Background: an optimization exercise with open tools, aiming at small area, a short achievable clock period and few clock cycles per item. Do not read the settings as production practice. At most, simulation tests tie the RTL to the original design; equivalence was not proved. Some runs may be left out. An edit can pass the tests and still lose a function that they never use. For run 3, only the layout was checked, not whether the RTL still works.

$ cat flow/run.sh
#!/bin/bash
# synth_recipe.tcl (not shown) runs the flow's synth.tcl, then flattens the netlist and writes it again
# the make line also repeats each setting of config.mk as NAME=value (left out here)
make -C /OpenROAD-flow-scripts/flow DESIGN_CONFIG=/design/flow/config.mk WORK_HOME=/design/flow/orfs CLKGATE_MAP_FILE= SYNTH_SCRIPT=/design/flow/synth_recipe.tcl finish
$ cat flow/config.mk
export PLATFORM = sky130hd
export DESIGN_NAME = sm4_top
export DESIGN_NICKNAME = sm4_top
export VERILOG_FILES = /design/flow/design.v
export SDC_FILE = /design/flow/constraint.sdc
export NUM_CORES = 4
export LEC_CHECK = 0
export CAP_MARGIN = 20
export CORE_MARGIN = 2
export CORE_UTILIZATION = 40
export SLEW_MARGIN = 20
$ cat flow/constraint.sdc
create_clock -name core_clock -period 6.5 [get_ports {clk}]
set_input_delay 1.3000 -clock core_clock [delete_from_list [all_inputs] [get_ports {clk}]]
set_output_delay 1.3000 -clock core_clock [all_outputs]
set_load 0.01 [all_outputs]
$ cat flow/design.v
module sbox(b, Sb);
    input[7:0] b;
    output[7:0] Sb;
    wire[7:0] g;
    wire[9:0] m;
    wire[3:0] p,l;
    wire[17:0] e;
    Input M1(b, g, m);
    Top M2(g, m, p);
    Middle M3(p, l);
    Bottom M4(g, m, l, e);
    Output M5(e, Sb);
endmodule
module XOR(t, a, b);
    output t;
    input a,
    b;
    xor(t, a, b);
endmodule
module XNOR(t, a, b);
    output t;
    input a,
    b;
    xnor(t, a, b);
endmodule
module NAND(t, a, b);
    output t;
    input a,
    b;
    nand(t, a, b);
endmodule
module NOR(t, a, b);
    output t;
    input a,
    b;
    nor(t, a, b);
endmodule
module Input(b, g, m);
    input[7:0] b;
    output[7:0] g;
    output[9:0] m;
    wire t1,
        t2,
        t3,
        t4,
        t5,
        t6,
        t7,
        t8,
        t9,
        t10,
        t11,
        t12,
        t13,
        t14,
        t15,
        t16,
        t17;
    XOR m1(t1, b[7], b[5]);
    XNOR m2(t2, b[5], b[1]);
    XNOR m3(t3, b[0], t2);
    XOR m4(t4, b[6], b[2]);
    XOR m5(t5, b[3], t3);
    XOR m6(t6, b[4], t1);
    XOR m7(t7, b[1], t5);
    XOR m8(t8, b[1], t4);
    XOR m9(t9, t6, t8);
    XOR m10(t10, t6, t7);
    XNOR m11(t11, b[3], t1);
    XNOR m12(t12, b[6], t9);
    XOR m13(t13, t4, t10);
    XOR m14(t14, t2, t11);
    XOR m15(t15, t12, t14);
    XOR m16(t16, t3, t12);
    XOR m17(t17, t11, t16);
    assign g = {t15, t14, ~b[0], t2, t5, t13, t7, t10};
    assign m = {t12, t9, t17, b[1], t11, t4, t16, t8, t3, t6};
endmodule
module Top(g, m, d);
    input[7:0] g;
    input[9:0] m;
    output[3:0] d;
    wire t1,
        t2,
        t3,
        t4,
        t5,
        t6,
        t7,
        t8,
        t9,
        t10,
        t11,
        t12,
        t13,
        t14,
        t15,
        t16,
        t17,
        t18,
        t19,
        t20,
        t21,
        t22,
        t23,
        t24;
    NAND m1(t1, g[5], g[1]);
    NAND m2(t2, m[1], m[0]);
    NAND m3(t3, g[4], g[0]);
    NAND m4(t4, g[7], g[3]);
    NAND m5(t5, m[9], m[8]);
    NOR m6(t6, g[6], g[2]);
    NOR m7(t7, g[7], g[3]);
    NOR m8(t8, m[9], m[8]);
    NOR m9(t9, m[7], m[6]);
    NAND m10(t10, m[3], m[2]);
    NAND m11(t11, m[5], m[4]);
    NOR m12(t12, m[3], m[2]);
    XOR m13(t13, t1, t2);
    XOR m14(t14, t3, t2);
    XOR m15(t15, t4, t13);
    XOR m16(t16, t5, t14);
    XOR m17(t17, t9, t10);
    XOR m18(t18, t11, t12);
    XOR m19(t19, t6, t15);
    XOR m20(t20, t7, t16);
    XOR m21(t21, t19, t17);
    XOR m22(t22, t20, t18);
    XOR m23(t23, t8, t15);
    XOR m24(t24, t6, t16);
    assign d[3] = t21;
    assign d[2] = t22;
    assign d[1] = t23;
    assign d[0] = t24;
endmodule
module Middle(p, l);
    input[3:0] p;
    output[3:0] l;
    wire t1,
        t2,
        t3,
        t4,
        t5,
        t6,
        t7,
        t8,
        t9,
        t10,
        t11,
        t12,
        t13,
        t14,
        t15;
    NAND m1(t1, p[3], p[0]);
    NOR m2(t2, t1, p[2]);
    NAND m3(t3, p[2], p[0]);
    XOR m4(t4, p[1], t3);
    NOR m5(t5, p[2], t4);
    NAND m6(t6, p[1], t4);
    NOR m7(t7, p[3], t4);
    NOR m8(t8, t7, t2);
    XNOR m9(t9, t5, t7);
    XNOR m10(t10, t9, p[3]);
    NAND m11(t11, t6, t8);
    NAND m12(t12, t8, p[1]);
    XNOR m13(t13, p[0], t12);
    NAND m14(t14, t1, p[2]);
    NAND m15(t15, t9, t14);
    assign l[3] = t13;
    assign l[2] = t11;
    assign l[1] = t15;
    assign l[0] = t10;
endmodule
module Bottom(g, m, l, e);
    input[7:0] g;
    input[9:0] m;
    input[3:0] l;
    output[17:0] e;
    wire k4,
        k3,
        k2,
        k1,
        k0;
    XOR m1(k4, l[3], l[2]);
    XOR m2(k3, l[3], l[1]);
    XOR m3(k2, l[2], l[0]);
    XOR m4(k1, k3, k2);
    XOR m5(k0, l[1], l[0]);
    NAND m6(e[17], g[2], l[2]);
    NAND m7(e[16], g[3], l[3]);
    NAND m8(e[15], m[8], k4);
    NAND m9(e[14], m[2], k1);
    NAND m10(e[13], m[4], k2);
    NAND m11(e[12], m[6], k3);
    NAND m12(e[11], g[0], l[0]);
    NAND m13(e[10], g[1], l[1]);
    NAND m14(e[9], m[0], k0);
    NAND m15(e[8], g[6], l[2]);
    NAND m16(e[7], g[7], l[3]);
    NAND m17(e[6], m[9], k4);
    NAND m18(e[5], m[3], k1);
    NAND m19(e[4], m[5], k2);
    NAND m20(e[3], m[7], k3);
    NAND m21(e[2], g[4], l[0]);
    NAND m22(e[1], g[5], l[1]);
    NAND m23(e[0], m[1], k0);
endmodule
module Output(e, Sb);
    input[17:0] e;
    output[7:0] Sb;
    wire E11,
        E10,
        E9,
        E8,
        E7,
        E6,
        E5,
        E4,
        E3,
        E2,
        E1,
        E0;
    wire t1,
        t2,
        t3,
        t4,
        t5,
        t6,
        t7,
        t8,
        t9,
        t10,
        t11,
        t12,
        t13,
        t14,
        t15,
        t16;
    XOR m1(E11, e[17], e[16]);
    XOR m2(E10, e[15], e[16]);
    XOR m3(E9, e[14], e[13]);
    XOR m4(E8, e[12], e[13]);
    XOR m5(E7, e[11], e[10]);
    XOR m6(E6, e[9], e[10]);
    XOR m7(E5, e[8], e[7]);
    XOR m8(E4, e[6], e[7]);
    XOR m9(E3, e[5], e[4]);
    XOR m10(E2, e[3], e[4]);
    XOR m11(E1, e[2], e[1]);
    XOR m12(E0, e[0], e[1]);
    XOR m13(t1, E9, E7);
    XOR m14(t2, E1, t1);
    XOR m15(t3, E3, t2);
    XOR m16(t4, E5, E3);
    XOR m17(t5, E4, t4);
    XOR m18(t6, E4, E0);
    XOR m19(t7, E11, E7);
    XOR m20(t8, t1, t4);
    XOR m21(t9, t1, t6);
    XOR m22(t10, E2, t5);
    XOR m23(t11, E10, E8);
    XNOR m24(t12, t3, t11);
    XOR m25(t13, t10, t12);
    XNOR m26(t14, t3, t7);
    XNOR m27(t15, E10, E6);
    XOR m28(t16, t6, t14);
    assign Sb = {t15, t13, t8, t14, t11, t9, t12, t16};
endmodule
module ck (
    clk,en,init,out
);
    input               clk;
    input               en;
    input               init;
    output  [7:0]       out;
    reg     [7:0]       temp;
    wire    [7:0]       temp_cur;
    assign temp_cur = (!en) ? temp : (init ? 8'b00000000 : temp + 8'b00000111);
    always @(posedge clk) begin
        if (en)
            temp <= temp_cur;
    end
    assign out = {temp_cur[0],temp_cur[1],temp_cur[2],temp_cur[3],temp_cur[4],temp_cur[5],temp_cur[6],temp_cur[7]};
endmodule
module control (
    clk,rst,start,d_ck,
    ctrl_k,ctrl_s,ctrl_rt_s,ctrl_sbox,ctrl_sbox_k,ctrl_ck,ctrl_init_ck,
    done,ck,fk
);
    input           clk;
    input           rst;
    input           start;
    input   [7:0]   d_ck;
    output  [1:0]   ctrl_k;
    output  [2:0]   ctrl_s;
    output          ctrl_rt_s;
    output          ctrl_sbox;
    output          ctrl_sbox_k;
    output          ctrl_ck;
    output          ctrl_init_ck;
    output          done;
    output          ck;
    output          fk;
    localparam [0:127] d_fk = {32'ha3b1bac6,32'h56aa3350,32'h677d9197,32'hb27022dc};
    reg     [5:0]   round;   
    reg     [6:0]   count; 
    reg     [1:0]   ctrl_k;
    reg     [2:0]   ctrl_s;
    reg             ctrl_rt_s;
    reg             ctrl_sbox;
    reg             ctrl_sbox_k;
    reg             ctrl_ck;
    reg             ck;
    reg             ctrl_init_ck;
    reg             done;
    wire    [7:0]   d_ck;
    wire            fk;
    assign fk = d_fk[count];
    always @(posedge clk or negedge rst) begin
        if(!rst)begin
            count   <= 0;
            round   <= 0;
        end
        else begin  
            if (start == 0 ) begin
                count   <= 0;
                round   <= 0;
            end    
            else begin   
                if (round == 0 && count == 7'b1111111) begin   
                    round <= round + 6'b000001;
                    count <= 6'b000000;
                end 
                if (round == 35 && count == 7'b1111111) begin   
                    round <= 0;
                    count <= 6'b000000;
                end 
                else if (round != 0 && round != 35 && count == 7'b0011111) begin
                    round <= round + 6'b000001;
                    count <= 6'b000000;
                end
                else    count <= count +  7'b0000001; 
            end
        end
    end
    always @(*) begin
        if (round != 0 && 0 <= count && count <= 12) begin
            ctrl_k = 2'b01;
        end
        else if (round != 0 && 13 <= count && count <= 22) begin
            ctrl_k = 2'b11;
        end
        else if (round != 0 && 23 <= count && count <= 31) begin
            ctrl_k = 2'b10;
        end
        else ctrl_k = 2'b00;
    end
    always @(*) begin
        if ( 2 <= round && round <= 33 && 0 <= count && count <= 1) begin
            ctrl_s = 3'b001;
        end
        else if ( 2 <= round && round <= 33 && 2 <= count && count <= 9) begin
            ctrl_s = 3'b011;
        end
        else if ( 2 <= round && round <= 33 && 10 <= count && count <= 17) begin
            ctrl_s = 3'b010;
        end
        else if ( 2 <= round && round <= 33 && 18 <= count && count <= 23) begin
            ctrl_s = 3'b110;
        end
        else if ( 2 <= round && round <= 33 && 24 <= count && count <= 31) begin
            ctrl_s = 3'b111;
        end
        else if (round == 34) begin
            ctrl_s = 3'b101;
        end
        else if (round == 1 || (35 == round )) begin
            ctrl_s = 3'b100;
        end
        else ctrl_s = 3'b000;
    end
    always @(*) begin
        if (2 <= round && 24 <= count) begin
            ctrl_rt_s = 1;
        end
        else ctrl_rt_s = 0;
    end
    always @(*) begin
        if (count == 127) begin
            ctrl_sbox = 1;
        end
        else if (round != 0 && count[2:0] == 7) begin
            ctrl_sbox = 1;
        end
        else ctrl_sbox = 0;
    end
    always @(*) begin
        if (round != 0 && count[2:0] == 0) begin     
            ctrl_sbox_k = 1;
        end
        else ctrl_sbox_k = 0;
    end    
    always @(*) begin
        if (count == 120) 
            ctrl_ck = 1;
        else if (round !=0 && count[2:0] == 0 ) 
            ctrl_ck = 1;
        else ctrl_ck = 0;
    end
    always @(*) begin
        if (120 <= count && count <= 127) begin
            ck = d_ck[count[2:0]];
        end
        else if (round != 0) begin
            ck = d_ck[count[2:0]];
        end     
        else ck = 0;
    end
    always @(*) begin
        if (count == 120 ) 
            ctrl_init_ck = 1;
        else ctrl_init_ck = 0;
    end
    always @(*) begin
        if ( round == 35 ) begin
            done = 1;
        end
        else done = 0;
    end
endmodule
module reg_key (
    clk,in,fk,ck,rt_out_k,
    ctrl_k,
    out_rk,rt_in_k
);
    input           clk;
    input           in;
    input           fk;
    input           ck;
    input           rt_out_k;
    input   [1:0]   ctrl_k;
    output          out_rk;
    output          rt_in_k;
    reg    [31:0]   r0_p,r1_p,r2_p,r3_p;
    wire   [1:0]    ctrl_k;
    assign rt_in_k = r1_p[23] ^ r2_p[23] ^ r3_p[23] ^ ck;
    assign out_rk = r3_p[23];
    always @(posedge clk) begin
        r0_p[31:24] <= r0_p[30:23];
        r0_p[22:14] <= r0_p[21:13];
        r0_p[12:0] <= {r0_p[11:0],r1_p[31]};
        r1_p <= {r1_p[30:0],r2_p[31]};
        r2_p <= {r2_p[30:0],r3_p[31]};
        r3_p[31:24] <= r3_p[30:23];
        r3_p[22:14] <= r3_p[21:13];
        r3_p[12:1] <= r3_p[11:0];
        if (ctrl_k == 1) begin             
            r0_p[23] <= r0_p[22] ^ rt_out_k;
            r0_p[13] <= r0_p[12] ^ rt_out_k;
            r3_p[23] <= r3_p[22];
            r3_p[13] <= r3_p[12];
            r3_p[0] <= r0_p[31] ^ rt_out_k;
        end
        else if (ctrl_k == 3) begin
            r0_p[23] <= r0_p[22] ^ rt_out_k;
            r0_p[13] <= r0_p[12];
            r3_p[23] <= r3_p[22];
            r3_p[13] <= r3_p[12] ^ rt_out_k;
            r3_p[0] <= r0_p[31] ^ rt_out_k;
        end
        else if (ctrl_k == 2) begin
            r0_p[23] <= r0_p[22];
            r0_p[13] <= r0_p[12];
            r3_p[23] <= r3_p[22] ^ rt_out_k;
            r3_p[13] <= r3_p[12] ^ rt_out_k;
            r3_p[0] <= r0_p[31] ^ rt_out_k;
        end
        else begin
            r0_p[23] <= r0_p[22];
            r0_p[13] <= r0_p[12];
            r3_p[23] <= r3_p[22];
            r3_p[13] <= r3_p[12];
            r3_p[0] <= in ^ fk;
        end
    end
endmodule
module reg_state (
    clk,in,rk,rt_out_s,
    ctrl_s,ctrl_rt_s,done,
    out_c,rt_in_s
);
    input           clk;
    input           in;
    input           rk;
    input           rt_out_s;
    input   [2:0]   ctrl_s;
    input           ctrl_rt_s;
    input           done;
    output          out_c;
    output          rt_in_s;
    reg    [31:0]   r0_p,r1_p,r2_p,r3_p;
    wire   [2:0]    ctrl_s;
    wire            temp;
    wire            done;  
    assign temp = r0_p[23] ^ r1_p[23] ^ r2_p[23] ^ rk;
    assign rt_in_s = (ctrl_rt_s) ? temp ^ rt_out_s : temp;
    assign out_c = (done) ? r0_p[31] : 0 ;
    always @(posedge clk) begin
        r0_p[31: 1] <= r0_p[30: 0];
            r1_p[31: 1] <= r1_p[30: 0];
            r2_p[31:25] <= r2_p[30:24];
            r2_p[23:19] <= r2_p[22:18];
            r2_p[17:11] <= r2_p[16:10];
            r2_p[ 9: 3] <= r2_p[ 8: 2];
            r2_p[1] <= r2_p[0];
            r3_p[31:25] <= r3_p[30:24];
            r3_p[23:19] <= r3_p[22:18];
            r3_p[17:11] <= r3_p[16:10];
            r3_p[ 9: 3] <= r3_p[ 8: 2];
            r3_p[1] <= r3_p[0];
            if (ctrl_s == 1) begin  
                r0_p[ 0] <= r1_p[31];
                r1_p[ 0] <= r2_p[31];
                r2_p[24] <= r2_p[23];
                r2_p[18] <= r2_p[17];
                r2_p[10] <= r2_p[ 9];
                r2_p[ 2] <= r2_p[ 1];
                r2_p[ 0] <= r3_p[31] ^ rt_out_s;
                r3_p[24] <= r3_p[23] ^ rt_out_s;
                r3_p[18] <= r3_p[17] ^ rt_out_s;
                r3_p[10] <= r3_p[ 9] ^ rt_out_s;
                r3_p[ 2] <= r3_p[ 1] ^ rt_out_s;
                r3_p[ 0] <= r0_p[31];
            end
            else if (ctrl_s == 3) begin
                r0_p[ 0] <= r1_p[31];
                r1_p[ 0] <= r2_p[31];
                r2_p[24] <= r2_p[23];
                r2_p[18] <= r2_p[17];
                r2_p[10] <= r2_p[ 9];
                r2_p[ 2] <= r2_p[ 1] ^ rt_out_s;
                r2_p[ 0] <= r3_p[31] ^ rt_out_s;
                r3_p[24] <= r3_p[23] ^ rt_out_s;
                r3_p[18] <= r3_p[17] ^ rt_out_s;
                r3_p[10] <= r3_p[ 9] ^ rt_out_s;
                r3_p[ 2] <= r3_p[ 1];
                r3_p[ 0] <= r0_p[31];
            end
            else if (ctrl_s == 2) begin
                r0_p[ 0] <= r1_p[31];
                r1_p[ 0] <= r2_p[31];
                r2_p[24] <= r2_p[23];
                r2_p[18] <= r2_p[17];
                r2_p[10] <= r2_p[ 9] ^ rt_out_s;
                r2_p[ 2] <= r2_p[ 1] ^ rt_out_s;
                r2_p[ 0] <= r3_p[31] ^ rt_out_s;
                r3_p[24] <= r3_p[23] ^ rt_out_s;
                r3_p[18] <= r3_p[17] ^ rt_out_s;
                r3_p[10] <= r3_p[ 9];
                r3_p[ 2] <= r3_p[ 1];
                r3_p[ 0] <= r0_p[31];
            end
            else if (ctrl_s == 6) begin
                r0_p[ 0] <= r1_p[31];
                r1_p[ 0] <= r2_p[31];
                r2_p[24] <= r2_p[23];
                r2_p[18] <= r2_p[17] ^ rt_out_s;
                r2_p[10] <= r2_p[ 9] ^ rt_out_s;
                r2_p[ 2] <= r2_p[ 1] ^ rt_out_s;
                r2_p[ 0] <= r3_p[31] ^ rt_out_s;
                r3_p[24] <= r3_p[23] ^ rt_out_s;
                r3_p[18] <= r3_p[17];
                r3_p[10] <= r3_p[ 9];
                r3_p[ 2] <= r3_p[ 1];
                r3_p[ 0] <= r0_p[31];
            end
            else if (ctrl_s == 7) begin
                r0_p[ 0] <= r1_p[31];
                r1_p[ 0] <= r2_p[31];
                r2_p[24] <= r2_p[23] ^ rt_out_s;
                r2_p[18] <= r2_p[17] ^ rt_out_s;
                r2_p[10] <= r2_p[ 9] ^ rt_out_s;
                r2_p[ 2] <= r2_p[ 1] ^ rt_out_s;
                r2_p[ 0] <= r3_p[31] ^ rt_out_s;
                r3_p[24] <= r3_p[23];
                r3_p[18] <= r3_p[17];
                r3_p[10] <= r3_p[ 9];
                r3_p[ 2] <= r3_p[ 1];
                r3_p[ 0] <= r0_p[31];
            end
            else if (ctrl_s == 5) begin
                r0_p[ 0] <= r2_p[31];
                r1_p[ 0] <= r1_p[31];
                r2_p[24] <= r2_p[23];
                r2_p[18] <= r2_p[17];
                r2_p[10] <= r2_p[ 9];
                r2_p[ 2] <= r2_p[ 1];
                r2_p[ 0] <= r0_p[31];
                r3_p[24] <= r3_p[23];
                r3_p[18] <= r3_p[17];
                r3_p[10] <= r3_p[ 9];
                r3_p[ 2] <= r3_p[ 1];
                r3_p[ 0] <= r3_p[31];                
            end
            else if (ctrl_s == 4) begin
                r0_p[ 0] <= r1_p[31];
                r1_p[ 0] <= r2_p[31];
                r2_p[24] <= r2_p[23];
                r2_p[18] <= r2_p[17];
                r2_p[10] <= r2_p[ 9];
                r2_p[ 2] <= r2_p[ 1];
                r2_p[ 0] <= r3_p[31];
                r3_p[24] <= r3_p[23];
                r3_p[18] <= r3_p[17];
                r3_p[10] <= r3_p[ 9];
                r3_p[ 2] <= r3_p[ 1];
                r3_p[ 0] <= r0_p[31];
            end
            else begin
                r0_p[ 0] <= r1_p[31];
                r1_p[ 0] <= r2_p[31];
                r2_p[24] <= r2_p[23];
                r2_p[18] <= r2_p[17];
                r2_p[10] <= r2_p[ 9];
                r2_p[ 2] <= r2_p[ 1];
                r2_p[ 0] <= r3_p[31];
                r3_p[24] <= r3_p[23];
                r3_p[18] <= r3_p[17];
                r3_p[10] <= r3_p[ 9];
                r3_p[ 2] <= r3_p[ 1];
                r3_p[ 0] <= in;
            end
    end
endmodule
module reg_t (
    clk,in,sbox_out,ctrl_sbox,sbox_in,out
);
    input           clk;
    input           in;
    input   [7:0]   sbox_out;
    input           ctrl_sbox;              
    output          out;
    output  [7:0]   sbox_in;
    reg     [7:0]  temp_p;         
    assign sbox_in = {temp_p[6:0],in};
    assign out = temp_p[7]; 
    always @(posedge clk) begin         
        if (ctrl_sbox) 
            temp_p [7:0] <= sbox_out;   
        else  temp_p[7:0] <= {temp_p[6:0],in};  
    end
endmodule
module reg_t_k (
    clk,in,sbox_out,ctrl_sbox,sbox_in,out
);
    input           clk;
    input           in;
    input   [7:0]   sbox_out;
    input           ctrl_sbox;              
    output          out;
    output  [7:0]   sbox_in;
    reg     [7:0]  temp_p;         
    assign  sbox_in = temp_p[7:0];
    assign out = (ctrl_sbox) ? sbox_out[7] : temp_p[7]; 
    always @(posedge clk) begin         
        if (ctrl_sbox) begin
            temp_p [7:0] <= {sbox_out[6:0],in};  
        end  
        else  begin
            temp_p[7:0] <= {temp_p[6:0],in};
        end
    end
endmodule
module sm4_top (
    clk,rst,start,i_plaintext,i_key,
    o_data,o_done
);
    input           clk;
    input           rst;
    input           start;
    input           i_plaintext;
    input           i_key;
    output          o_data;
    output          o_done;
    wire            fk;
    wire            ck;
    wire            rk;
    wire            rt_out_k;
    wire            rt_in_k;
    wire    [1:0]   ctrl_k;
    wire    [2:0]   ctrl_s;
    wire            ctrl_rt_s;
    wire            rt_out_s;
    wire            rt_in_s;
    wire            ctrl_sbox;
    wire            ctrl_sbox_k;
    wire    [7:0]   sbox_in;
    wire    [7:0]   sbox_in_k;  
    wire    [7:0]   sbox_out;
    wire    [7:0]   sbox_in_s;
    wire            ctrl_ck;
    wire    [7:0]   d_ck;
    wire            ctrl_init_ck;
    assign sbox_in = (ctrl_sbox_k) ? sbox_in_k : sbox_in_s; 
    control c(
        .clk(clk),
        .rst(rst),
        .start(start),
        .d_ck(d_ck),
        .ctrl_k(ctrl_k),
        .ctrl_s(ctrl_s),
        .ctrl_rt_s(ctrl_rt_s),
        .ctrl_sbox(ctrl_sbox),
        .ctrl_sbox_k(ctrl_sbox_k),
        .ctrl_ck(ctrl_ck),
        .ctrl_init_ck(ctrl_init_ck),
        .done(o_done),
        .ck(ck),
        .fk(fk)
    );
    reg_key key(
    .clk(clk),
    .in(i_key),
    .fk(fk),
    .ck(ck),
    .rt_out_k(rt_out_k),
    .ctrl_k(ctrl_k),
    .out_rk(rk),
    .rt_in_k(rt_in_k)
    );
    reg_state state(
    .clk(clk),
    .in(i_plaintext),
    .rk(rk),
    .rt_out_s(rt_out_s),
    .ctrl_s(ctrl_s),
    .ctrl_rt_s(ctrl_rt_s),
    .done(o_done),
    .out_c(o_data),
    .rt_in_s(rt_in_s)
    );
    reg_t_k t_key(
    .clk(clk),
    .in(rt_in_k),
    .sbox_out(sbox_out),
    .ctrl_sbox(ctrl_sbox_k),
    .sbox_in(sbox_in_k),
    .out(rt_out_k)
    );
    reg_t t_state(
    .clk(clk),
    .in(rt_in_s),
    .sbox_out(sbox_out),
    .ctrl_sbox(ctrl_sbox),
    .sbox_in(sbox_in_s),
    .out(rt_out_s)
    );
    ck ck0(
    .clk(clk),
    .en(ctrl_ck),
    .init(ctrl_init_ck),
    .out(d_ck)
    );
    sbox s(
    .b(sbox_in),
    .Sb(sbox_out)
    );
endmodule
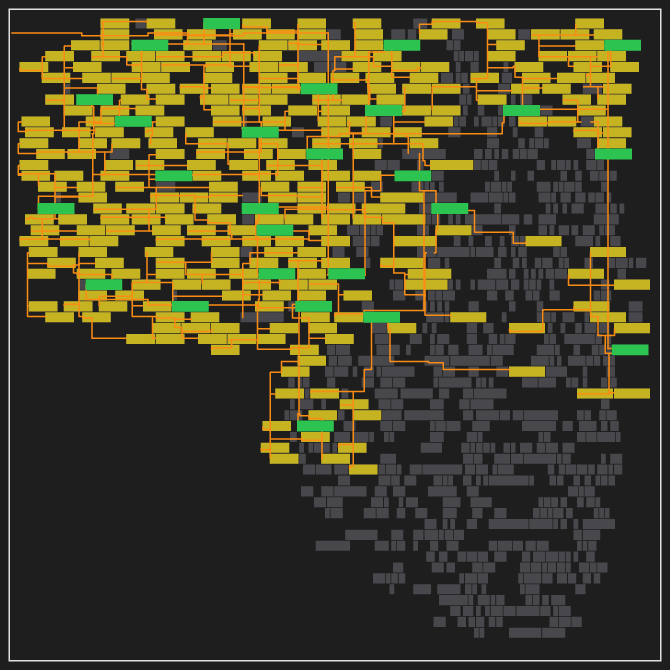
Fig. 1. Clock wires, drivers and flops (run 1).
(4 px per um)
[orange] clock wires | length: 2920 um
[yellow] flip-flops | count: 293
[green] cells driving clock nets | count: 26
routed clock nets	27
Worst Skew: 0.00735 ns
worst-skew pair later-pin latency: 0.53 ns

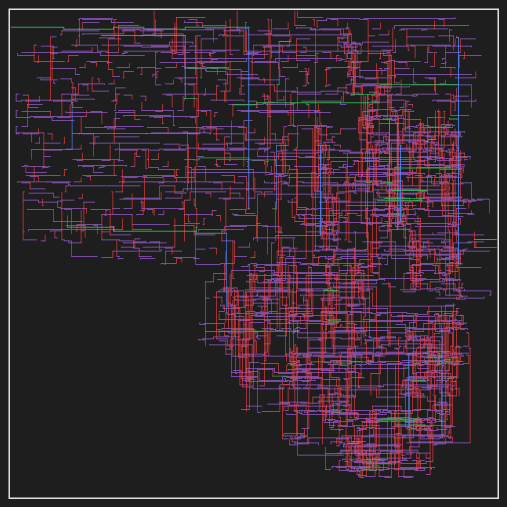
Fig. 2. Signal wires by layer (run 1).
(3 px per um)
colour	layer	wire length
blue	met4	486 um
red	met2	7500 um
purple	met1	9480 um
green	met3	726 um
GRT Overall Usage: 13.8%
final wirelength: 18200 um

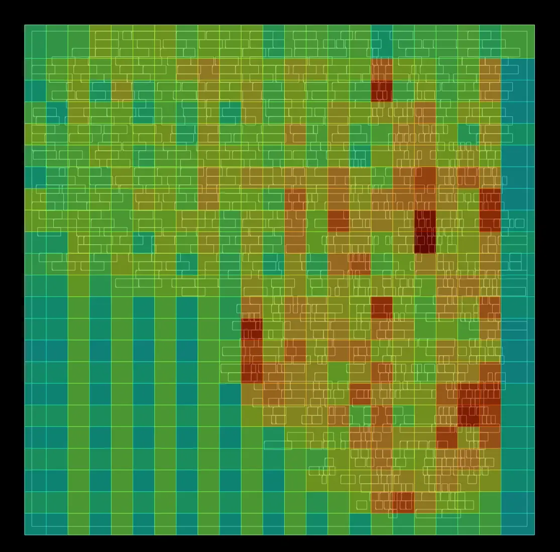
Fig. 3. Routing congestion (run 1).
GR Layer Usage met2: 19.8%
Final Core Density: 46.8%

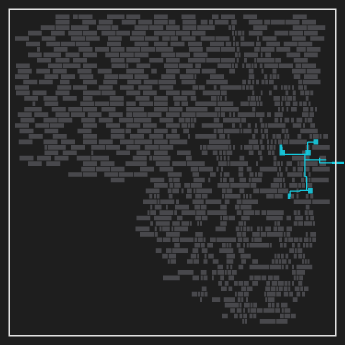
Fig. 4. Port wiring (run 1).
(2 px per um)
colour	port	direction	edge	end cells	buffers	wire
cyan	start	input	right	6	1	78.5 um
I/O pin total: 7
PortBufs: 6

-- run 1: layout by cell type, fill, tap and decap left out, types with 5 or more instances in the layout --
| master | synthesis | routed |
|---|---|---|
| a211oi_1 | 10 | 10 |
| a21oi_1 | 29 | 28 |
| and2_1 | 10 | 10 |
| buf_4 | 3 | 38 |
| clkbuf_16 | 0 | 26 |
| clkdlybuf4s50_1 | 0 | 6 |
| dfrtp_1 | 13 | 13 |
| dfxtp_1 | 272 | 272 |
| edfxtp_1 | 8 | 8 |
| ha_1 | 16 | 14 |
| inv_1 | 19 | 17 |
| mux2_2 | 11 | 11 |
| mux2i_1 | 18 | 18 |
| mux2i_4 | 3 | 6 |
| nand2_1 | 73 | 73 |
| nand2b_1 | 8 | 8 |
| nand3_1 | 17 | 17 |
| nand4_1 | 8 | 8 |
| nor2_1 | 72 | 72 |
| nor2b_1 | 13 | 13 |
| nor3_1 | 16 | 16 |
| o211ai_1 | 6 | 6 |
| o21ai_0 | 43 | 42 |
| o22ai_1 | 6 | 6 |
| xnor2_1 | 52 | 51 |
| xor2_1 | 24 | 21 |
| xor2_2 | 2 | 5 |
-- run 1: sequential cells by signal, summed over array words and instances (netlist names) --
register        count
key.r0_p           32
key.r1_p           32
key.r2_p           32
key.r3_p           32
state.r0_p         32
state.r1_p         32
state.r2_p         32
state.r3_p         32
ck0.temp            8
t_key.temp_p        8
t_state.temp_p      8
c.count             7
c.round             6
-- run 1: cell usage after synthesis, types with 11 or more instances --
library cell and count:
xnor2_1 52, nand3_1 17, nor3_1 16, mux2i_1 18, dfrtp_1 13, nand2_1 73, a21oi_1 29, ha_1 16
inv_1 19, dfxtp_1 272, clkbuf_1 14, nor2_1 72, mux2_2 11, xor2_1 24, nor2b_1 13, o21ai_0 43
-- run 1: cell families after synthesis --
group | share of synthesized area (%)
xor+xnor | 9.48
fa+ha+maj | 1.99
mux | 4.84
buf+inv | 2.03
flops | 59.8
compound gates | 10.2
simple gates | 11.7
-- run 1: per-layer routing --
metal  GRT usage, %  share of wire [%]
met5              0                  0
met4           4.87                2.7
met3           2.19                4.0
met2           19.8                 41
met1           20.9                 52
-- run 1: area by class of cell --
cell class                      count  share of cell area (%)
Clock buffer                       33                    6.16
Clock inverter                     13                    1.38
Inverter                           19                   0.613
Multi-Input combinational cell    534                    33.7
Sequential cell                   293                    51.7
Tap cell                          330                    3.55
Timing Repair Buffer               44                    2.97
-- run 1: metrics by stage --
stage	hold slack [ns]	worst slack, ns	cells	area [sq um]
after CTS	0.324	0.157	1259	11600
after detailed placement	0.312	0.207	1213	10700
final	0.321	0.418	1266	11600
after floorplan	0.310	0.00861	870	10100
after global routing	0.324	0.00778	1266	11600
after global placement	0.310	0.359	1213	10700
-- run 1: what timing repair did --
item / 4_1_cts / 5_1_grt
endpoints found under the setup margin: 0 / 11
hold buffers: 0 / 0
buffers inserted: 0 / 7
gates resized for setup: 0 / 5
-- run 1: worst paths after layout --
path | to | slack (ns) | depth (start not counted)
max | t_state.temp_p[6]$_DFF_P_ | 0.42 | 23
min | state.r1_p[5]$_DFF_P_ | 0.32 | 0
max reg2reg | t_state.temp_p[6]$_DFF_P_ | 0.42 | 23
min reg2reg | state.r1_p[5]$_DFF_P_ | 0.32 | 0
max in group asynchronous | c.count[1]$_DFF_PN0_ | 4.90 | 1
min in group asynchronous | c.round[4]$_DFFE_PN0P_ | 1.17 | 1
==> out/metrics.cfg, run 1 <==
[synth]
synth-seq-cells=293
ys_seq_area_share_pct=59.8
synth_flop_cell=dfxtp_1
synth_edf_count=8
yosysTopAreaCell=dfxtp_1

[sta]
min_period_over_period_pct=93.6
final.min_clock_period_ns=6.08
max_slew_margin_pct=35.5
timing.fmax_mhz=164
drv_slew=0
tns_ns=0

[worst_setup_path]
critPathLaunch=c.round[5]$_DFFE_PN0P_
critical_path.max_stage_delay_ns=0.52
critical_path.slowest_cell=xnor3_2
crit_buf_inv=1
path_max_fanout=7
cp.arrival_ns=6.51
critPathKind=flop to flop

[die]
die_y_um=162
num_rows=58
die_area_sq_um=26400
die_x_um=162
core_area_sq_um=24900

[clock_network]
cts_buffer_depth=3
cts.sinks=293
cts_tree=done
h-tree-depth=1

[placed_design]
dpl.hpwl_um=12500
gp_congestion=0.861

[layout]
regArea_sq_um=6010
fillCellCount=2237

[detailed_routing]
vias_per_cell=4.80

[worst_hold_path]
min_from=state.r1_p[4]$_DFF_P_

[grt]
antenna_found_initial=0

[run_status]
status=no timing/DRC/antenna violations

Testbench counts for the RTL of run 1, summed over its fixed seeds: cycles 86,016, blocks 64.
==> run 2: a larger rewrite; changed files in full <==
==> flow/design.v <==
module sbox_lin(b, g, m);
    input  [7:0] b;
    output [7:0] g;
    output [9:0] m;
    wire t1  = b[7] ^ b[5];
    wire t2  = ~(b[5] ^ b[1]);
    wire t3  = ~(b[0] ^ t2);
    wire t4  = b[6] ^ b[2];
    wire t5  = b[3] ^ t3;
    wire t6  = b[4] ^ t1;
    wire t7  = b[1] ^ t5;
    wire t8  = b[1] ^ t4;
    wire t9  = t6 ^ t8;
    wire t10 = t6 ^ t7;
    wire t11 = ~(b[3] ^ t1);
    wire t12 = ~(b[6] ^ t9);
    wire t13 = t4 ^ t10;
    wire t14 = t2 ^ t11;
    wire t15 = t12 ^ t14;
    wire t16 = t3 ^ t12;
    wire t17 = t11 ^ t16;
    assign g = {t15, t14, ~b[0], t2, t5, t13, t7, t10};
    assign m = {t12, t9, t17, b[1], t11, t4, t16, t8, t3, t6};
endmodule
module sbox_top(b, l);
    input  [7:0] b;
    output [3:0] l;
    wire [7:0] g;
    wire [9:0] m;
    sbox_lin lin(.b(b), .g(g), .m(m));
    wire t1  = ~(g[5] & g[1]);
    wire t2  = ~(m[1] & m[0]);
    wire t3  = ~(g[4] & g[0]);
    wire t4  = ~(g[7] & g[3]);
    wire t5  = ~(m[9] & m[8]);
    wire t6  = ~(g[6] | g[2]);
    wire t7  = ~(g[7] | g[3]);
    wire t8  = ~(m[9] | m[8]);
    wire t9  = ~(m[7] | m[6]);
    wire t10 = ~(m[3] & m[2]);
    wire t11 = ~(m[5] & m[4]);
    wire t12 = ~(m[3] | m[2]);
    wire t13 = t1 ^ t2;
    wire t14 = t3 ^ t2;
    wire t15 = t4 ^ t13;
    wire t16 = t5 ^ t14;
    wire t17 = t9 ^ t10;
    wire t18 = t11 ^ t12;
    wire t19 = t6 ^ t15;
    wire t20 = t7 ^ t16;
    wire [3:0] p;
    assign p[3] = t19 ^ t17;
    assign p[2] = t20 ^ t18;
    assign p[1] = t8 ^ t15;
    assign p[0] = t6 ^ t16;
    wire u1  = ~(p[3] & p[0]);
    wire u2  = ~(u1 | p[2]);
    wire u3  = ~(p[2] & p[0]);
    wire u4  = p[1] ^ u3;
    wire u5  = ~(p[2] | u4);
    wire u6  = ~(p[1] & u4);
    wire u7  = ~(p[3] | u4);
    wire u8  = ~(u7 | u2);
    wire u9  = ~(u5 ^ u7);
    wire u10 = ~(u9 ^ p[3]);
    wire u11 = ~(u6 & u8);
    wire u12 = ~(u8 & p[1]);
    wire u13 = ~(p[0] ^ u12);
    wire u14 = ~(u1 & p[2]);
    wire u15 = ~(u9 & u14);
    assign l = {u13, u11, u15, u10};
endmodule
module sbox_bot(b, l, Sb);
    input  [7:0] b;
    input  [3:0] l;
    output [7:0] Sb;
    wire [7:0] g;
    wire [9:0] m;
    sbox_lin lin(.b(b), .g(g), .m(m));
    wire k4 = l[3] ^ l[2];
    wire k3 = l[3] ^ l[1];
    wire k2 = l[2] ^ l[0];
    wire k1 = k3 ^ k2;
    wire k0 = l[1] ^ l[0];
    wire [17:0] e;
    assign e[17] = ~(g[2] & l[2]);
    assign e[16] = ~(g[3] & l[3]);
    assign e[15] = ~(m[8] & k4);
    assign e[14] = ~(m[2] & k1);
    assign e[13] = ~(m[4] & k2);
    assign e[12] = ~(m[6] & k3);
    assign e[11] = ~(g[0] & l[0]);
    assign e[10] = ~(g[1] & l[1]);
    assign e[9]  = ~(m[0] & k0);
    assign e[8]  = ~(g[6] & l[2]);
    assign e[7]  = ~(g[7] & l[3]);
    assign e[6]  = ~(m[9] & k4);
    assign e[5]  = ~(m[3] & k1);
    assign e[4]  = ~(m[5] & k2);
    assign e[3]  = ~(m[7] & k3);
    assign e[2]  = ~(g[4] & l[0]);
    assign e[1]  = ~(g[5] & l[1]);
    assign e[0]  = ~(m[1] & k0);
    wire E11 = e[17] ^ e[16];
    wire E10 = e[15] ^ e[16];
    wire E9  = e[14] ^ e[13];
    wire E8  = e[12] ^ e[13];
    wire E7  = e[11] ^ e[10];
    wire E6  = e[9]  ^ e[10];
    wire E5  = e[8]  ^ e[7];
    wire E4  = e[6]  ^ e[7];
    wire E3  = e[5]  ^ e[4];
    wire E2  = e[3]  ^ e[4];
    wire E1  = e[2]  ^ e[1];
    wire E0  = e[0]  ^ e[1];
    wire v1  = E9 ^ E7;
    wire v2  = E1 ^ v1;
    wire v3  = E3 ^ v2;
    wire v4  = E5 ^ E3;
    wire v5  = E4 ^ v4;
    wire v6  = E4 ^ E0;
    wire v7  = E11 ^ E7;
    wire v8  = v1 ^ v4;
    wire v9  = v1 ^ v6;
    wire v10 = E2 ^ v5;
    wire v11 = E10 ^ E8;
    wire v12 = ~(v3 ^ v11);
    wire v13 = v10 ^ v12;
    wire v14 = ~(v3 ^ v7);
    wire v15 = ~(E10 ^ E6);
    wire v16 = v6 ^ v14;
    assign Sb = {v15, v13, v8, v14, v11, v9, v12, v16};
endmodule
module sm4_top (
    clk,rst,start,i_plaintext,i_key,
    o_data,o_done
);
    input           clk;
    input           rst;
    input           start;
    input           i_plaintext;
    input           i_key;
    output          o_data;
    output          o_done;
    localparam [1:0] PH_LOAD = 2'd0, PH_COMP = 2'd1, PH_OUT = 2'd2;
    localparam [127:0] FK = {32'ha3b1bac6, 32'h56aa3350, 32'h677d9197, 32'hb27022dc};
    reg     [1:0]   phase;
    reg     [6:0]   cnt;
    reg             done_r;
    reg             data_r;
    reg     [31:0]  w1, w2, w3, w4, w5, w6, w7, w8;
    reg     [31:0]  pb;      
    reg     [15:0]  pl;      
    wire comp = (phase == PH_COMP);
    wire outp = (phase == PH_OUT);
    wire [4:0] r = cnt[5:1];
    wire [6:0] n0 = {r, 2'b00};
    wire [7:0] ck0 = {1'b0, n0} * 8'd7;
    wire [7:0] ck1 = ck0 + 8'd7;
    wire [7:0] ck2 = ck0 + 8'd14;
    wire [7:0] ck3 = ck0 + 8'd21;
    wire [31:0] ck = {ck0, ck1, ck2, ck3};
    wire        s1key = ~cnt[0];
    wire [31:0] bin = w1 ^ w3 ^ w5 ^ (s1key ? ck : w2);
    wire [15:0] lin;
    sbox_top st0(.b(bin[31:24]), .l(lin[15:12]));
    sbox_top st1(.b(bin[23:16]), .l(lin[11: 8]));
    sbox_top st2(.b(bin[15: 8]), .l(lin[ 7: 4]));
    sbox_top st3(.b(bin[ 7: 0]), .l(lin[ 3: 0]));
    always @(posedge clk) begin
        pb <= bin;
        pl <= lin;
    end
    wire [31:0] s;
    sbox_bot sb0(.b(pb[31:24]), .l(pl[15:12]), .Sb(s[31:24]));
    sbox_bot sb1(.b(pb[23:16]), .l(pl[11: 8]), .Sb(s[23:16]));
    sbox_bot sb2(.b(pb[15: 8]), .l(pl[ 7: 4]), .Sb(s[15: 8]));
    sbox_bot sb3(.b(pb[ 7: 0]), .l(pl[ 3: 0]), .Sb(s[ 7: 0]));
    wire [31:0] lk = s ^ {s[18:0], s[31:19]} ^ {s[8:0], s[31:9]};
    wire [31:0] ld = s ^ {s[29:0], s[31:30]} ^ {s[21:0], s[31:22]}
                       ^ {s[13:0], s[31:14]} ^ {s[7:0], s[31:8]};
    wire        selk = cnt[0];
    wire        seld = ~cnt[0] & (cnt[6:2] != 5'd0);
    wire [31:0] nw = w8 ^ ({32{selk}} & lk) ^ ({32{seld}} & ld);
    wire fk = FK[7'd127 - cnt];
    always @(posedge clk) begin
        if (comp) begin
            w1 <= nw;
            w2 <= w1;
            w3 <= w2;
            w4 <= w3;
            w5 <= w4;
            w6 <= w5;
            w7 <= w6;
            w8 <= w7;
        end else begin
            w1 <= {w1[30:0], outp ? w1[31] : (i_key ^ fk)};
            w3 <= {w3[30:0], outp ? w3[31] : w1[31]};
            w5 <= {w5[30:0], outp ? w5[31] : w3[31]};
            w7 <= {w7[30:0], outp ? w7[31] : w5[31]};
            w6 <= {w6[30:0], i_plaintext};
            w8 <= {w8[30:0], w6[31]};
            w2 <= {w2[30:0], w8[31]};
            w4 <= {w4[30:0], w2[31]};
        end
    end
    wire [6:0] kn = cnt + 7'd1;
    wire [1:0] q = kn[6:5];
    wire       tap = (q == 2'd0) ? w1[30] : (q == 2'd1) ? w3[30] :
                     (q == 2'd2) ? w5[30] : w7[30];
    wire       comp_end = comp & (cnt == 7'd66);
    wire       out_end  = outp & (cnt == 7'd127);
    always @(posedge clk or negedge rst) begin
        if (!rst) begin
            phase  <= PH_LOAD;
            cnt    <= 7'd0;
            done_r <= 1'b0;
            data_r <= 1'b0;
        end else if (!start) begin
            phase  <= PH_LOAD;
            cnt    <= 7'd0;
            done_r <= 1'b0;
            data_r <= 1'b0;
        end else begin
            done_r <= comp_end | (outp & ~out_end);
            data_r <= comp_end ? nw[31] : (outp & ~out_end & tap);
            if (phase == PH_LOAD) begin
                cnt <= kn;
                if (cnt == 7'd127) phase <= PH_COMP;
            end else if (comp) begin
                cnt <= comp_end ? 7'd0 : kn;
                if (comp_end) phase <= PH_OUT;
            end else begin
                cnt <= kn;
                if (out_end) phase <= PH_LOAD;
            end
        end
    end
    assign o_done = done_r;
    assign o_data = data_r;
endmodule
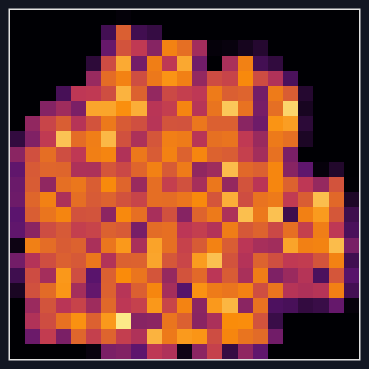
Fig. 5. Cell area per tile (run 2).
(1.5 px per um) The die is cut into 23 by 23 equal tiles; black is low, pale yellow is high, 0 to 100% covered.
emptiest ninth of the die	top right
fullest tile	95%
mean over tiles	41%

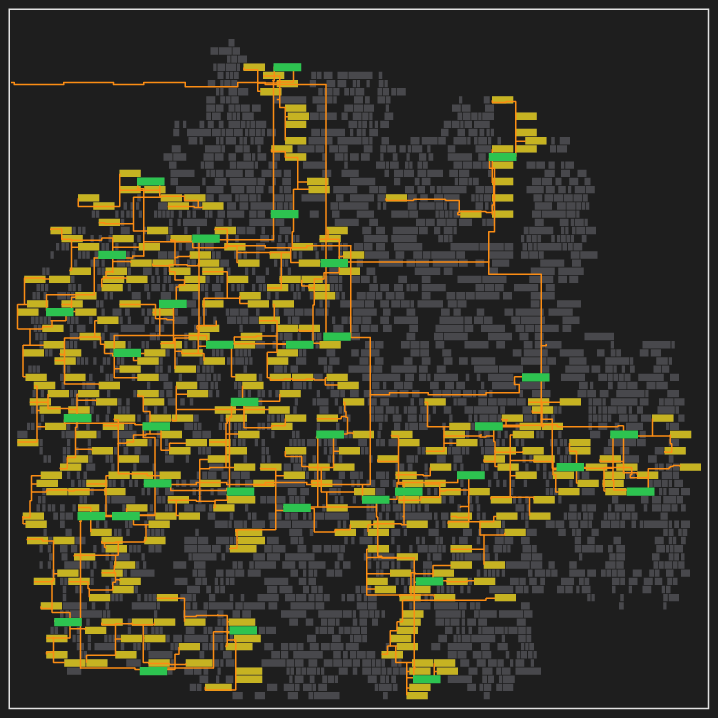
Fig. 6. Clock wires, drivers and flops (run 2).
(3 px per um)
[orange] clock wires | length: 4220 um
[yellow] flip-flops | count: 315
[green] cells driving clock nets | count: 35
routed clock nets	36

==> out/metrics.cfg, run 2 <==
[worst_setup_path]
critical_path.slowest_cell=fa_1
critPathKind=flop to flop
reg2regPathDepth=21
path_max_fanout=14

[sta]
finClkSkew_ns=0.0320
rsz0062_at_grt=true
worst_slack_ns=0.212
drv_slew=0
tns_ns=0
final.min_clock_period_ns=6.29
min_period_over_period_pct=96.7
timing.fmax_mhz=159

[clock_network]
cts-buffers-inserted=35
h-tree-depth=2
insertion_delay_ns=0.55
cts_tree=done
cts.sinks=315

[synth]
synth_top_family_by_area=XOR/XNOR gates
synth_compound_area_share_pct=9.64
synth.cell_area_sq_um=20900
yosysTopAreaCell=dfxtp_1
synth_edf_count=0
ys_seq_area_share_pct=30.4
synthXorXnorAreaFrac_pct=30.1
synth_flop_cell=dfxtp_1
synthMuxAreaShare_pct=3.08
synthTopCellsByCount=nand2_1 (803), dfxtp_1 (304), xnor2_1 (282)
synth_fa_ha_area_share_pct=2.15
synth-seq-cells=315

[layout]
layout_commonest_cell=nand2_1
final_util_pct=45.1
final_cell_mix=nand2_1 (803), dfxtp_1 (304), xnor2_1 (278)

[die]
die_x_um=233
die_area_sq_um=54100
boundaryPins=7
die_y_um=233
core_area_sq_um=51500

[grt]
grt_overflow=0
track_usage_pct=20.3
met2_usage_pct=32.2
grt.busiest_layer=met2
met1_usage_pct=29.0
antenna_found_initial=0
grtUsageMet3_pct=2.62

[placed_design]
port_buffers=6
place_ws_ns=0.0800
dpl.hpwl_um=40700
placed_cell_area_sq_um=21900
gp_congestion=0.905

[run_status]
status=no timing/DRC/antenna violations

[detailed_routing]
routed_wl_um=55000
vias_per_cell=5.20
wl_per_cell_um=17.3

[worst_hold_path]
hold-path-cell-count=2

Testbench counts for the RTL of run 2, summed over its fixed seeds: cycles 20,672, blocks 64.
## run 2: worst paths after layout
kind | slack [ns] | to | start
max | 0.21 | pl[3]$_DFF_P_ | cnt[3]$_DFF_PN0_
min | 0.43 | w5[31]$_DFF_P_ | w4[31]$_DFF_P_
max reg2reg | 0.21 | pl[3]$_DFF_P_ | cnt[3]$_DFF_PN0_
min reg2reg | 0.43 | w5[31]$_DFF_P_ | w4[31]$_DFF_P_
max in group asynchronous | 5.02 | cnt[0]$_DFF_PN0_ | rst
min in group asynchronous | 1.10 | phase[0]$_DFFE_PN0P_ | rst
## run 2: layout make-up
| cell class | instances | area (sq um) |
|---|---|---|
| clock buffer | 48 | 955 |
| clock inverter | 13 | 170 |
| fill | 5081 | 28300 |
| inverter | 48 | 180 |
| multi-input combinational | 2003 | 14100 |
| sequential | 315 | 6360 |
| tap | 680 | 851 |
| timing repair buffer | 77 | 626 |
## run 2: metrics by stage
step                      hold WS (ns)  cells
after floorplan                  0.392   2481
after global placement           0.408   3118
after detailed placement         0.420   3118
after CTS                        0.424   3179
after global routing             0.452   3184
final                            0.430   3184
## run 2: per-layer routing
| metal | part of all wire [%] | wire, um |
|---|---|---|
| met5 | 0 | 0 |
| met4 | 2.2 | 1220 |
| met3 | 4.5 | 2480 |
| met2 | 45 | 24600 |
| met1 | 49 | 26700 |
## run 2: repair_timing
| action | 4_1_cts | 5_1_grt |
|---|---|---|
| setup endpoints to repair | 0 | 12 |
| gates resized for setup | 0 | 41 |
| setup buffers | 0 | 5 |
## run 2: cell families after synthesis
| kind of cell | after synthesis |
|---|---|
| AO/OA/AOI/OAI | 300 |
| XOR/XNOR | 534 |
| adder cells (fa/ha/maj) | 33 |
| buffers and inverters | 163 |
| flip-flops | 315 |
| multiplexers | 58 |
| AND/OR/NAND/NOR | 1078 |
## run 2: critical path, delay by kind of cell, from the launching register on
family,cells,cell delay [ns]
adders and majority gates,4,1.80
xor gates and xnor gates,6,1.60
and+or+nand+nor,3,0.86
AOI/OAI and AO/OA,4,0.67
muxes,2,0.47
DFF,1,0.41
buffers and inverters,2,0.35
==> run 3: a larger rewrite; changed files in full <==
removed: flow/run.sh
==> flow/design.v <==
module sbox_lin(b, g, m);
    input  [7:0] b;
    output [7:0] g;
    output [9:0] m;
    wire t1  = b[7] ^ b[5];
    wire t2  = ~(b[5] ^ b[1]);
    wire t3  = ~(b[0] ^ t2);
    wire t4  = b[6] ^ b[2];
    wire t5  = b[3] ^ t3;
    wire t6  = b[4] ^ t1;
    wire t7  = b[1] ^ t5;
    wire t8  = b[1] ^ t4;
    wire t9  = t6 ^ t8;
    wire t10 = t6 ^ t7;
    wire t11 = ~(b[3] ^ t1);
    wire t12 = ~(b[6] ^ t9);
    wire t13 = t4 ^ t10;
    wire t14 = t2 ^ t11;
    wire t15 = t12 ^ t14;
    wire t16 = t3 ^ t12;
    wire t17 = t11 ^ t16;
    assign g = {t15, t14, ~b[0], t2, t5, t13, t7, t10};
    assign m = {t12, t9, t17, b[1], t11, t4, t16, t8, t3, t6};
endmodule
module sbox_mul(g, m, p);
    input  [7:0] g;
    input  [9:0] m;
    output [3:0] p;
    wire t1  = ~(g[5] & g[1]);
    wire t2  = ~(m[1] & m[0]);
    wire t3  = ~(g[4] & g[0]);
    wire t4  = ~(g[7] & g[3]);
    wire t5  = ~(m[9] & m[8]);
    wire t6  = ~(g[6] | g[2]);
    wire t7  = ~(g[7] | g[3]);
    wire t8  = ~(m[9] | m[8]);
    wire t9  = ~(m[7] | m[6]);
    wire t10 = ~(m[3] & m[2]);
    wire t11 = ~(m[5] & m[4]);
    wire t12 = ~(m[3] | m[2]);
    wire t13 = t1 ^ t2;
    wire t14 = t3 ^ t2;
    wire t15 = t4 ^ t13;
    wire t16 = t5 ^ t14;
    wire t17 = t9 ^ t10;
    wire t18 = t11 ^ t12;
    wire t19 = t6 ^ t15;
    wire t20 = t7 ^ t16;
    assign p[3] = t19 ^ t17;
    assign p[2] = t20 ^ t18;
    assign p[1] = t8 ^ t15;
    assign p[0] = t6 ^ t16;
endmodule
module sbox_inv(p, l);
    input  [3:0] p;
    output [3:0] l;
    wire u1  = ~(p[3] & p[0]);
    wire u2  = ~(u1 | p[2]);
    wire u3  = ~(p[2] & p[0]);
    wire u4  = p[1] ^ u3;
    wire u5  = ~(p[2] | u4);
    wire u6  = ~(p[1] & u4);
    wire u7  = ~(p[3] | u4);
    wire u8  = ~(u7 | u2);
    wire u9  = ~(u5 ^ u7);
    wire u10 = ~(u9 ^ p[3]);
    wire u11 = ~(u6 & u8);
    wire u12 = ~(u8 & p[1]);
    wire u13 = ~(p[0] ^ u12);
    wire u14 = ~(u1 & p[2]);
    wire u15 = ~(u9 & u14);
    assign l = {u13, u11, u15, u10};
endmodule
module sbox_bot(g, m, l, Sb);
    input  [7:0] g;
    input  [9:0] m;
    input  [3:0] l;
    output [7:0] Sb;
    wire k4 = l[3] ^ l[2];
    wire k3 = l[3] ^ l[1];
    wire k2 = l[2] ^ l[0];
    wire k1 = k3 ^ k2;
    wire k0 = l[1] ^ l[0];
    wire [17:0] e;
    assign e[17] = ~(g[2] & l[2]);
    assign e[16] = ~(g[3] & l[3]);
    assign e[15] = ~(m[8] & k4);
    assign e[14] = ~(m[2] & k1);
    assign e[13] = ~(m[4] & k2);
    assign e[12] = ~(m[6] & k3);
    assign e[11] = ~(g[0] & l[0]);
    assign e[10] = ~(g[1] & l[1]);
    assign e[9]  = ~(m[0] & k0);
    assign e[8]  = ~(g[6] & l[2]);
    assign e[7]  = ~(g[7] & l[3]);
    assign e[6]  = ~(m[9] & k4);
    assign e[5]  = ~(m[3] & k1);
    assign e[4]  = ~(m[5] & k2);
    assign e[3]  = ~(m[7] & k3);
    assign e[2]  = ~(g[4] & l[0]);
    assign e[1]  = ~(g[5] & l[1]);
    assign e[0]  = ~(m[1] & k0);
    wire E11 = e[17] ^ e[16];
    wire E10 = e[15] ^ e[16];
    wire E9  = e[14] ^ e[13];
    wire E8  = e[12] ^ e[13];
    wire E7  = e[11] ^ e[10];
    wire E6  = e[9]  ^ e[10];
    wire E5  = e[8]  ^ e[7];
    wire E4  = e[6]  ^ e[7];
    wire E3  = e[5]  ^ e[4];
    wire E2  = e[3]  ^ e[4];
    wire E1  = e[2]  ^ e[1];
    wire E0  = e[0]  ^ e[1];
    wire v1  = E9 ^ E7;
    wire v2  = E1 ^ v1;
    wire v3  = E3 ^ v2;
    wire v4  = E5 ^ E3;
    wire v5  = E4 ^ v4;
    wire v6  = E4 ^ E0;
    wire v7  = E11 ^ E7;
    wire v8  = v1 ^ v4;
    wire v9  = v1 ^ v6;
    wire v10 = E2 ^ v5;
    wire v11 = E10 ^ E8;
    wire v12 = ~(v3 ^ v11);
    wire v13 = v10 ^ v12;
    wire v14 = ~(v3 ^ v7);
    wire v15 = ~(E10 ^ E6);
    wire v16 = v6 ^ v14;
    assign Sb = {v15, v13, v8, v14, v11, v9, v12, v16};
endmodule
module sm4_top (
    clk,rst,start,i_plaintext,i_key,
    o_data,o_done
);
    input           clk;
    input           rst;
    input           start;
    input           i_plaintext;
    input           i_key;
    output          o_data;
    output          o_done;
    localparam [1:0] PH_LOAD = 2'd0, PH_COMP = 2'd1, PH_OUT = 2'd2;
    localparam [127:0] FK = {32'ha3b1bac6, 32'h56aa3350, 32'h677d9197, 32'hb27022dc};
    localparam [6:0] COMP_LAST = 7'd100;
    reg     [1:0]   phase;
    reg     [6:0]   cnt;
    reg     [1:0]   m3;
    reg     [4:0]   rnd;
    reg             done_r;
    reg             data_r;
    reg             comp;    
    reg             outp;    
    reg             wk;      
    reg             wd;      
    reg     [31:0]  kr0, kr1, kr2, kr3;
    reg     [31:0]  dr0, dr1, dr2, dr3;
    reg     [31:0]  pre;     
    reg     [31:0]  s1b;     
    reg     [15:0]  s1p;     
    reg     [31:0]  s2s;     
    reg  [31:0] ck;
    always @(*) begin
        case (rnd)
            5'd0: ck = 32'h00070e15;
            5'd1: ck = 32'h1c232a31;
            5'd2: ck = 32'h383f464d;
            5'd3: ck = 32'h545b6269;
            5'd4: ck = 32'h70777e85;
            5'd5: ck = 32'h8c939aa1;
            5'd6: ck = 32'ha8afb6bd;
            5'd7: ck = 32'hc4cbd2d9;
            5'd8: ck = 32'he0e7eef5;
            5'd9: ck = 32'hfc030a11;
            5'd10: ck = 32'h181f262d;
            5'd11: ck = 32'h343b4249;
            5'd12: ck = 32'h50575e65;
            5'd13: ck = 32'h6c737a81;
            5'd14: ck = 32'h888f969d;
            5'd15: ck = 32'ha4abb2b9;
            5'd16: ck = 32'hc0c7ced5;
            5'd17: ck = 32'hdce3eaf1;
            5'd18: ck = 32'hf8ff060d;
            5'd19: ck = 32'h141b2229;
            5'd20: ck = 32'h30373e45;
            5'd21: ck = 32'h4c535a61;
            5'd22: ck = 32'h686f767d;
            5'd23: ck = 32'h848b9299;
            5'd24: ck = 32'ha0a7aeb5;
            5'd25: ck = 32'hbcc3cad1;
            5'd26: ck = 32'hd8dfe6ed;
            5'd27: ck = 32'hf4fb0209;
            5'd28: ck = 32'h10171e25;
            5'd29: ck = 32'h2c333a41;
            5'd30: ck = 32'h484f565d;
            5'd31: ck = 32'h646b7279;
        endcase
    end
    always @(posedge clk) begin
        if (m3 == 2'd2)
            pre <= kr1 ^ kr2 ^ ck ^ dr3;
        else
            pre <= dr1 ^ dr2 ^ kr0 ^ kr3;
    end
    wire [31:0] b = pre ^ kr0 ^ dr0;
    wire [31:0] p1;
    genvar gi;
    generate
        for (gi = 0; gi < 4; gi = gi + 1) begin : st1
            wire [7:0] g;
            wire [9:0] m;
            sbox_lin lin(.b(b[8*gi+7:8*gi]), .g(g), .m(m));
            sbox_mul mul(.g(g), .m(m), .p(p1[4*gi+3:4*gi]));
        end
    endgenerate
    always @(posedge clk) begin
        s1b <= b;
        s1p <= p1;
    end
    wire [31:0] s;
    generate
        for (gi = 0; gi < 4; gi = gi + 1) begin : st2
            wire [7:0] g;
            wire [9:0] m;
            wire [3:0] l;
            sbox_lin lin(.b(s1b[8*gi+7:8*gi]), .g(g), .m(m));
            sbox_inv inv(.p(s1p[4*gi+3:4*gi]), .l(l));
            sbox_bot bot(.g(g), .m(m), .l(l), .Sb(s[8*gi+7:8*gi]));
        end
    endgenerate
    always @(posedge clk) begin
        s2s <= s;
    end
    wire [31:0] lk = s2s ^ {s2s[18:0], s2s[31:19]} ^ {s2s[8:0], s2s[31:9]};
    wire [31:0] ld = s2s ^ {s2s[29:0], s2s[31:30]} ^ {s2s[21:0], s2s[31:22]}
                         ^ {s2s[13:0], s2s[31:14]} ^ {s2s[7:0], s2s[31:8]};
    wire [31:0] nk = kr3 ^ lk;
    wire [31:0] nd = dr3 ^ ld;
    wire fk = FK[7'd127 - cnt];
    always @(posedge clk) begin
        if (wk)
            kr0 <= nk;
        else if (comp)
            kr0 <= kr3;
        else
            kr0 <= {kr0[30:0], kr1[31]};
        if (wd)
            dr0 <= nd;
        else if (comp)
            dr0 <= dr3;
        else
            dr0 <= {dr0[30:0], outp ? dr0[31] : dr1[31]};
        if (comp) begin
            kr1 <= kr0;
            kr2 <= kr1;
            kr3 <= kr2;
            dr1 <= dr0;
            dr2 <= dr1;
            dr3 <= dr2;
        end else begin
            kr3 <= {kr3[30:0], i_key ^ fk};
            kr2 <= {kr2[30:0], kr3[31]};
            kr1 <= {kr1[30:0], kr2[31]};
            dr3 <= {dr3[30:0], outp ? dr3[31] : i_plaintext};
            dr2 <= {dr2[30:0], outp ? dr2[31] : dr3[31]};
            dr1 <= {dr1[30:0], outp ? dr1[31] : dr2[31]};
        end
    end
    wire [6:0] kn = cnt + 7'd1;
    wire [1:0] q = kn[6:5];
    wire       tap = (q == 2'd0) ? dr0[30] : (q == 2'd1) ? dr3[30] :
                     (q == 2'd2) ? dr2[30] : dr1[30];
    wire       comp_end = comp & (cnt == COMP_LAST);
    wire       out_end  = outp & (cnt == 7'd127);
    reg  [1:0] phase_n;
    reg  [6:0] cnt_n;
    reg  [1:0] m3_n;
    reg  [4:0] rnd_n;
    always @(*) begin
        phase_n = phase;
        cnt_n   = kn;
        m3_n    = 2'd2;
        rnd_n   = 5'd0;
        if (!start) begin
            phase_n = PH_LOAD;
            cnt_n   = 7'd0;
        end else if (phase == PH_LOAD) begin
            if (cnt == 7'd127) phase_n = PH_COMP;
        end else if (comp) begin
            m3_n  = (m3 == 2'd2) ? 2'd0 : m3 + 2'd1;
            rnd_n = (m3 == 2'd0) ? rnd + 5'd1 : rnd;
            if (comp_end) begin
                phase_n = PH_OUT;
                cnt_n   = 7'd0;
            end
        end else begin
            if (out_end) phase_n = PH_LOAD;
        end
    end
    always @(posedge clk or negedge rst) begin
        if (!rst) begin
            phase  <= PH_LOAD;
            cnt    <= 7'd0;
            m3     <= 2'd2;
            rnd    <= 5'd0;
            comp   <= 1'b0;
            outp   <= 1'b0;
            wk     <= 1'b0;
            wd     <= 1'b0;
            done_r <= 1'b0;
            data_r <= 1'b0;
        end else begin
            phase  <= phase_n;
            cnt    <= cnt_n;
            m3     <= m3_n;
            rnd    <= rnd_n;
            comp   <= (phase_n == PH_COMP);
            outp   <= (phase_n == PH_OUT);
            wk     <= (phase_n == PH_COMP) & (m3_n == 2'd2) & (cnt_n >= 7'd3);
            wd     <= (phase_n == PH_COMP) & (m3_n == 2'd0) & (cnt_n >= 7'd7);
            done_r <= start & (comp_end | (outp & ~out_end));
            data_r <= start & (comp_end ? nd[31] : (outp & ~out_end & tap));
        end
    end
    assign o_done = done_r;
    assign o_data = data_r;
endmodule
==> flow/flow/run.sh <==
#!/bin/bash
# The standard ORFS layout (standard.sh), with two synthesis changes:
#  - ADDER_MAP_FILE empty: Yosys's full/half-adder extraction would turn the
#    XOR/AND pairs of the S-box and linear layers into slow adder cells that
#    ABC cannot restructure.
#  - the 3-input XOR/XNOR cells are added to DONT_USE_CELLS (on top of the
#    platform's list): ABC chains them in the linear layers, and they are
#    slower than trees of 2-input XORs.
set -euo pipefail
PLATFORM_DONT_USE=$(sed -n '/^export DONT_USE_CELLS += /,/^#/p' \
    "$FLOW_HOME/platforms/sky130hd/config.mk" | grep -o 'sky130_fd_sc_hd__[a-z0-9_]*' | tr '\n' ' ')
EXTRA="sky130_fd_sc_hd__xor3_1 sky130_fd_sc_hd__xor3_2 sky130_fd_sc_hd__xor3_4 sky130_fd_sc_hd__xnor3_1 sky130_fd_sc_hd__xnor3_2 sky130_fd_sc_hd__xnor3_4"
bash standard.sh ADDER_MAP_FILE= "DONT_USE_CELLS=$PLATFORM_DONT_USE $EXTRA" finish > standard.log 2>&1
==> flow/standard.sh <==
#!/bin/bash
# synth_recipe.tcl (not shown) runs the flow's synth.tcl, then flattens the netlist and writes it again
# the make line also repeats each setting of config.mk as NAME=value (left out here)
make -C /OpenROAD-flow-scripts/flow DESIGN_CONFIG=/design/flow/config.mk WORK_HOME=/design/flow/orfs CLKGATE_MAP_FILE= SYNTH_SCRIPT=/design/flow/synth_recipe.tcl "${@:-finish}"
==> flow/config.mk <==
export PLATFORM = sky130hd
export DESIGN_NAME = sm4_top
export DESIGN_NICKNAME = sm4_top
export VERILOG_FILES = /design/flow/design.v
export SDC_FILE = /design/flow/constraint.sdc
export NUM_CORES = 4
export LEC_CHECK = 0
export CAP_MARGIN = 20
export CORE_MARGIN = 2
export CORE_UTILIZATION = 40
export SETUP_SLACK_MARGIN = 4.0
export SLEW_MARGIN = 20
==> out/metrics.cfg, run 3 <==
[layout]
final_cell_mix=xnor2_1 (369), dfxtp_1 (322), nor2_1 (304)
regArea_sq_um=8050
fillCellCount=5093

[worst_setup_path]
r2r-start=s1b[7]$_DFF_P_
path_max_fanout=6
rrSetupSlack_ns=3.90

[die]
die_area_sq_um=59500
num_rows=87
die_y_um=244

[run_status]
status=no timing/DRC/antenna violations

[synth]
ys_seq_area_share_pct=34.4
synthTopCellsByCount=xnor2_1 (444), dfxtp_1 (368), nor2_1 (308)
synth-seq-cells=390
synth_flop_cell=dfxtp_1

[clock_network]
h-tree-depth=2
hold_buffers=0
cts-buffers-inserted=44
cts_tree=done

[sta]
min_period_over_period_pct=39.9
final.min_clock_period_ns=2.60
rsz0062_at_grt=true
timing.fmax_mhz=385
tns_ns=0
drv_slew=0

[worst_hold_path]
min_from=cnt[0]$_DFF_PN0_

[placed_design]
dpl.hpwl_um=41700

[detailed_routing]
vias_per_cell=5.37
routed_wl_um=62600

[grt]
antenna_found_initial=0
track_usage_pct=20.0

[run 3: metal layers]
metal | vias up | GRT usage [%] | wire (um)
met5 | - | 0 | 0
met4 | 0 | 5.47 | 1270
met3 | 95 | 2.14 | 2590
met2 | 442 | 33.4 | 30200
met1 | 9101 | 27.4 | 28600
li1 | 9009 | - | -
[run 3: kinds of logic (layout without fill, tap and decap cells)]
group	count (synthesis)	count (layout)	share of synthesized area, %
and+or+nand+nor	720	720	13.4
xor gates and xnor gates	650	653	25.8
AOI/OAI and AO/OA	479	479	12.8
DFF	390	390	34.4
muxes	220	220	10.6
buffers and inverters	182	254	3.00
[run 3: worst max-delay path by stage]
stage	end	slack, ns	depth (start not counted)
finish	s2s[6]$_DFF_P_	3.90	11
global route	s2s[6]$_DFF_P_	3.78	11
CTS	s2s[14]$_DFF_P_	3.90	10
detailed placement	s2s[14]$_DFF_P_	3.23	10
global placement	s2s[14]$_DFF_P_	3.31	10
floorplan	s1p[3]$_DFF_P_	4.01	10
[run 3: what timing repair did]
item,in CTS,in global routing
cloned,1,2
resized for setup,158,159
buffers inserted,67,51
setup endpoints to repair,160,48
pin swaps,41,67
[run 3: critical path, cell delays in order, from the launching register on]
cell and delay [ns]:
dfxtp_4 0.37, xnor2_4 0.17, buf_12 0.15, xnor2_4 0.26
xor2_4 0.24, nor2_1 0.07, a21oi_1 0.13, o22ai_1 0.09
a211o_1 0.35, xnor2_1 0.37, xnor2_2 0.13, xnor2_1 0.14
[run 3: area by class of cell]
class	instances	area share [%]
clock buffers	69	4.76
clock inverters	10	0.448
inverters	37	0.556
multi-input cells	2072	57.9
flip-flops and latches	390	28.9
well taps	756	3.39
repair buffers	138	4.09
[run 3: metrics by stage]
stage | cells | hold WS [ns] | area, sq um | setup slack, ns
final | 3472 | 0.511 | 27900 | 3.90
after global routing | 3472 | 0.535 | 27900 | 3.78
after CTS | 3419 | 0.525 | 26500 | 3.90
after detailed placement | 3272 | 0.509 | 23600 | 3.23
after global placement | 3272 | 0.505 | 23600 | 3.31
after floorplan | 2641 | 0.456 | 23000 | 4.01
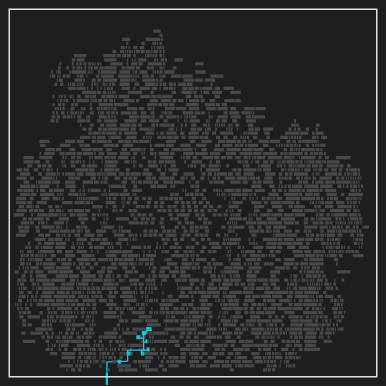
Fig. 7. Port wiring (run 3).
(1.5 px per um)
colour	port	direction	edge	end cells	buffers	wire
cyan	start	input	bottom	8	1	71.3 um

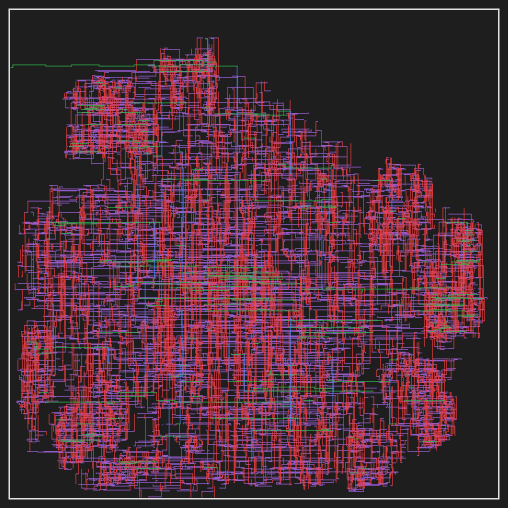
Fig. 8. Signal wires by layer (run 3).
(2 px per um)
colour	layer	wire length
green	met3	2590 um
purple	met1	28.6 mm
red	met2	30.2 mm
blue	met4	1270 um

==> run 4, diff against run 3 <==
--- a/flow/design.v
+++ b/flow/design.v
@@ -154,6 +154,10 @@
     reg             outp;    
     reg             wk;      
     reg             wd;      
+    reg             krot;    
+    reg             kins;    
+    reg             klate;   
+    reg             kd;
     reg     [31:0]  kr0, kr1, kr2, kr3;
     reg     [31:0]  dr0, dr1, dr2, dr3;
     reg     [31:0]  pre;     
@@ -238,13 +242,20 @@
     wire [31:0] nk = kr3 ^ lk;
     wire [31:0] nd = dr3 ^ ld;
     wire fk = FK[7'd127 - cnt];
+    wire kbit = i_key ^ fk;
+    always @(posedge clk) kd <= kbit;
     always @(posedge clk) begin
         if (wk)
             kr0 <= nk;
-        else if (comp)
+        else if (krot)
             kr0 <= kr3;
         else
-            kr0 <= {kr0[30:0], kr1[31]};
+            kr0 <= {kr0[30:0], klate ? kd : kbit};
+        kr1 <= (krot | kins) ? kr0 : kr3;
+        kr2 <= kr1;
+        kr3 <= kr2;
+    end
+    always @(posedge clk) begin
         if (wd)
             dr0 <= nd;
         else if (comp)
@@ -252,16 +263,10 @@
         else
             dr0 <= {dr0[30:0], outp ? dr0[31] : dr1[31]};
         if (comp) begin
-            kr1 <= kr0;
-            kr2 <= kr1;
-            kr3 <= kr2;
             dr1 <= dr0;
             dr2 <= dr1;
             dr3 <= dr2;
         end else begin
-            kr3 <= {kr3[30:0], i_key ^ fk};
-            kr2 <= {kr2[30:0], kr3[31]};
-            kr1 <= {kr1[30:0], kr2[31]};
             dr3 <= {dr3[30:0], outp ? dr3[31] : i_plaintext};
             dr2 <= {dr2[30:0], outp ? dr2[31] : dr3[31]};
             dr1 <= {dr1[30:0], outp ? dr1[31] : dr2[31]};
@@ -308,6 +313,9 @@
             outp   <= 1'b0;
             wk     <= 1'b0;
             wd     <= 1'b0;
+            krot   <= 1'b0;
+            kins   <= 1'b0;
+            klate  <= 1'b0;
             done_r <= 1'b0;
             data_r <= 1'b0;
         end else begin
@@ -319,6 +327,10 @@
             outp   <= (phase_n == PH_OUT);
             wk     <= (phase_n == PH_COMP) & (m3_n == 2'd2) & (cnt_n >= 7'd3);
             wd     <= (phase_n == PH_COMP) & (m3_n == 2'd0) & (cnt_n >= 7'd7);
+            krot   <= (phase_n == PH_COMP) & (cnt_n != 7'd0);
+            kins   <= (phase_n == PH_LOAD) & (cnt_n[4:0] == 5'd0);
+            klate  <= ((phase_n == PH_LOAD) & (cnt_n >= 7'd96)) |
+                      ((phase_n == PH_COMP) & (cnt_n == 7'd0));
             done_r <= start & (comp_end | (outp & ~out_end));
             data_r <= start & (comp_end ? nd[31] : (outp & ~out_end & tap));
         end
--- a/flow/config.mk
+++ b/flow/config.mk
@@ -7,6 +7,6 @@
 export LEC_CHECK = 0
 export CAP_MARGIN = 20
 export CORE_MARGIN = 2
-export CORE_UTILIZATION = 40
-export SETUP_SLACK_MARGIN = 4.0
+export CORE_UTILIZATION = 60
+export SETUP_SLACK_MARGIN = 3.6
 export SLEW_MARGIN = 20
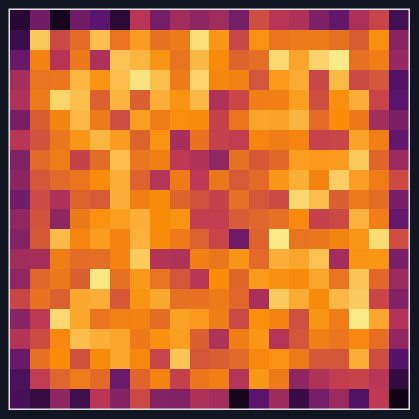
Fig. 9. Cell area per tile (run 4).
(2 px per um) The die is cut into 20 by 20 equal tiles; black is low, pale yellow is high, 0 to 100% covered.
tiles over 75% full	28%
fullest tile	96%
mean over tiles	63%
core area: 37600 sq um
initial core utilization: 60.9%
Final Core Density: 67.8%

==> out/metrics.cfg, run 4 <==
[layout]
regArea_sq_um=8050

[placed_design]
dpl.hpwl_um=39900
dp.cells=3018

[synth]
synthSimpleGateAreaFrac_pct=13.9
synth_edf_count=0
synthXorXnorAreaFrac_pct=26.7
synth-seq-cells=394
synth_compound_area_share_pct=13.7
yosysTopAreaCell=dfxtp_1

[detailed_routing]
dr.max_layer_used=met4
wl_met2_um=26800
vias_per_cell=5.74
wl_met3_um=2690
wl_met1_um=26400

[worst_setup_path]
critical_path.max_stage_delay_ns=0.48
reg2regPathDepth=10
rrSetupSlack_ns=3.69
crit_chain=xor2_4 > xor2_2 > xor2_2 > nand2_1 > mux2i_1 > a22oi_1 > o221ai_1 > xor2_1 > xnor2_1 > xnor2_1
r2r-start=s1b[29]$_DFF_P_

[die]
die_x_um=199
die_y_um=199
boundaryPins=7

[worst_hold_path]
hold_end=kr3[16]$_DFF_P_

[run_status]
status=no timing/DRC/antenna violations

[clock_network]
cts.sinks=394
cts_tree=done
cts_buffer_depth=3
insertion_delay_ns=0.57

[sta]
max_slew_margin_pct=29.7

Testbench counts for the RTL of run 4, summed over its fixed seeds: cycles 22,848, blocks 64.
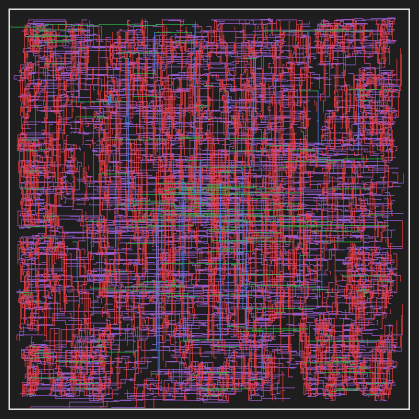
Fig. 10. Signal wires by layer (run 4).
(2 px per um)
colour	layer	wire length
purple	met1	26.4 mm
green	met3	2690 um
blue	met4	1680 um
red	met2	26.8 mm

## run 4: cell types whose count changed after synthesis, sizes merged, moves of 6 or more
cell   delta
nor3b     +7
a21oi     -7
mux2     -67
xor2     +14
buf       +6
a32oi     +6
o21ai    +13
nand2     -7
nor2     +15
## run 4: final cells by class
class,instances,area share (%)
sequential,394,31.6
clock inverter,14,0.849
inverter,41,0.619
tap,511,2.51
multi-input combinational,2052,57.8
clock buffer,66,4.80
timing repair buffer,60,1.83
## run 4: routing by layer
layer / vias to the layer above / track usage, %
li1: 8822 / -
met1: 8662 / 39.6
met2: 429 / 46.9
met3: 87 / 3.80
met4: 0 / 9.76
met5: - / 0
## run 4: what timing repair did
action / 4_1_cts / 5_1_grt
endpoints found under the hold margin: 0 / 0
cloned: 0 / 1
setup endpoints to repair: 30 / 38
buffers inserted: 0 / 39
gates resized for setup: 39 / 58
pin swaps: 0 / 18
## run 4: kinds of logic (layout without fill, tap and decap cells)
| logic type | count (synthesis) | count (layout) |
|---|---|---|
| compound gates | 501 | 501 |
| xor+xnor | 663 | 664 |
| fa+ha+maj | 3 | 3 |
| buf+inv | 192 | 181 |
| flops | 394 | 394 |
| mux | 149 | 149 |
| simple gates | 735 | 735 |
## run 4: worst reg2reg max path, stage by stage (launching register included)
cell,delay (ns)
dfxtp_2,0.48
xor2_4,0.38
xor2_2,0.30
xor2_2,0.32
nand2_1,0.15
mux2i_1,0.16
a22oi_1,0.08
o221ai_1,0.26
xor2_1,0.30
xnor2_1,0.14
xnor2_1,0.14
## run 4: how the worst max path moves through the flow
stage	start	endpoint
after floorplan	dr0[0]$_DFF_P_	s1p[3]$_DFF_P_
after detailed placement	s1b[29]$_DFF_P_	s2s[30]$_DFF_P_
after CTS	s1b[25]$_DFF_P_	s2s[30]$_DFF_P_
after global placement	dr0[13]$_DFF_P_	s1p[7]$_DFF_P_
final	s1b[29]$_DFF_P_	s2s[30]$_DFF_P_
after global routing	s1b[29]$_DFF_P_	s2s[30]$_DFF_P_
## run 4: metrics by stage
| step | hold slack [ns] | setup slack, ns | cell area [sq um] |
|---|---|---|---|
| after CTS | 0.357 | 3.49 | 24800 |
| final | 0.359 | 3.69 | 25500 |
| after global placement | 0.351 | 3.25 | 23100 |
| after detailed placement | 0.354 | 3.16 | 23100 |
| after floorplan | 0.349 | 3.95 | 22900 |
| after global routing | 0.361 | 3.48 | 25500 |
==> run 5, diff against run 4 <==
--- a/flow/config.mk
+++ b/flow/config.mk
@@ -5,8 +5,9 @@
 export SDC_FILE = /design/flow/constraint.sdc
 export NUM_CORES = 4
 export LEC_CHECK = 0
+export ABC_AREA = 1
 export CAP_MARGIN = 20
 export CORE_MARGIN = 2
-export CORE_UTILIZATION = 60
-export SETUP_SLACK_MARGIN = 3.6
+export CORE_UTILIZATION = 40
+export SETUP_SLACK_MARGIN = 4.0
 export SLEW_MARGIN = 20
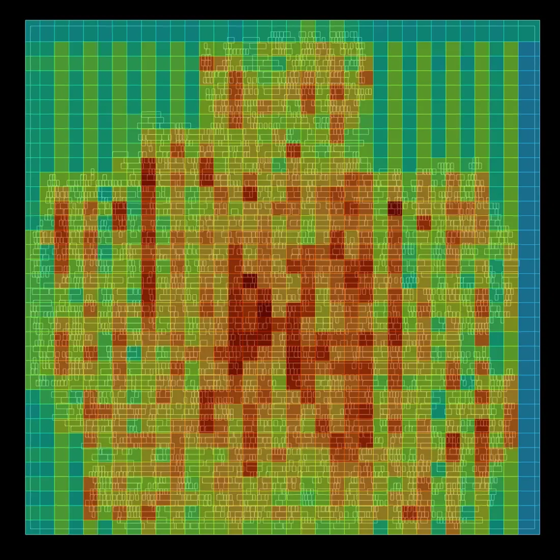
Fig. 11. Routing congestion (run 5).
Final Core Density: 45.2%
busiest grt layer: met2
WL/cell: 15.1 um
GR Layer Usage met2: 35.0%

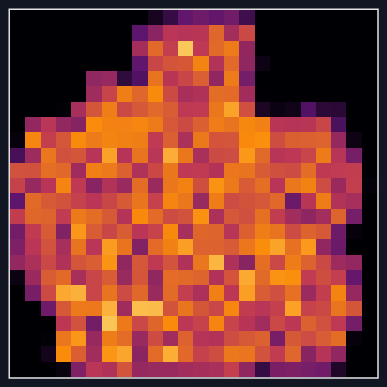
Fig. 12. Cell area per tile (run 5).
(1.5 px per um) The die is cut into 24 by 24 equal tiles; black is low, pale yellow is high, 0 to 100% covered.
emptiest ninth of the die	top right
fullest tile	88%
tiles over 75% full	5.4%
nearly empty tiles	23%
core area: 57500 sq um
initial core utilization: 40.4%

==> out/metrics.cfg, run 5 <==
[run_status]
status=no timing/DRC/antenna violations

[clock_network]
insertion_delay_ns=0.61
hold_buffers=0

[layout]
multi_input_area_sq_um=13900
layout_commonest_cell=nand2_1
final_cell_mix=nand2_1 (1179), dfxtp_1 (339), inv_1 (324)

[worst_setup_path]
critPathLaunch=data_r$_DFF_PN0_
rrSetupSlack_ns=4.14
path_max_fanout=1
crit_buf_inv=1

[placed_design]
port_buffers=6
place_ws_ns=3.50
dpl.hpwl_um=46400

[sta]
worst_slack_ns=4.05
timing.fmax_mhz=408
tns_ns=0
rsz0062_at_grt=true
max_slew_margin_pct=39.0

[synth]
synth_flop_cell=dfxtp_1
ys_seq_area_share_pct=34.5
synth_edf_count=0

[detailed_routing]
routed_wl_um=63800
vias_per_cell=4.92

[die]
boundaryPins=7
die_x_um=245
num_rows=88
die_area_sq_um=59900

[worst_hold_path]
min_from=kr1[13]$_DFF_P_

run 5: layer usage:
metal	routed length, um	track usage, %	vias up
met5	0	0	-
met4	1830	6.38	0
met3	3180	3.04	118
met2	28800	35.0	440
met1	30000	29.0	9435
li1	-	-	10800
run 5: through the flow:
stage,std cells
after floorplan,3457
after global placement,4147
after detailed placement,4147
after CTS,4226
after global routing,4234
final,4234
run 5: worst paths after layout:
check                              endpoint  cells after the start
min reg2reg                 kr2[13]$_DFF_P_                      0
min in group asynchronous  cnt[6]$_DFF_PN0_                      2
min                         kr2[13]$_DFF_P_                      0
max in group asynchronous   m3[1]$_DFF_PN1_                      2
max                                  o_data                      1
max reg2reg                  kr0[0]$_DFF_P_                      5
run 5: logic make-up after synthesis:
family | count (synthesis) | synth area share (%)
xor gates and xnor gates | 459 | 17.5
and+or+nand+nor | 1741 | 31.4
buffers and inverters | 456 | 7.40
AOI/OAI and AO/OA | 407 | 9.19
DFF | 394 | 34.5
run 5: cell type report:
| cell class | count | area share [%] |
|---|---|---|
| Tap cell | 765 | 3.68 |
| Sequential cell | 394 | 31.0 |
| Inverter | 365 | 5.30 |
| Clock buffer | 61 | 4.87 |
| Multi-Input combinational cell | 2607 | 53.4 |
| Timing Repair Buffer | 24 | 0.775 |
| Clock inverter | 18 | 0.982 |
run 5: timing repair:
item                       CTS  global route
setup endpoints to repair    3            67
buffers inserted             0             8
gates resized for setup      9           139
pin swaps                    0            14
==> run 6, diff against run 5 <==
--- a/flow/config.mk
+++ b/flow/config.mk
@@ -9,5 +9,5 @@
 export CAP_MARGIN = 20
 export CORE_MARGIN = 2
 export CORE_UTILIZATION = 40
-export SETUP_SLACK_MARGIN = 4.0
+export SETUP_SLACK_MARGIN = 4.4
 export SLEW_MARGIN = 20
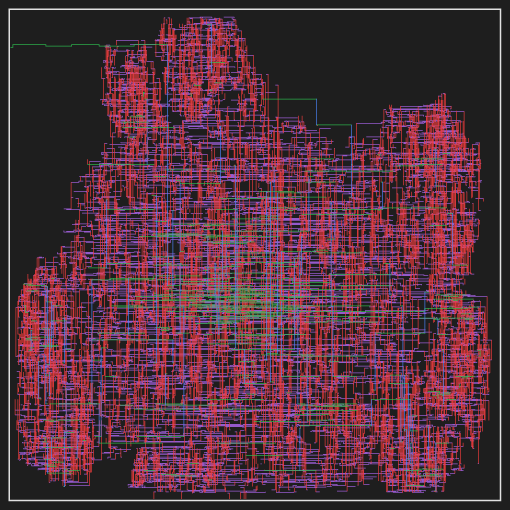
Fig. 13. Signal wires by layer (run 6).
(2 px per um)
colour	layer	wire length
red	met2	37.2 mm
blue	met4	2440 um
purple	met1	31.8 mm
green	met3	4170 um

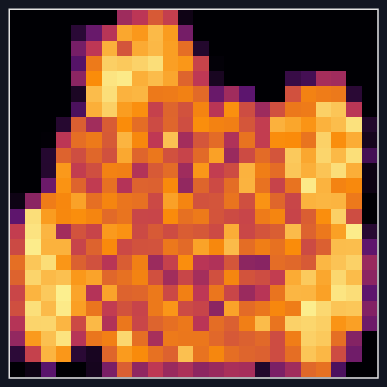
Fig. 14. Cell area per tile (run 6).
(1.5 px per um) The die is cut into 24 by 24 equal tiles; black is low, pale yellow is high, 0 to 100% covered.
tiles over 75% full	26%
nearly empty tiles	19%
fullest tile	96%
Final Core Density: 55.6%

==> out/metrics.cfg, run 6 <==
[worst_setup_path]
rrSetupSlack_ns=4.25
crit_buf_inv=1
critical_path.max_stage_delay_ns=0.35
crit_family=flip-flops
reg2reg_to=s2s[30]$_DFF_P_
critPathKind=flop to output pin
cp.arrival_ns=1.07
reg2regPathDepth=18
r2r-start=s1p[14]$_DFF_P_

[synth]
synth.cell_area_sq_um=23200
synthTopCellsByCount=nand2_1 (1223), dfxtp_1 (369), inv_1 (336)
yosysTopAreaCell=dfxtp_1
synth_most_common_cell=nand2_1
synth_flop_cell=dfxtp_1
ys_seq_area_share_pct=34.5
synth-seq-cells=394

[placed_design]
port_buffers=6
dp.cells=4145

[die]
die_x_um=245
boundaryPins=7
die_y_um=245
core_area_sq_um=57500

[grt]
antenna_found_initial=0

[sta]
fin_hold_ws_ns=0.347
final.min_clock_period_ns=2.37
rsz0062_at_grt=true
worst_slack_ns=4.13
max_slew_margin_pct=34.4
tns_ns=0
finClkSkew_ns=0.0279

[layout]
layout_commonest_cell=nand2_1
final_cell_area_sq_um=32000

[run_status]
status=no timing/DRC/antenna violations

[clock_network]
h-tree-depth=2
insertion_delay_ns=0.59
cts.sinks=394
cts-buffers-inserted=46
hold_buffers=0

[detailed_routing]
routed_wl_um=75500

[worst_hold_path]
hold_end=kr3[6]$_DFF_P_
hold-path-cell-count=0

-- run 6: cell counts after synthesis --
Identical to the previous run, type by type.
-- run 6: layer usage --
layer | global-route usage, % | part of all wire (%) | wire [um]
met5 | 0 | 0 | 0
met4 | 7.01 | 3.2 | 2440
met3 | 3.29 | 5.5 | 4170
met2 | 37.7 | 49 | 37200
met1 | 28.9 | 42 | 31800
-- run 6: worst max path at each step --
| stage | from | endpoint | cells past startpoint |
|---|---|---|---|
| 2_1_floorplan | start | rnd[2]$_DFFE_PN0P_ | 6 |
| 3_3_place_gp | start | rnd[2]$_DFFE_PN0P_ | 7 |
| 3_5_place_dp | start | rnd[2]$_DFFE_PN0P_ | 7 |
| 4_1_cts | done_r$_DFF_PN0_ | o_done | 1 |
| 5_1_grt | done_r$_DFF_PN0_ | o_done | 1 |
| 6_report | done_r$_DFF_PN0_ | o_done | 1 |
-- run 6: cell families after synthesis --
group	Yosys count	synth area share [%]
xor+xnor	459	17.5
simple gates	1741	31.4
flops	394	34.5
buf+inv	456	7.40
compound gates	407	9.19
-- run 6: worst reg2reg max path: cells and delay by family (launching register included) --
family	cells	cell delay, ns
DFF	1	0.37
AOI/OAI and AO/OA	1	0.20
buffers and inverters	5	0.49
and+or+nand+nor	12	1.06
-- run 6: cell type report --
class                      instances  area (sq um)
clock buffer                      68          1360
clock inverter                    10          78.8
fill                            5161         25500
inverter                         365          1490
multi-input combinational       2607         17900
sequential                       394          8250
tap                              765           957
timing repair buffer             243          1970
timing repair inverter             1          7.51
-- run 6: timing repair --
item                                    CTS  global route
resized for setup                       369           938
setup buffers                            66           163
endpoints found under the setup margin  148            70
pin swaps                                89           342
gates cloned                              0             1
Fig. 15: run 6, port wiring
(1.5 px per um)
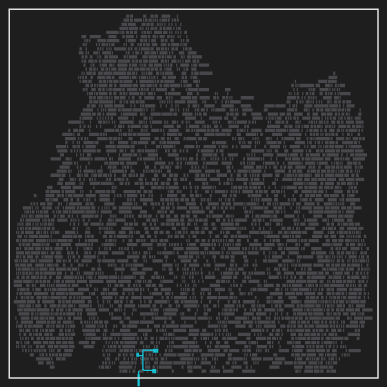

==> run 7, diff against run 6 <==
--- a/flow/config.mk
+++ b/flow/config.mk
@@ -9,5 +9,5 @@
 export CAP_MARGIN = 20
 export CORE_MARGIN = 2
 export CORE_UTILIZATION = 40
-export SETUP_SLACK_MARGIN = 4.4
+export SETUP_SLACK_MARGIN = 3.8
 export SLEW_MARGIN = 20
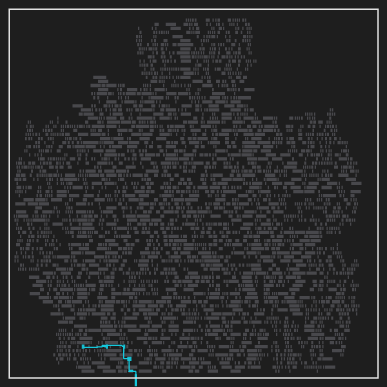
Fig. 16. Port wiring (run 7).
(1.5 px per um)
colour	port	direction	edge	end cells	buffers	wire
cyan	start	input	bottom	4	1	63.2 um

==> out/metrics.cfg, run 7 <==
[clock_network]
cts-buffers-inserted=45
cts_buffer_depth=3
cts.sinks=394
cts_tree=done
insertion_delay_ns=0.61
h-tree-depth=2

[sta]
drv_slew=0
timing.fmax_mhz=388
final.min_clock_period_ns=2.58

[synth]
synthTopCellsByCount=nand2_1 (1223), dfxtp_1 (369), inv_1 (336)
synth.cell_area_sq_um=23200
synth_most_common_cell=nand2_1
ys_seq_area_share_pct=34.5

[worst_setup_path]
crit_family=flip-flops
reg2regPathDepth=5
critPathKind=flop to output pin
critPathLaunch=data_r$_DFF_PN0_
crit_chain=dlygate4sd2_1
r2r-start=comp$_DFF_PN0_
crit_buf_inv=1
critical_path.max_stage_delay_ns=0.38

[layout]
final_cell_mix=nand2_1 (1220), dfxtp_1 (368), inv_1 (334)
finalNonFillerCells=4228
layout_commonest_cell=nand2_1

[grt]
track_usage_pct=21.3
grt_overflow=0

[placed_design]
port_buffers=6

[run_status]
status=no timing/DRC/antenna violations

[detailed_routing]
routed_wl_um=63400
vias_per_cell=4.88

[worst_hold_path]
min_from=kr1[13]$_DFF_P_

[die]
boundaryPins=7

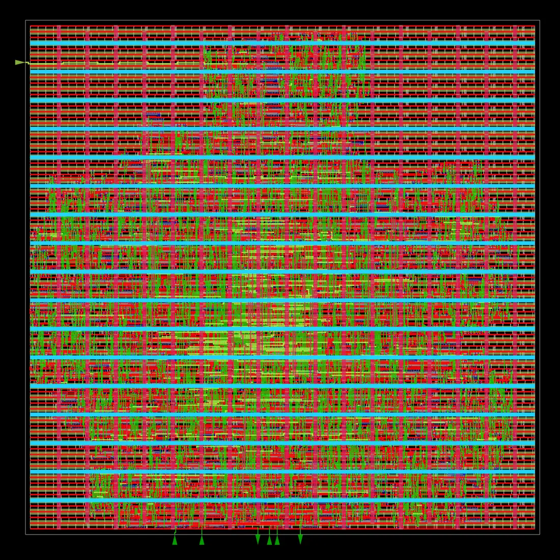
Fig. 17. Top view of the die (run 7).
die width: 245 um
row count: 88

## run 7: how the worst max path moves through the flow
stage / slack (ns) / to / cells after the start
6_report: 3.92 / o_data / 1
3_3_place_gp: 3.56 / rnd[2]$_DFFE_PN0P_ / 7
3_5_place_dp: 3.50 / rnd[2]$_DFFE_PN0P_ / 7
2_1_floorplan: 4.36 / rnd[2]$_DFFE_PN0P_ / 6
4_1_cts: 3.88 / o_data / 1
5_1_grt: 3.77 / s1p[7]$_DFF_P_ / 19
## run 7: layout make-up
cell class                 instances  area (sq um)
fill                            5927         32000
multi-input combinational       2607         13500
sequential                       394          8020
inverter                         365          1370
clock buffer                      61          1270
tap                              765           957
clock inverter                    18           255
timing repair buffer              18           148
## run 7: per-layer routing
layer  track usage, %  vias to the layer above  wire [um]
met1             28.9                     9274      29900
li1                 -                    10800          -
met3             3.04                      121       3320
met5                0                        -          0
met2             35.0                      437      28300
met4             6.38                        0       1890
## run 7: timing repair
item | 4_1_cts | 5_1_grt
endpoints found under the hold margin | 0 | 0
gates resized for setup | 2 | 6
buffers inserted | 0 | 2
gates cloned | 0 | 0
setup endpoints to repair | 2 | 8
hold buffers | 0 | 0
## run 7: through the flow
stage                     area, sq um  hold slack, ns  utilization, %  setup WS (ns)
after floorplan                 23200           0.349               -           4.36
after global routing            25500           0.348            44.4           3.77
after detailed placement        24000           0.354            41.7           3.50
after global placement          24000           0.350            41.7           3.56
after CTS                       25500           0.340            44.3           3.88
final                           25500           0.343            44.4           3.92
## run 7: logic make-up after synthesis
family          Yosys count  synth area share [%]
compound gates          407                  9.19
flops                   394                  34.5
xor+xnor                459                  17.5
buf+inv                 456                  7.40
simple gates           1741                  31.4
==> run 8, diff against run 7 <==
--- a/flow/config.mk
+++ b/flow/config.mk
@@ -5,9 +5,8 @@
 export SDC_FILE = /design/flow/constraint.sdc
 export NUM_CORES = 4
 export LEC_CHECK = 0
-export ABC_AREA = 1
 export CAP_MARGIN = 20
 export CORE_MARGIN = 2
 export CORE_UTILIZATION = 40
-export SETUP_SLACK_MARGIN = 3.8
+export SETUP_SLACK_MARGIN = 4.0
 export SLEW_MARGIN = 20
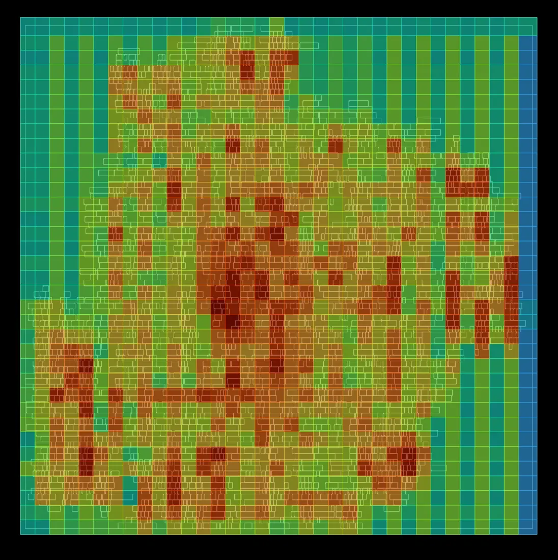
Fig. 18. Routing congestion (run 8).
M3 GR Usage: 2.71%
M1 GR Usage: 27.4%
Final Core Density: 50.3%
WL/cell: 18.0 um
GR Layer Usage met2: 34.1%

==> out/metrics.cfg, run 8 <==
[run_status]
status=no timing/DRC/antenna violations

[synth]
ys_seq_area_share_pct=35.0
synth_edf_count=0
yosys_warnings=1
synthTopCellsByCount=xnor2_1 (442), dfxtp_1 (369), nor2_1 (323)
synth_flop_cell=dfxtp_1
synth.cell_area_sq_um=22900
yosysTopAreaCell=dfxtp_1
synth_most_common_cell=xnor2_1

[worst_setup_path]
path_max_fanout=6
rrSetupSlack_ns=4.01
critical_path.max_stage_delay_ns=0.38
cp.arrival_ns=2.94
critPathKind=flop to flop
critical_path.slowest_cell=dfxtp_4

[sta]
tns_ns=0
min_period_over_period_pct=38.4
fin_hold_ws_ns=0.354
timing.fmax_mhz=401
rsz0062_at_grt=true
worst_slew_pin_slew_ns=0.953
finClkSkew_ns=0.0222
max_slew_margin_pct=36.5
drv_slew=0

[die]
boundaryPins=7
num_rows=87
initial_utilization_pct=40.5
die_y_um=243
die_x_um=243
core_area_sq_um=56500

[clock_network]
h-tree-depth=2
cts.sinks=394
hold_buffers=0
cts_buffer_depth=3
cts-buffers-inserted=44
cts_tree=done
insertion_delay_ns=0.57

[placed_design]
gp_congestion=0.949
dpl.hpwl_um=41400
placed_cell_area_sq_um=23500
port_buffers=6

[detailed_routing]
routed_wl_um=63900
vias_per_cell=5.32

[grt]
antenna_found_initial=0
track_usage_pct=20.2
grt_overflow=0

[layout]
final_cell_area_sq_um=28400
fillCellCount=5078
final_cell_mix=xnor2_1 (381), dfxtp_1 (322), nor2_1 (316)

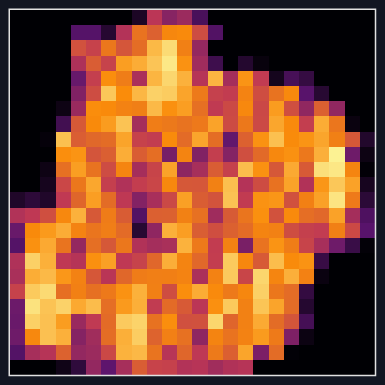
Fig. 19. Cell area per tile (run 8).
(1.5 px per um) The die is cut into 24 by 24 equal tiles; black is low, pale yellow is high, 0 to 100% covered.
densest ninth of the die	bottom middle
mean over tiles	46%
fullest tile	97%

## run 8: kinds of logic after synthesis
group / after synthesis / share of synthesized area, %
buffers and inverters: 192 / 3.34
multiplexers: 149 / 7.21
flip-flops: 394 / 35.0
XOR/XNOR: 663 / 26.7
adder cells (fa/ha/maj): 3 / 0.142
AO/OA/AOI/OAI: 501 / 13.7
AND/OR/NAND/NOR: 735 / 13.9
## run 8: final timing paths
path	start	to	cells past startpoint
max	s1b[31]$_DFF_P_	s2s[24]$_DFF_P_	11
min	kr1[13]$_DFF_P_	kr2[13]$_DFF_P_	0
max reg2reg	s1b[31]$_DFF_P_	s2s[24]$_DFF_P_	11
min reg2reg	kr1[13]$_DFF_P_	kr2[13]$_DFF_P_	0
max in group asynchronous	rst	m3[1]$_DFF_PN1_	2
min in group asynchronous	rst	done_r$_DFF_PN0_	2
## run 8: worst max-delay path, delay by kind of cell, from the launching register on
kind                      cells  cell delay [ns]
buffers and inverters         2             0.29
xor gates and xnor gates      6             1.19
and+or+nand+nor               1             0.07
AOI/OAI and AO/OA             2             0.44
DFF                           1             0.38
## run 8: routing by layer
layer / share of wire [%] / global-route usage (%)
met1: 45 / 27.4
met2: 48 / 34.1
met3: 4.8 / 2.71
met4: 2.1 / 4.75
met5: 0 / 0
## run 8: timing repair
| action | in CTS | in global routing |
|---|---|---|
| resized for setup | 144 | 187 |
| setup endpoints to repair | 61 | 46 |
| gates cloned | 1 | 3 |
| pin swaps | 41 | 104 |
| endpoints found under the hold margin | 0 | 0 |
| setup buffers | 68 | 126 |
## run 8: final cells by class
class                           count  area [sq um]  share of cell area, %
Clock inverter                     12           193                  0.678
Inverter                           41           184                  0.647
Timing Repair inverter              1          5.00                 0.0176
Tap cell                          756           946                   3.33
Timing Repair Buffer              223          1910                   6.72
Clock buffer                       64          1270                   4.46
Multi-Input combinational cell   2052         15800                   55.5
Sequential cell                   394          8150                   28.7
## run 8: metrics by stage
step	setup WS (ns)	std cells
floorplan	4.01	2637
global placement	3.25	3268
detailed placement	3.13	3268
CTS	3.93	3413
global route	3.86	3543
finish	4.01	3543
==> run 9, diff against run 8 <==
--- a/flow/config.mk
+++ b/flow/config.mk
@@ -5,8 +5,11 @@
 export SDC_FILE = /design/flow/constraint.sdc
 export NUM_CORES = 4
 export LEC_CHECK = 0
+export ABC_AREA = 1
 export CAP_MARGIN = 20
 export CORE_MARGIN = 2
 export CORE_UTILIZATION = 40
+export CTS_CLUSTER_DIAMETER = 100
+export CTS_CLUSTER_SIZE = 30
 export SETUP_SLACK_MARGIN = 4.0
 export SLEW_MARGIN = 20
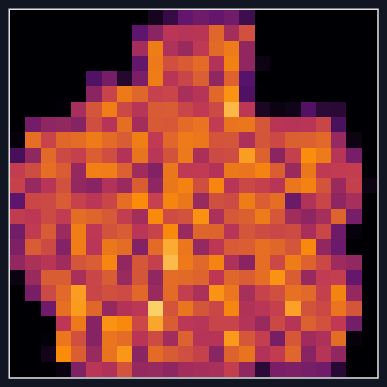
Fig. 20. Cell area per tile (run 9).
(1.5 px per um) The die is cut into 24 by 24 equal tiles; black is low, pale yellow is high, 0 to 100% covered.
tiles over 75% full	3.0%
mean over tiles	40%
nearly empty tiles	23%

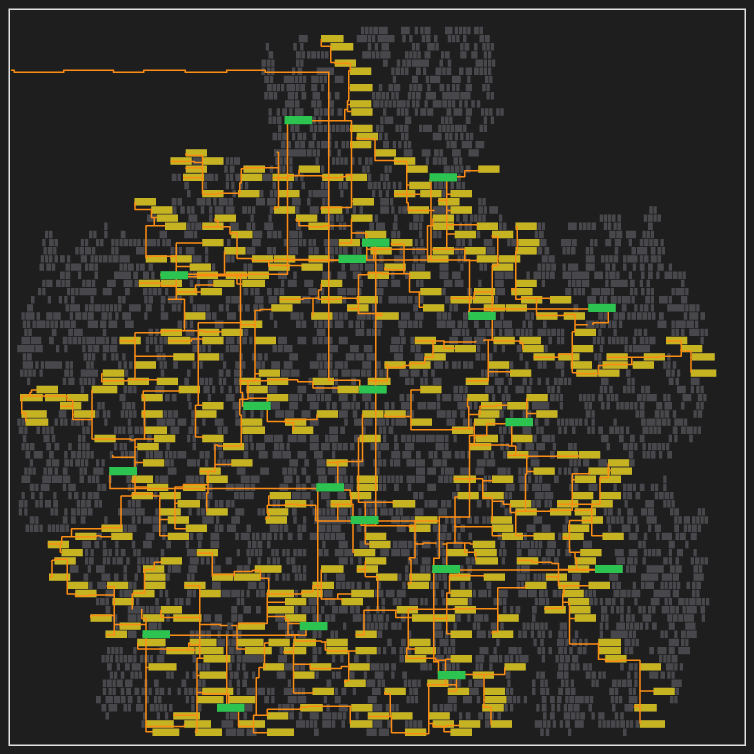
Fig. 21. Clock wires, drivers and flops (run 9).
(3 px per um)
[orange] clock wires | length: 4540 um
[green] cells driving clock nets | count: 19
[yellow] flip-flops | count: 394
routed clock nets	20

==> out/metrics.cfg, run 9 <==
[run_status]
status=no timing/DRC/antenna violations

[worst_setup_path]
reg2regPathDepth=5
critical_path.slowest_cell=dfrtp_1
crit_family=flip-flops
critPathLaunch=data_r$_DFF_PN0_

[clock_network]
cts.sinks=394
hold_buffers=0
cts_tree=done

[placed_design]
place_ws_ns=3.50
gp_congestion=0.872

[worst_hold_path]
min_from=kr1[13]$_DFF_P_
hold_end=kr2[13]$_DFF_P_

[layout]
final_util_pct=43.6

[synth]
synth-seq-cells=394
synth_compound_area_share_pct=9.19
ys_seq_area_share_pct=34.5
yosys_warnings=1

[die]
die_area_sq_um=59900
die_x_um=245
num_rows=88

[sta]
finClkSkew_ns=0.0456
min_period_over_period_pct=37.0
worst_slack_ns=4.10
tns_ns=0

[grt]
track_usage_pct=20.9

==> run 9: cell types whose count changed in the layout (fill, tap and decap cells not counted), moves of 130 or more <==
cell     before   now
inv_1        28   326
nor2_1      316    99
xnor2_1     381   232
o21ai_0     101   231
buf_4       190    16
nand3_1      28   285
nand2_1     202  1183
==> run 9: area by class of cell <==
type	instances	area, sq um	share of cell area (%)
Clock buffer	22	497	1.98
Clock inverter	10	145	0.579
Timing Repair Buffer	24	201	0.804
Tap cell	765	957	3.82
Multi-Input combinational cell	2607	13800	55.1
Inverter	365	1380	5.49
Sequential cell	394	8080	32.2
==> run 9: cell families after synthesis <==
logic type             Yosys count
flip-flops                     394
AND/OR/NAND/NOR               1741
AO/OA/AOI/OAI                  407
XOR/XNOR                       459
buffers and inverters          456
==> run 9: what timing repair did <==
item / CTS / global route
setup buffers: 0 / 8
resized for setup: 4 / 140
cloned: 0 / 0
endpoints found under the hold margin: 0 / 0
setup endpoints to repair: 2 / 70
pin swaps: 0 / 12
==> run 9: through the flow <==
step	hold slack, ns	cells	area [sq um]
3_5_place_dp	0.354	4147	24000
5_1_grt	0.354	4187	25100
4_1_cts	0.355	4179	24600
6_report	0.351	4187	25100
2_1_floorplan	0.349	3457	23200
3_3_place_gp	0.350	4147	24000
==> run 9: how the worst max path moves through the flow <==
stage	slack, ns	depth (start not counted)	endpoint
final	4.10	1	o_data
after global routing	3.88	19	s2s[14]$_DFF_P_
after floorplan	4.36	6	rnd[2]$_DFFE_PN0P_
after CTS	3.96	1	o_data
after global placement	3.56	7	rnd[2]$_DFFE_PN0P_
after detailed placement	3.50	7	rnd[2]$_DFFE_PN0P_
==> run 9: layer usage <==
metal	vias up	global-route usage, %
met5	-	0
met4	0	5.45
met3	92	1.80
met2	424	34.9
met1	9318	28.8
li1	10700	-
==> run 10, diff against run 9 <==
--- a/flow/design.v
+++ b/flow/design.v
@@ -317,7 +317,6 @@
             kins   <= 1'b0;
             klate  <= 1'b0;
             done_r <= 1'b0;
-            data_r <= 1'b0;
         end else begin
             phase  <= phase_n;
             cnt    <= cnt_n;
@@ -332,9 +331,10 @@
             klate  <= ((phase_n == PH_LOAD) & (cnt_n >= 7'd96)) |
                       ((phase_n == PH_COMP) & (cnt_n == 7'd0));
             done_r <= start & (comp_end | (outp & ~out_end));
-            data_r <= start & (comp_end ? nd[31] : (outp & ~out_end & tap));
         end
     end
+    always @(posedge clk)
+        data_r <= start & (comp_end ? nd[31] : (outp & ~out_end & tap));
     assign o_done = done_r;
     assign o_data = data_r;
 endmodule
--- a/flow/config.mk
+++ b/flow/config.mk
@@ -9,7 +9,7 @@
 export CAP_MARGIN = 20
 export CORE_MARGIN = 2
 export CORE_UTILIZATION = 40
-export CTS_CLUSTER_DIAMETER = 100
-export CTS_CLUSTER_SIZE = 30
+export CTS_CLUSTER_DIAMETER = 80
+export CTS_CLUSTER_SIZE = 24
 export SETUP_SLACK_MARGIN = 4.0
 export SLEW_MARGIN = 20
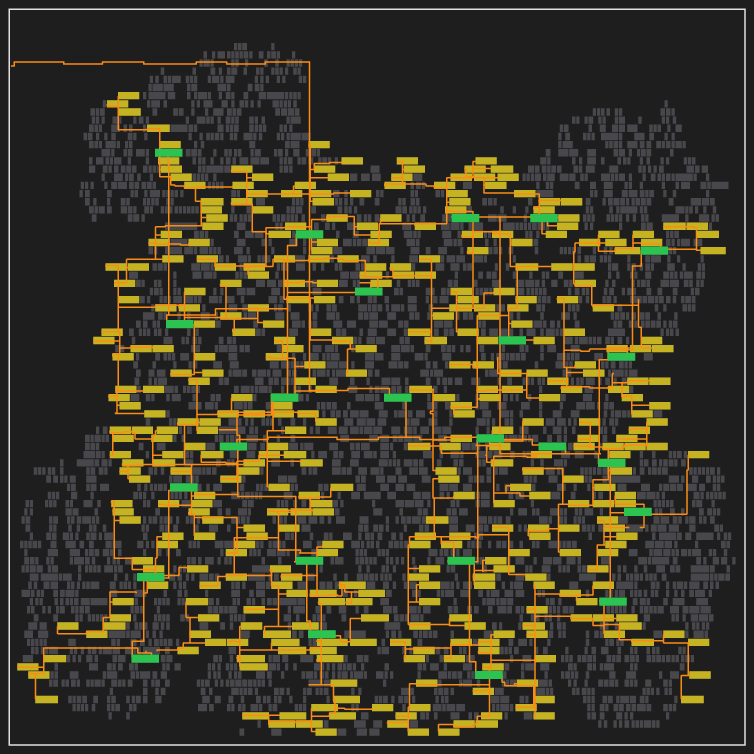
Fig. 22. Clock wires, drivers and flops (run 10).
(3 px per um)
[green] cells driving clock nets | count: 24
[orange] clock wires | length: 4760 um
[yellow] flip-flops | count: 394
flops lie	widely spread
worst-skew pair later-pin latency: 0.58 ns
Worst Skew: 0.0245 ns

==> out/metrics.cfg, run 10 <==
[layout]
final_cell_mix=nand2_1 (1178), dfxtp_1 (332), inv_1 (326)
finalNonFillerCells=4193
layout_commonest_cell=nand2_1
final_cell_area_sq_um=25300

[sta]
min_period_over_period_pct=37.5
drv_slew=0
tns_ns=0
fin_hold_ws_ns=0.357
final.min_clock_period_ns=2.44

[synth]
yosys_warnings=1
synth_flop_cell=dfxtp_1
synth-seq-cells=394
synth_most_common_cell=nand2_1

[clock_network]
h-tree-depth=1
cts-buffers-inserted=24
cts_tree=done
hold_buffers=0

[run_status]
status=no timing/DRC/antenna violations

[worst_hold_path]
hold_end=kr2[20]$_DFF_P_
min_from=kr1[20]$_DFF_P_

[worst_setup_path]
critPathKind=flop to output pin
crit_buf_inv=1
cp_num_cells=1
reg2regPathDepth=8
crit_family=flip-flops
rrSetupSlack_ns=4.15

[placed_design]
gp_congestion=0.877
placed_cell_area_sq_um=24000

[die]
die_y_um=245
die_area_sq_um=59900
die_x_um=245
core_area_sq_um=57500
num_rows=88
boundaryPins=7

[grt]
track_usage_pct=20.8

[detailed_routing]
routed_wl_um=62700

Testbench counts for the RTL of run 10, summed over its fixed seeds: cycles 22,848, blocks 64.
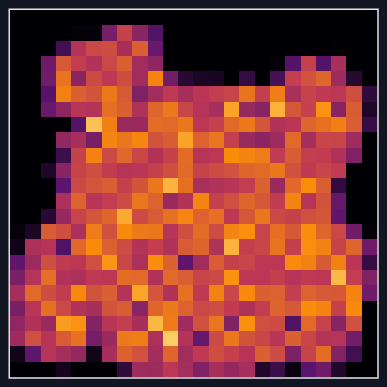
Fig. 23. Cell area per tile (run 10).
(1.5 px per um) The die is cut into 24 by 24 equal tiles; black is low, pale yellow is high, 0 to 100% covered.
fullest tile	89%
tiles over 75% full	4.2%
nearly empty tiles	22%
mean over tiles	41%
Final Core Density: 44.1%
initial core utilization: 40.4%

[run 10: cell type report]
type	count	area, sq um
clock buffer	29	651
sequential	394	8070
clock inverter	12	176
multi-input combinational	2607	13900
tap	765	957
timing repair buffer	21	181
fill	6029	32200
inverter	365	1380
[run 10: routing by layer]
layer  share of wire (%)  up-vias  track usage, %
li1                    -    10700               -
met1                  48     9424            28.8
met2                  45      404            34.6
met3                 3.9       85            1.95
met4                 2.8        0            5.60
met5                   0        -               0
[run 10: metrics by stage]
stage / setup WS (ns)
finish: 4.06
global route: 3.97
CTS: 4.01
detailed placement: 3.50
global placement: 3.54
floorplan: 4.36
[run 10: worst max path at each step]
stage                          from                 end  slack [ns]
finish               data_r$_DFF_P_              o_data        4.06
global route        kr0[31]$_DFF_P_     s1p[15]$_DFF_P_        3.97
CTS                  dr0[9]$_DFF_P_      s1p[7]$_DFF_P_        4.01
detailed placement            start  rnd[2]$_DFFE_PN0P_        3.50
global placement              start  rnd[2]$_DFFE_PN0P_        3.54
floorplan                     start  rnd[2]$_DFFE_PN0P_        4.36
[run 10: what timing repair did]
item / 4_1_cts / 5_1_grt
setup endpoints to repair: 26 / 39
pin swaps: 0 / 10
buffers inserted: 1 / 5
resized for setup: 5 / 155
[run 10: cells by family after synthesis]
logic type	Yosys count	synth area share (%)
buf+inv	456	7.40
compound gates	407	9.19
xor+xnor	459	17.5
simple gates	1741	31.4
flops	394	34.5
==> run 11, diff against run 10 <==
--- a/flow/config.mk
+++ b/flow/config.mk
@@ -8,8 +8,8 @@
 export ABC_AREA = 1
 export CAP_MARGIN = 20
 export CORE_MARGIN = 2
-export CORE_UTILIZATION = 40
-export CTS_CLUSTER_DIAMETER = 80
-export CTS_CLUSTER_SIZE = 24
-export SETUP_SLACK_MARGIN = 4.0
+export CORE_UTILIZATION = 55
+export CTS_CLUSTER_DIAMETER = 100
+export CTS_CLUSTER_SIZE = 30
+export SETUP_SLACK_MARGIN = 4.1
 export SLEW_MARGIN = 20
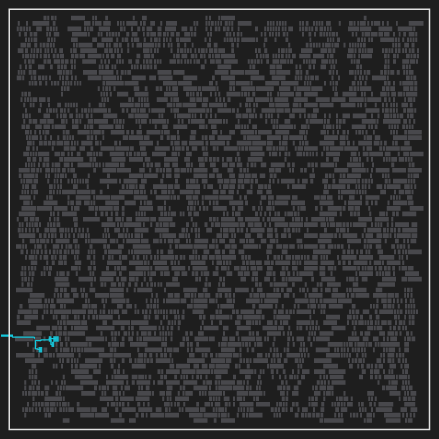
Fig. 24. Port wiring (run 11).
(2 px per um)
colour	port	direction	edge	end cells	buffers	wire
cyan	start	input	left	4	1	35.2 um

==> out/metrics.cfg, run 11 <==
[sta]
max_slew_margin_pct=32.7
rsz0062_at_grt=true
final.min_clock_period_ns=2.37
timing.fmax_mhz=422
min_period_over_period_pct=36.4

[die]
num_rows=75

[layout]
final_cell_mix=nand2_1 (1131), inv_1 (317), dfxtp_1 (316)
fillCellCount=3938

[worst_setup_path]
critPathKind=flop to output pin
critical_path.max_stage_delay_ns=0.38
crit_buf_inv=1
crit_family=flip-flops
cp.arrival_ns=1.07

[grt]
antenna_found_initial=0

[run_status]
status=no timing/DRC/antenna violations

[detailed_routing]
vias_per_cell=5.33

[worst_hold_path]
hold-path-cell-count=0

[clock_network]
hold_buffers=0
insertion_delay_ns=0.56

[synth]
synthTopCellsByCount=nand2_1 (1223), dfxtp_1 (370), inv_1 (336)
synth_most_common_cell=nand2_1
synth.cell_area_sq_um=23200

[placed_design]
gp_congestion=0.903

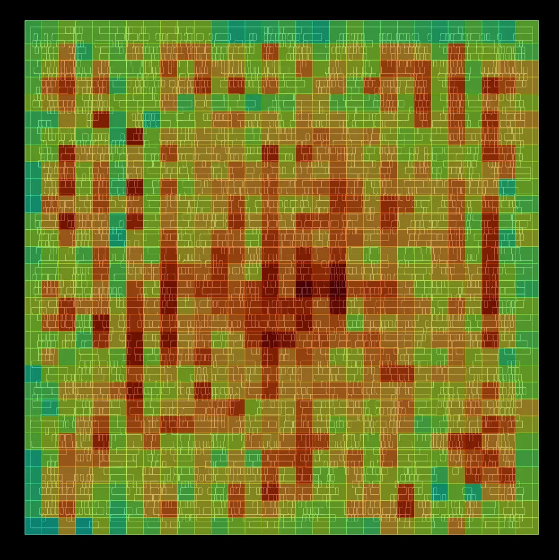
Fig. 25. Routing congestion (run 11).
M3 GR Usage: 2.87%
GRT Overall Usage: 29.2%
Final Core Density: 60.9%
GR Layer Usage met2: 49.0%
WL/cell: 16.6 um

run 11: cell counts after synthesis:
No cell type changed its count.
run 11: worst paths after layout:
path | startpoint | end | slack, ns
max | done_r$_DFF_PN0_ | o_done | 4.13
min | kr1[27]$_DFF_P_ | kr2[27]$_DFF_P_ | 0.35
min in group asynchronous | rst | cnt[0]$_DFF_PN0_ | 0.71
min reg2reg | kr1[27]$_DFF_P_ | kr2[27]$_DFF_P_ | 0.35
max reg2reg | rnd[1]$_DFFE_PN0P_ | pre[22]$_DFF_P_ | 4.21
max in group asynchronous | rst | comp$_DFF_PN0_ | 5.39
run 11: cells by family after synthesis:
kind of cell	Yosys count	share of synthesized area (%)
AOI/OAI and AO/OA	407	9.19
xor gates and xnor gates	459	17.5
and+or+nand+nor	1741	31.4
buffers and inverters	456	7.40
DFF	394	34.5
run 11: area by class of cell:
type,instances,area (sq um),share of cell area [%]
flip-flops and latches,394,8110,31.9
well taps,539,674,2.65
inverters,365,1390,5.46
multi-input cells,2607,14300,56.2
repair buffers,50,388,1.53
clock inverters,5,63.8,0.251
clock buffers,22,508,2.00
run 11: through the flow:
| stage | utilization, % | hold slack (ns) | std cells | worst slack, ns |
|---|---|---|---|---|
| finish | 60.9 | 0.350 | 3982 | 4.13 |
| global route | 60.9 | 0.359 | 3982 | 4.03 |
| CTS | 58.1 | 0.355 | 3946 | 4.11 |
| detailed placement | 56.7 | 0.354 | 3919 | 3.54 |
| global placement | 56.7 | 0.351 | 3919 | 3.58 |
| floorplan | - | 0.349 | 3457 | 4.36 |
run 11: timing repair:
item	in CTS	in global routing
pin swaps	1	39
resized for setup	14	273
setup buffers	0	36
endpoints found under the setup margin	12	93
run 11: routing by layer:
layer / global-route usage [%] / routed length (um) / vias to the layer above
met5: 0 / 0 / -
met4: 7.02 / 1630 / 0
met3: 2.87 / 3860 / 101
met2: 49.0 / 30600 / 587
met1: 40.5 / 29800 / 9761
li1: - / - / 10800
==> run 12, diff against run 11 <==
--- a/flow/config.mk
+++ b/flow/config.mk
@@ -8,7 +8,7 @@
 export ABC_AREA = 1
 export CAP_MARGIN = 20
 export CORE_MARGIN = 2
-export CORE_UTILIZATION = 55
+export CORE_UTILIZATION = 40
 export CTS_CLUSTER_DIAMETER = 100
 export CTS_CLUSTER_SIZE = 30
 export SETUP_SLACK_MARGIN = 4.1
==> out/metrics.cfg, run 12 <==
[run_status]
status=no timing/DRC/antenna violations

[clock_network]
cts.sinks=394
insertion_delay_ns=0.56
cts-buffers-inserted=18
cts_buffer_depth=3
cts_tree=done

[placed_design]
dp.cells=4146
port_buffers=6
gp_congestion=0.877
dpl.hpwl_um=45900

[synth]
synthXorXnorAreaFrac_pct=17.5
ys_seq_area_share_pct=34.5
yosysTopAreaCell=dfxtp_1
synth_edf_count=0
synth_fa_ha_area_share_pct=0
synth_most_common_cell=nand2_1
synth_top_family_by_area=simple AND/OR/NAND/NOR gates
synthTopCellsByCount=nand2_1 (1223), dfxtp_1 (370), inv_1 (336)

[sta]
min_period_over_period_pct=36.3
max_slew_margin_pct=31.1
tns_ns=0
finClkSkew_ns=0.0267

[worst_setup_path]
path_max_fanout=1
critical_path.max_stage_delay_ns=0.37
rrSetupSlack_ns=4.22
cp_num_cells=1
crit_chain=buf_2
reg2regPathDepth=8

[die]
core_area_sq_um=57500
num_rows=88

[layout]
multi_input_area_sq_um=14400
layout_commonest_cell=nand2_1
final_cell_mix=nand2_1 (1119), inv_1 (318), dfxtp_1 (316)
regArea_sq_um=8110

run 12: cell count changes in the layout (fill, tap and decap cells not counted), moves of 3 or more:
cell,before,now
nand2_1,1131,1119
buf_4,43,40
nand3_4,1,7
nand2_2,116,129
nand3_1,265,259
run 12: final cells by class:
cell class                      instances  area share (%)
Inverter                              365            5.38
Timing Repair Buffer                   48            1.50
Sequential cell                       394            31.5
Multi-Input combinational cell       2607            55.8
Clock inverter                          6           0.272
Tap cell                              765            3.71
Clock buffer                           20            1.86
run 12: path summary, 6_finish.rpt:
path	startpoint	endpoint
worst max-delay path	done_r$_DFF_PN0_	o_done
worst min-delay path	kr2[9]$_DFF_P_	kr3[9]$_DFF_P_
worst max register to register	m3[1]$_DFF_PN1_	pre[13]$_DFF_P_
worst min register to register	kr2[9]$_DFF_P_	kr3[9]$_DFF_P_
max in group asynchronous	rst	comp$_DFF_PN0_
min in group asynchronous	rst	cnt[4]$_DFF_PN0_
run 12: per-layer routing:
metal | global-route usage [%] | share of wire [%]
met5 | 0 | 0
met4 | 5.15 | 2.5
met1 | 28.7 | 47
met2 | 34.5 | 46
met3 | 1.90 | 4.5
run 12: what timing repair did:
| item | 4_1_cts | 5_1_grt |
|---|---|---|
| gates resized for setup | 14 | 304 |
| setup endpoints to repair | 34 | 48 |
| pin swaps | 0 | 48 |
| setup buffers | 4 | 29 |
| cloned | 0 | 0 |
run 12: metrics by stage:
step / utilization (%) / worst slack, ns / hold slack (ns) / area, sq um
3_5_place_dp: 41.7 / 3.50 / 0.355 / 24000
3_3_place_gp: 41.7 / 3.54 / 0.351 / 24000
4_1_cts: 42.7 / 4.13 / 0.370 / 24500
5_1_grt: 44.8 / 4.00 / 0.374 / 25800
6_report: 44.8 / 4.14 / 0.361 / 25800
2_1_floorplan: - / 4.36 / 0.349 / 23200
run 12: logic make-up after synthesis:
logic type,Yosys count
compound gates,407
xor+xnor,459
buf+inv,456
flops,394
simple gates,1741
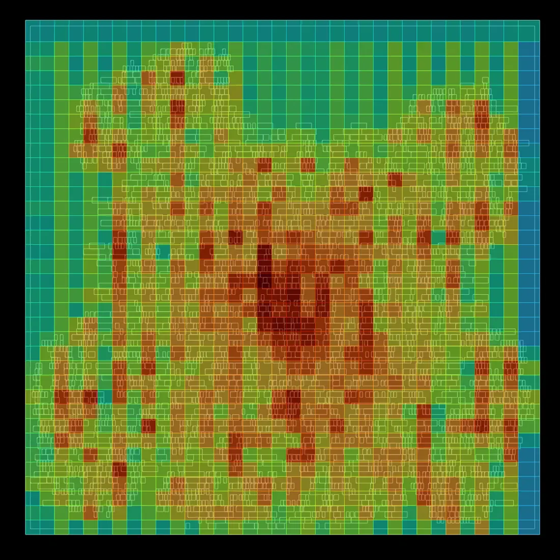
Fig. 26. Routing congestion (run 12).
GRT Overall Usage: 20.7%
M1 GR Usage: 28.7%
M3 GR Usage: 1.90%
GR Layer Usage met2: 34.5%
Final Core Density: 44.8%

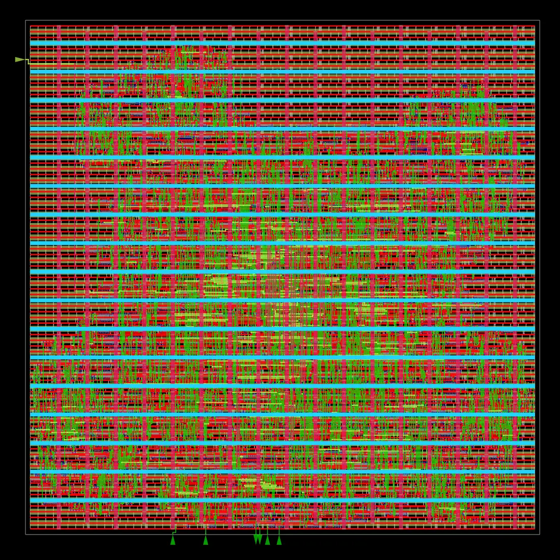
Fig. 27. Top view of the die (run 12).
die area: 59900 sq um
die width: 245 um
final wirelength: 63600 um
Final Cell Area: 25800 sq um


==> gallery <==
Clock wires, drivers and flops.
Plate I
(3 px per um)
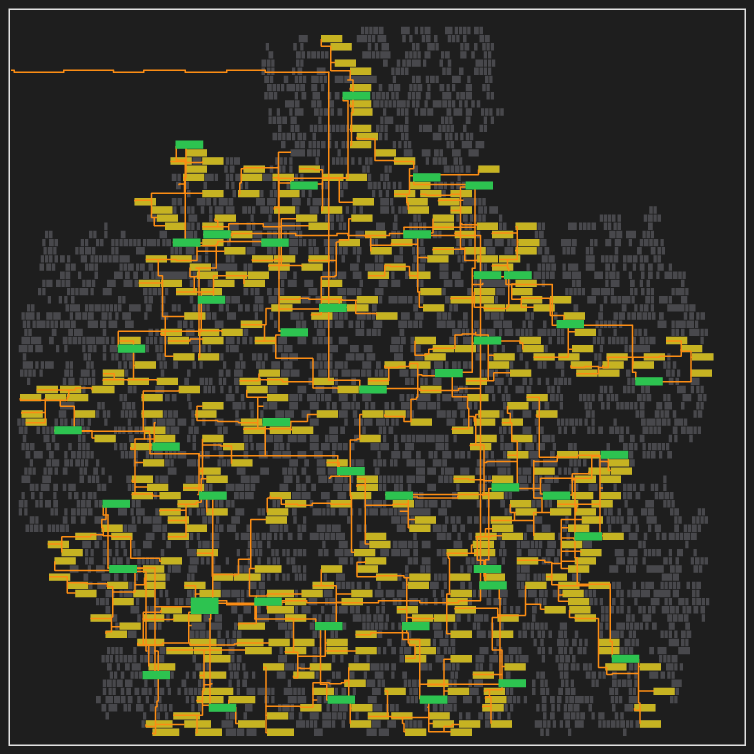
Plate II
(3 px per um)
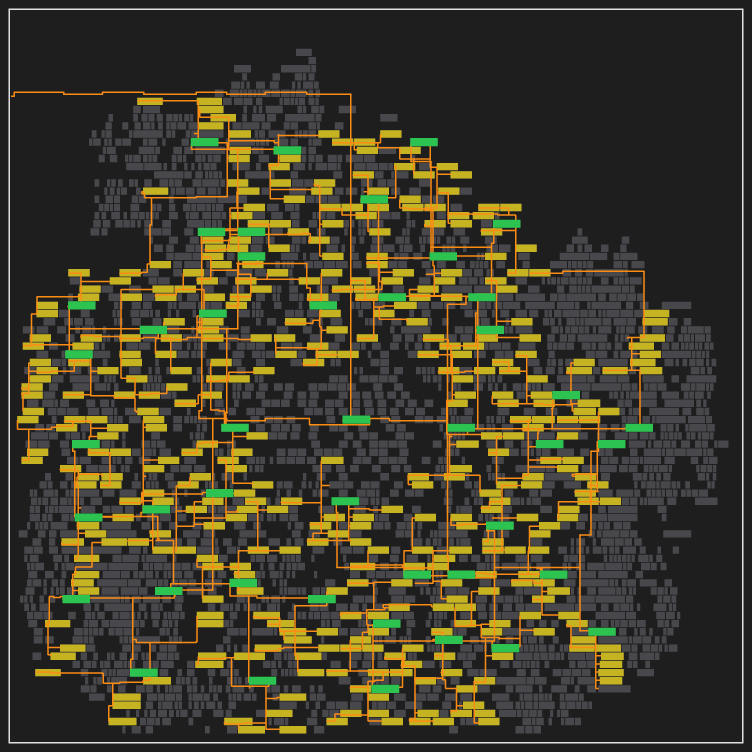
Plate III
(3 px per um)
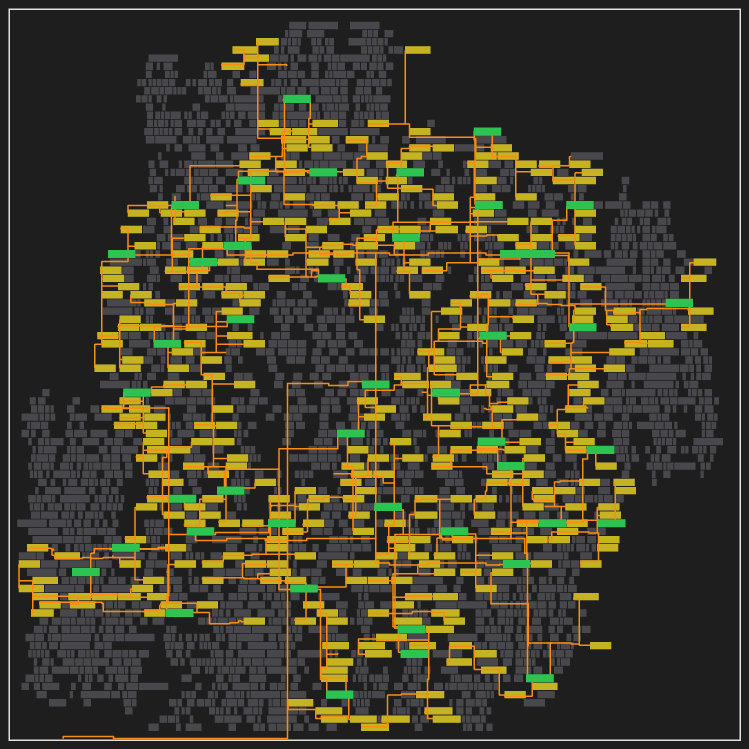
Plate IV
(4 px per um)
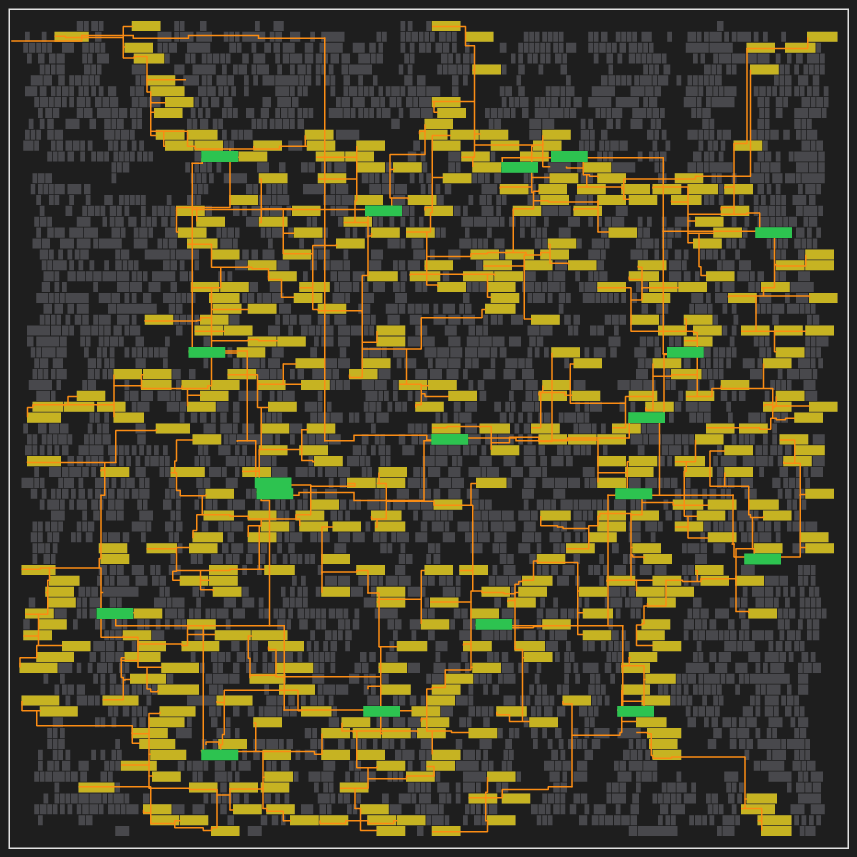
Plate V
(3 px per um)
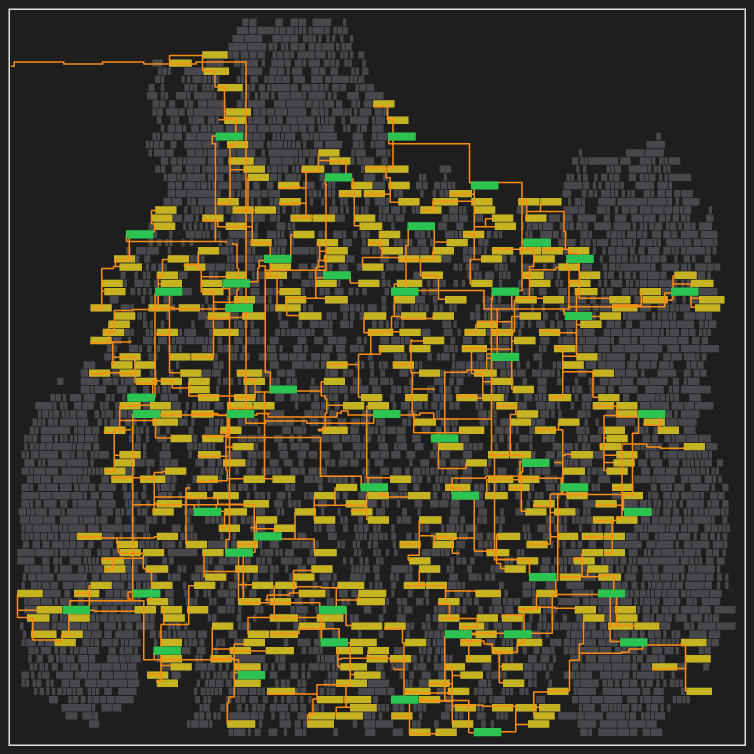
Plate VI
(3 px per um)
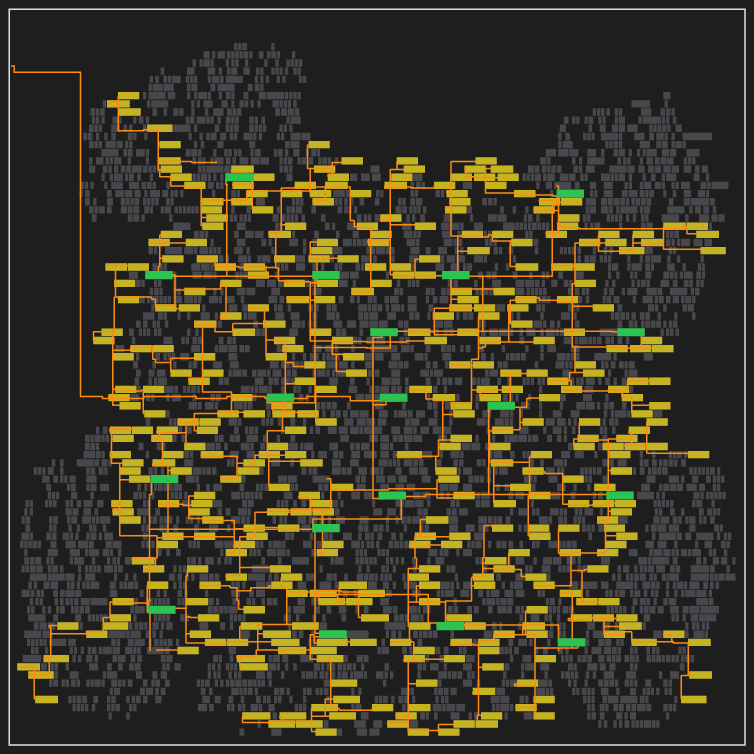
- smallest die: Plate IV
run 7 -> Plate I
run 3 -> Plate II
run 12 -> Plate VI
run 6 -> Plate V
run 8 -> Plate III
run 11 -> Plate IV


==> screenshots <==
Cell area per tile.
(a)
(1.5 px per um) The die is cut into 24 by 24 equal tiles; black is low, pale yellow is high, 0 to 100% covered.
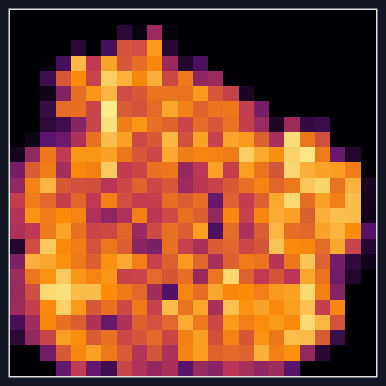
(b)
(2 px per um) The die is cut into 21 by 21 equal tiles; black is low, pale yellow is high, 0 to 100% covered.
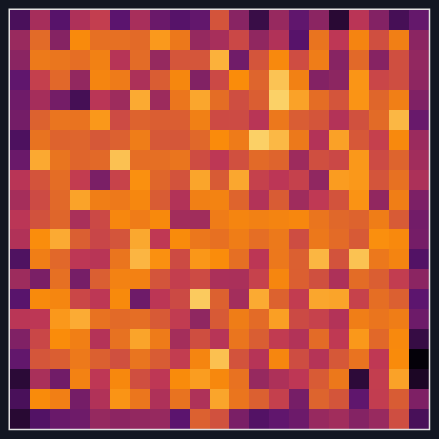
(a) is run 3.
(b) is run 11.

Key to (b):
mean over tiles	56%
tiles over 75% full	11%
nearly empty tiles	0.20%
fullest tile	90%

==> separate check: timing with driven ports <==
In the flow no input, the clock included, has a driving cell. The finished layouts below were timed again as built, in two steps.
Step 1: set_driving_cell puts a clkbuf_16 on clk and a buf_2 on each other input, an assumption about the parent block.
Step 2 moves the port delays by t, midway between the first and last clock arrival at a register: inputs arrive t later, outputs are due t later. That takes back most of the time a late clock gives input paths.
a / b / c = no drivers / after step 1 / after step 2; a / b = the first two.
run | shift t [ns] | setup slack, ns | worst hold slack (ns)
run 1 | 0.573 | 0.418 / 0.418 / 0.418 | 0.321 / 0.321 / 0.321
run 2 | 0.593 | 0.212 / 0.212 / 0.212 | 0.430 / 0.430 / 0.430
run 3 | 0.621 | 3.905 / 3.905 / 3.705 | 0.511 / 0.511 / 0.511
run 4 | 0.619 | 3.686 / 3.686 / 3.557 | 0.359 / 0.359 / 0.359
run 5 | 0.652 | 4.051 / 3.993 / 3.578 | 0.342 / 0.342 / 0.342
run 6 | 0.639 | 4.126 / 4.063 / 3.958 | 0.347 / 0.347 / 0.347
run 7 | 0.653 | 3.922 / 3.864 / 3.504 | 0.343 / 0.343 / 0.343
run 8 | 0.615 | 4.006 / 3.987 / 3.604 | 0.354 / 0.354 / 0.354
run 9 | 0.607 | 4.097 / 4.040 / 3.643 | 0.351 / 0.351 / 0.351
run 10 | 0.627 | 4.065 / 4.000 / 3.611 | 0.357 / 0.357 / 0.357
run 11 | 0.601 | 4.131 / 4.071 / 3.687 | 0.350 / 0.350 / 0.350
run 12 | 0.605 | 4.138 / 4.079 / 3.666 | 0.361 / 0.361 / 0.361
After both steps every run listed still meets setup and hold. The setup slack of run 5, which loses most, moves by -0.058 ns with the drivers and by -0.473 ns with both steps.
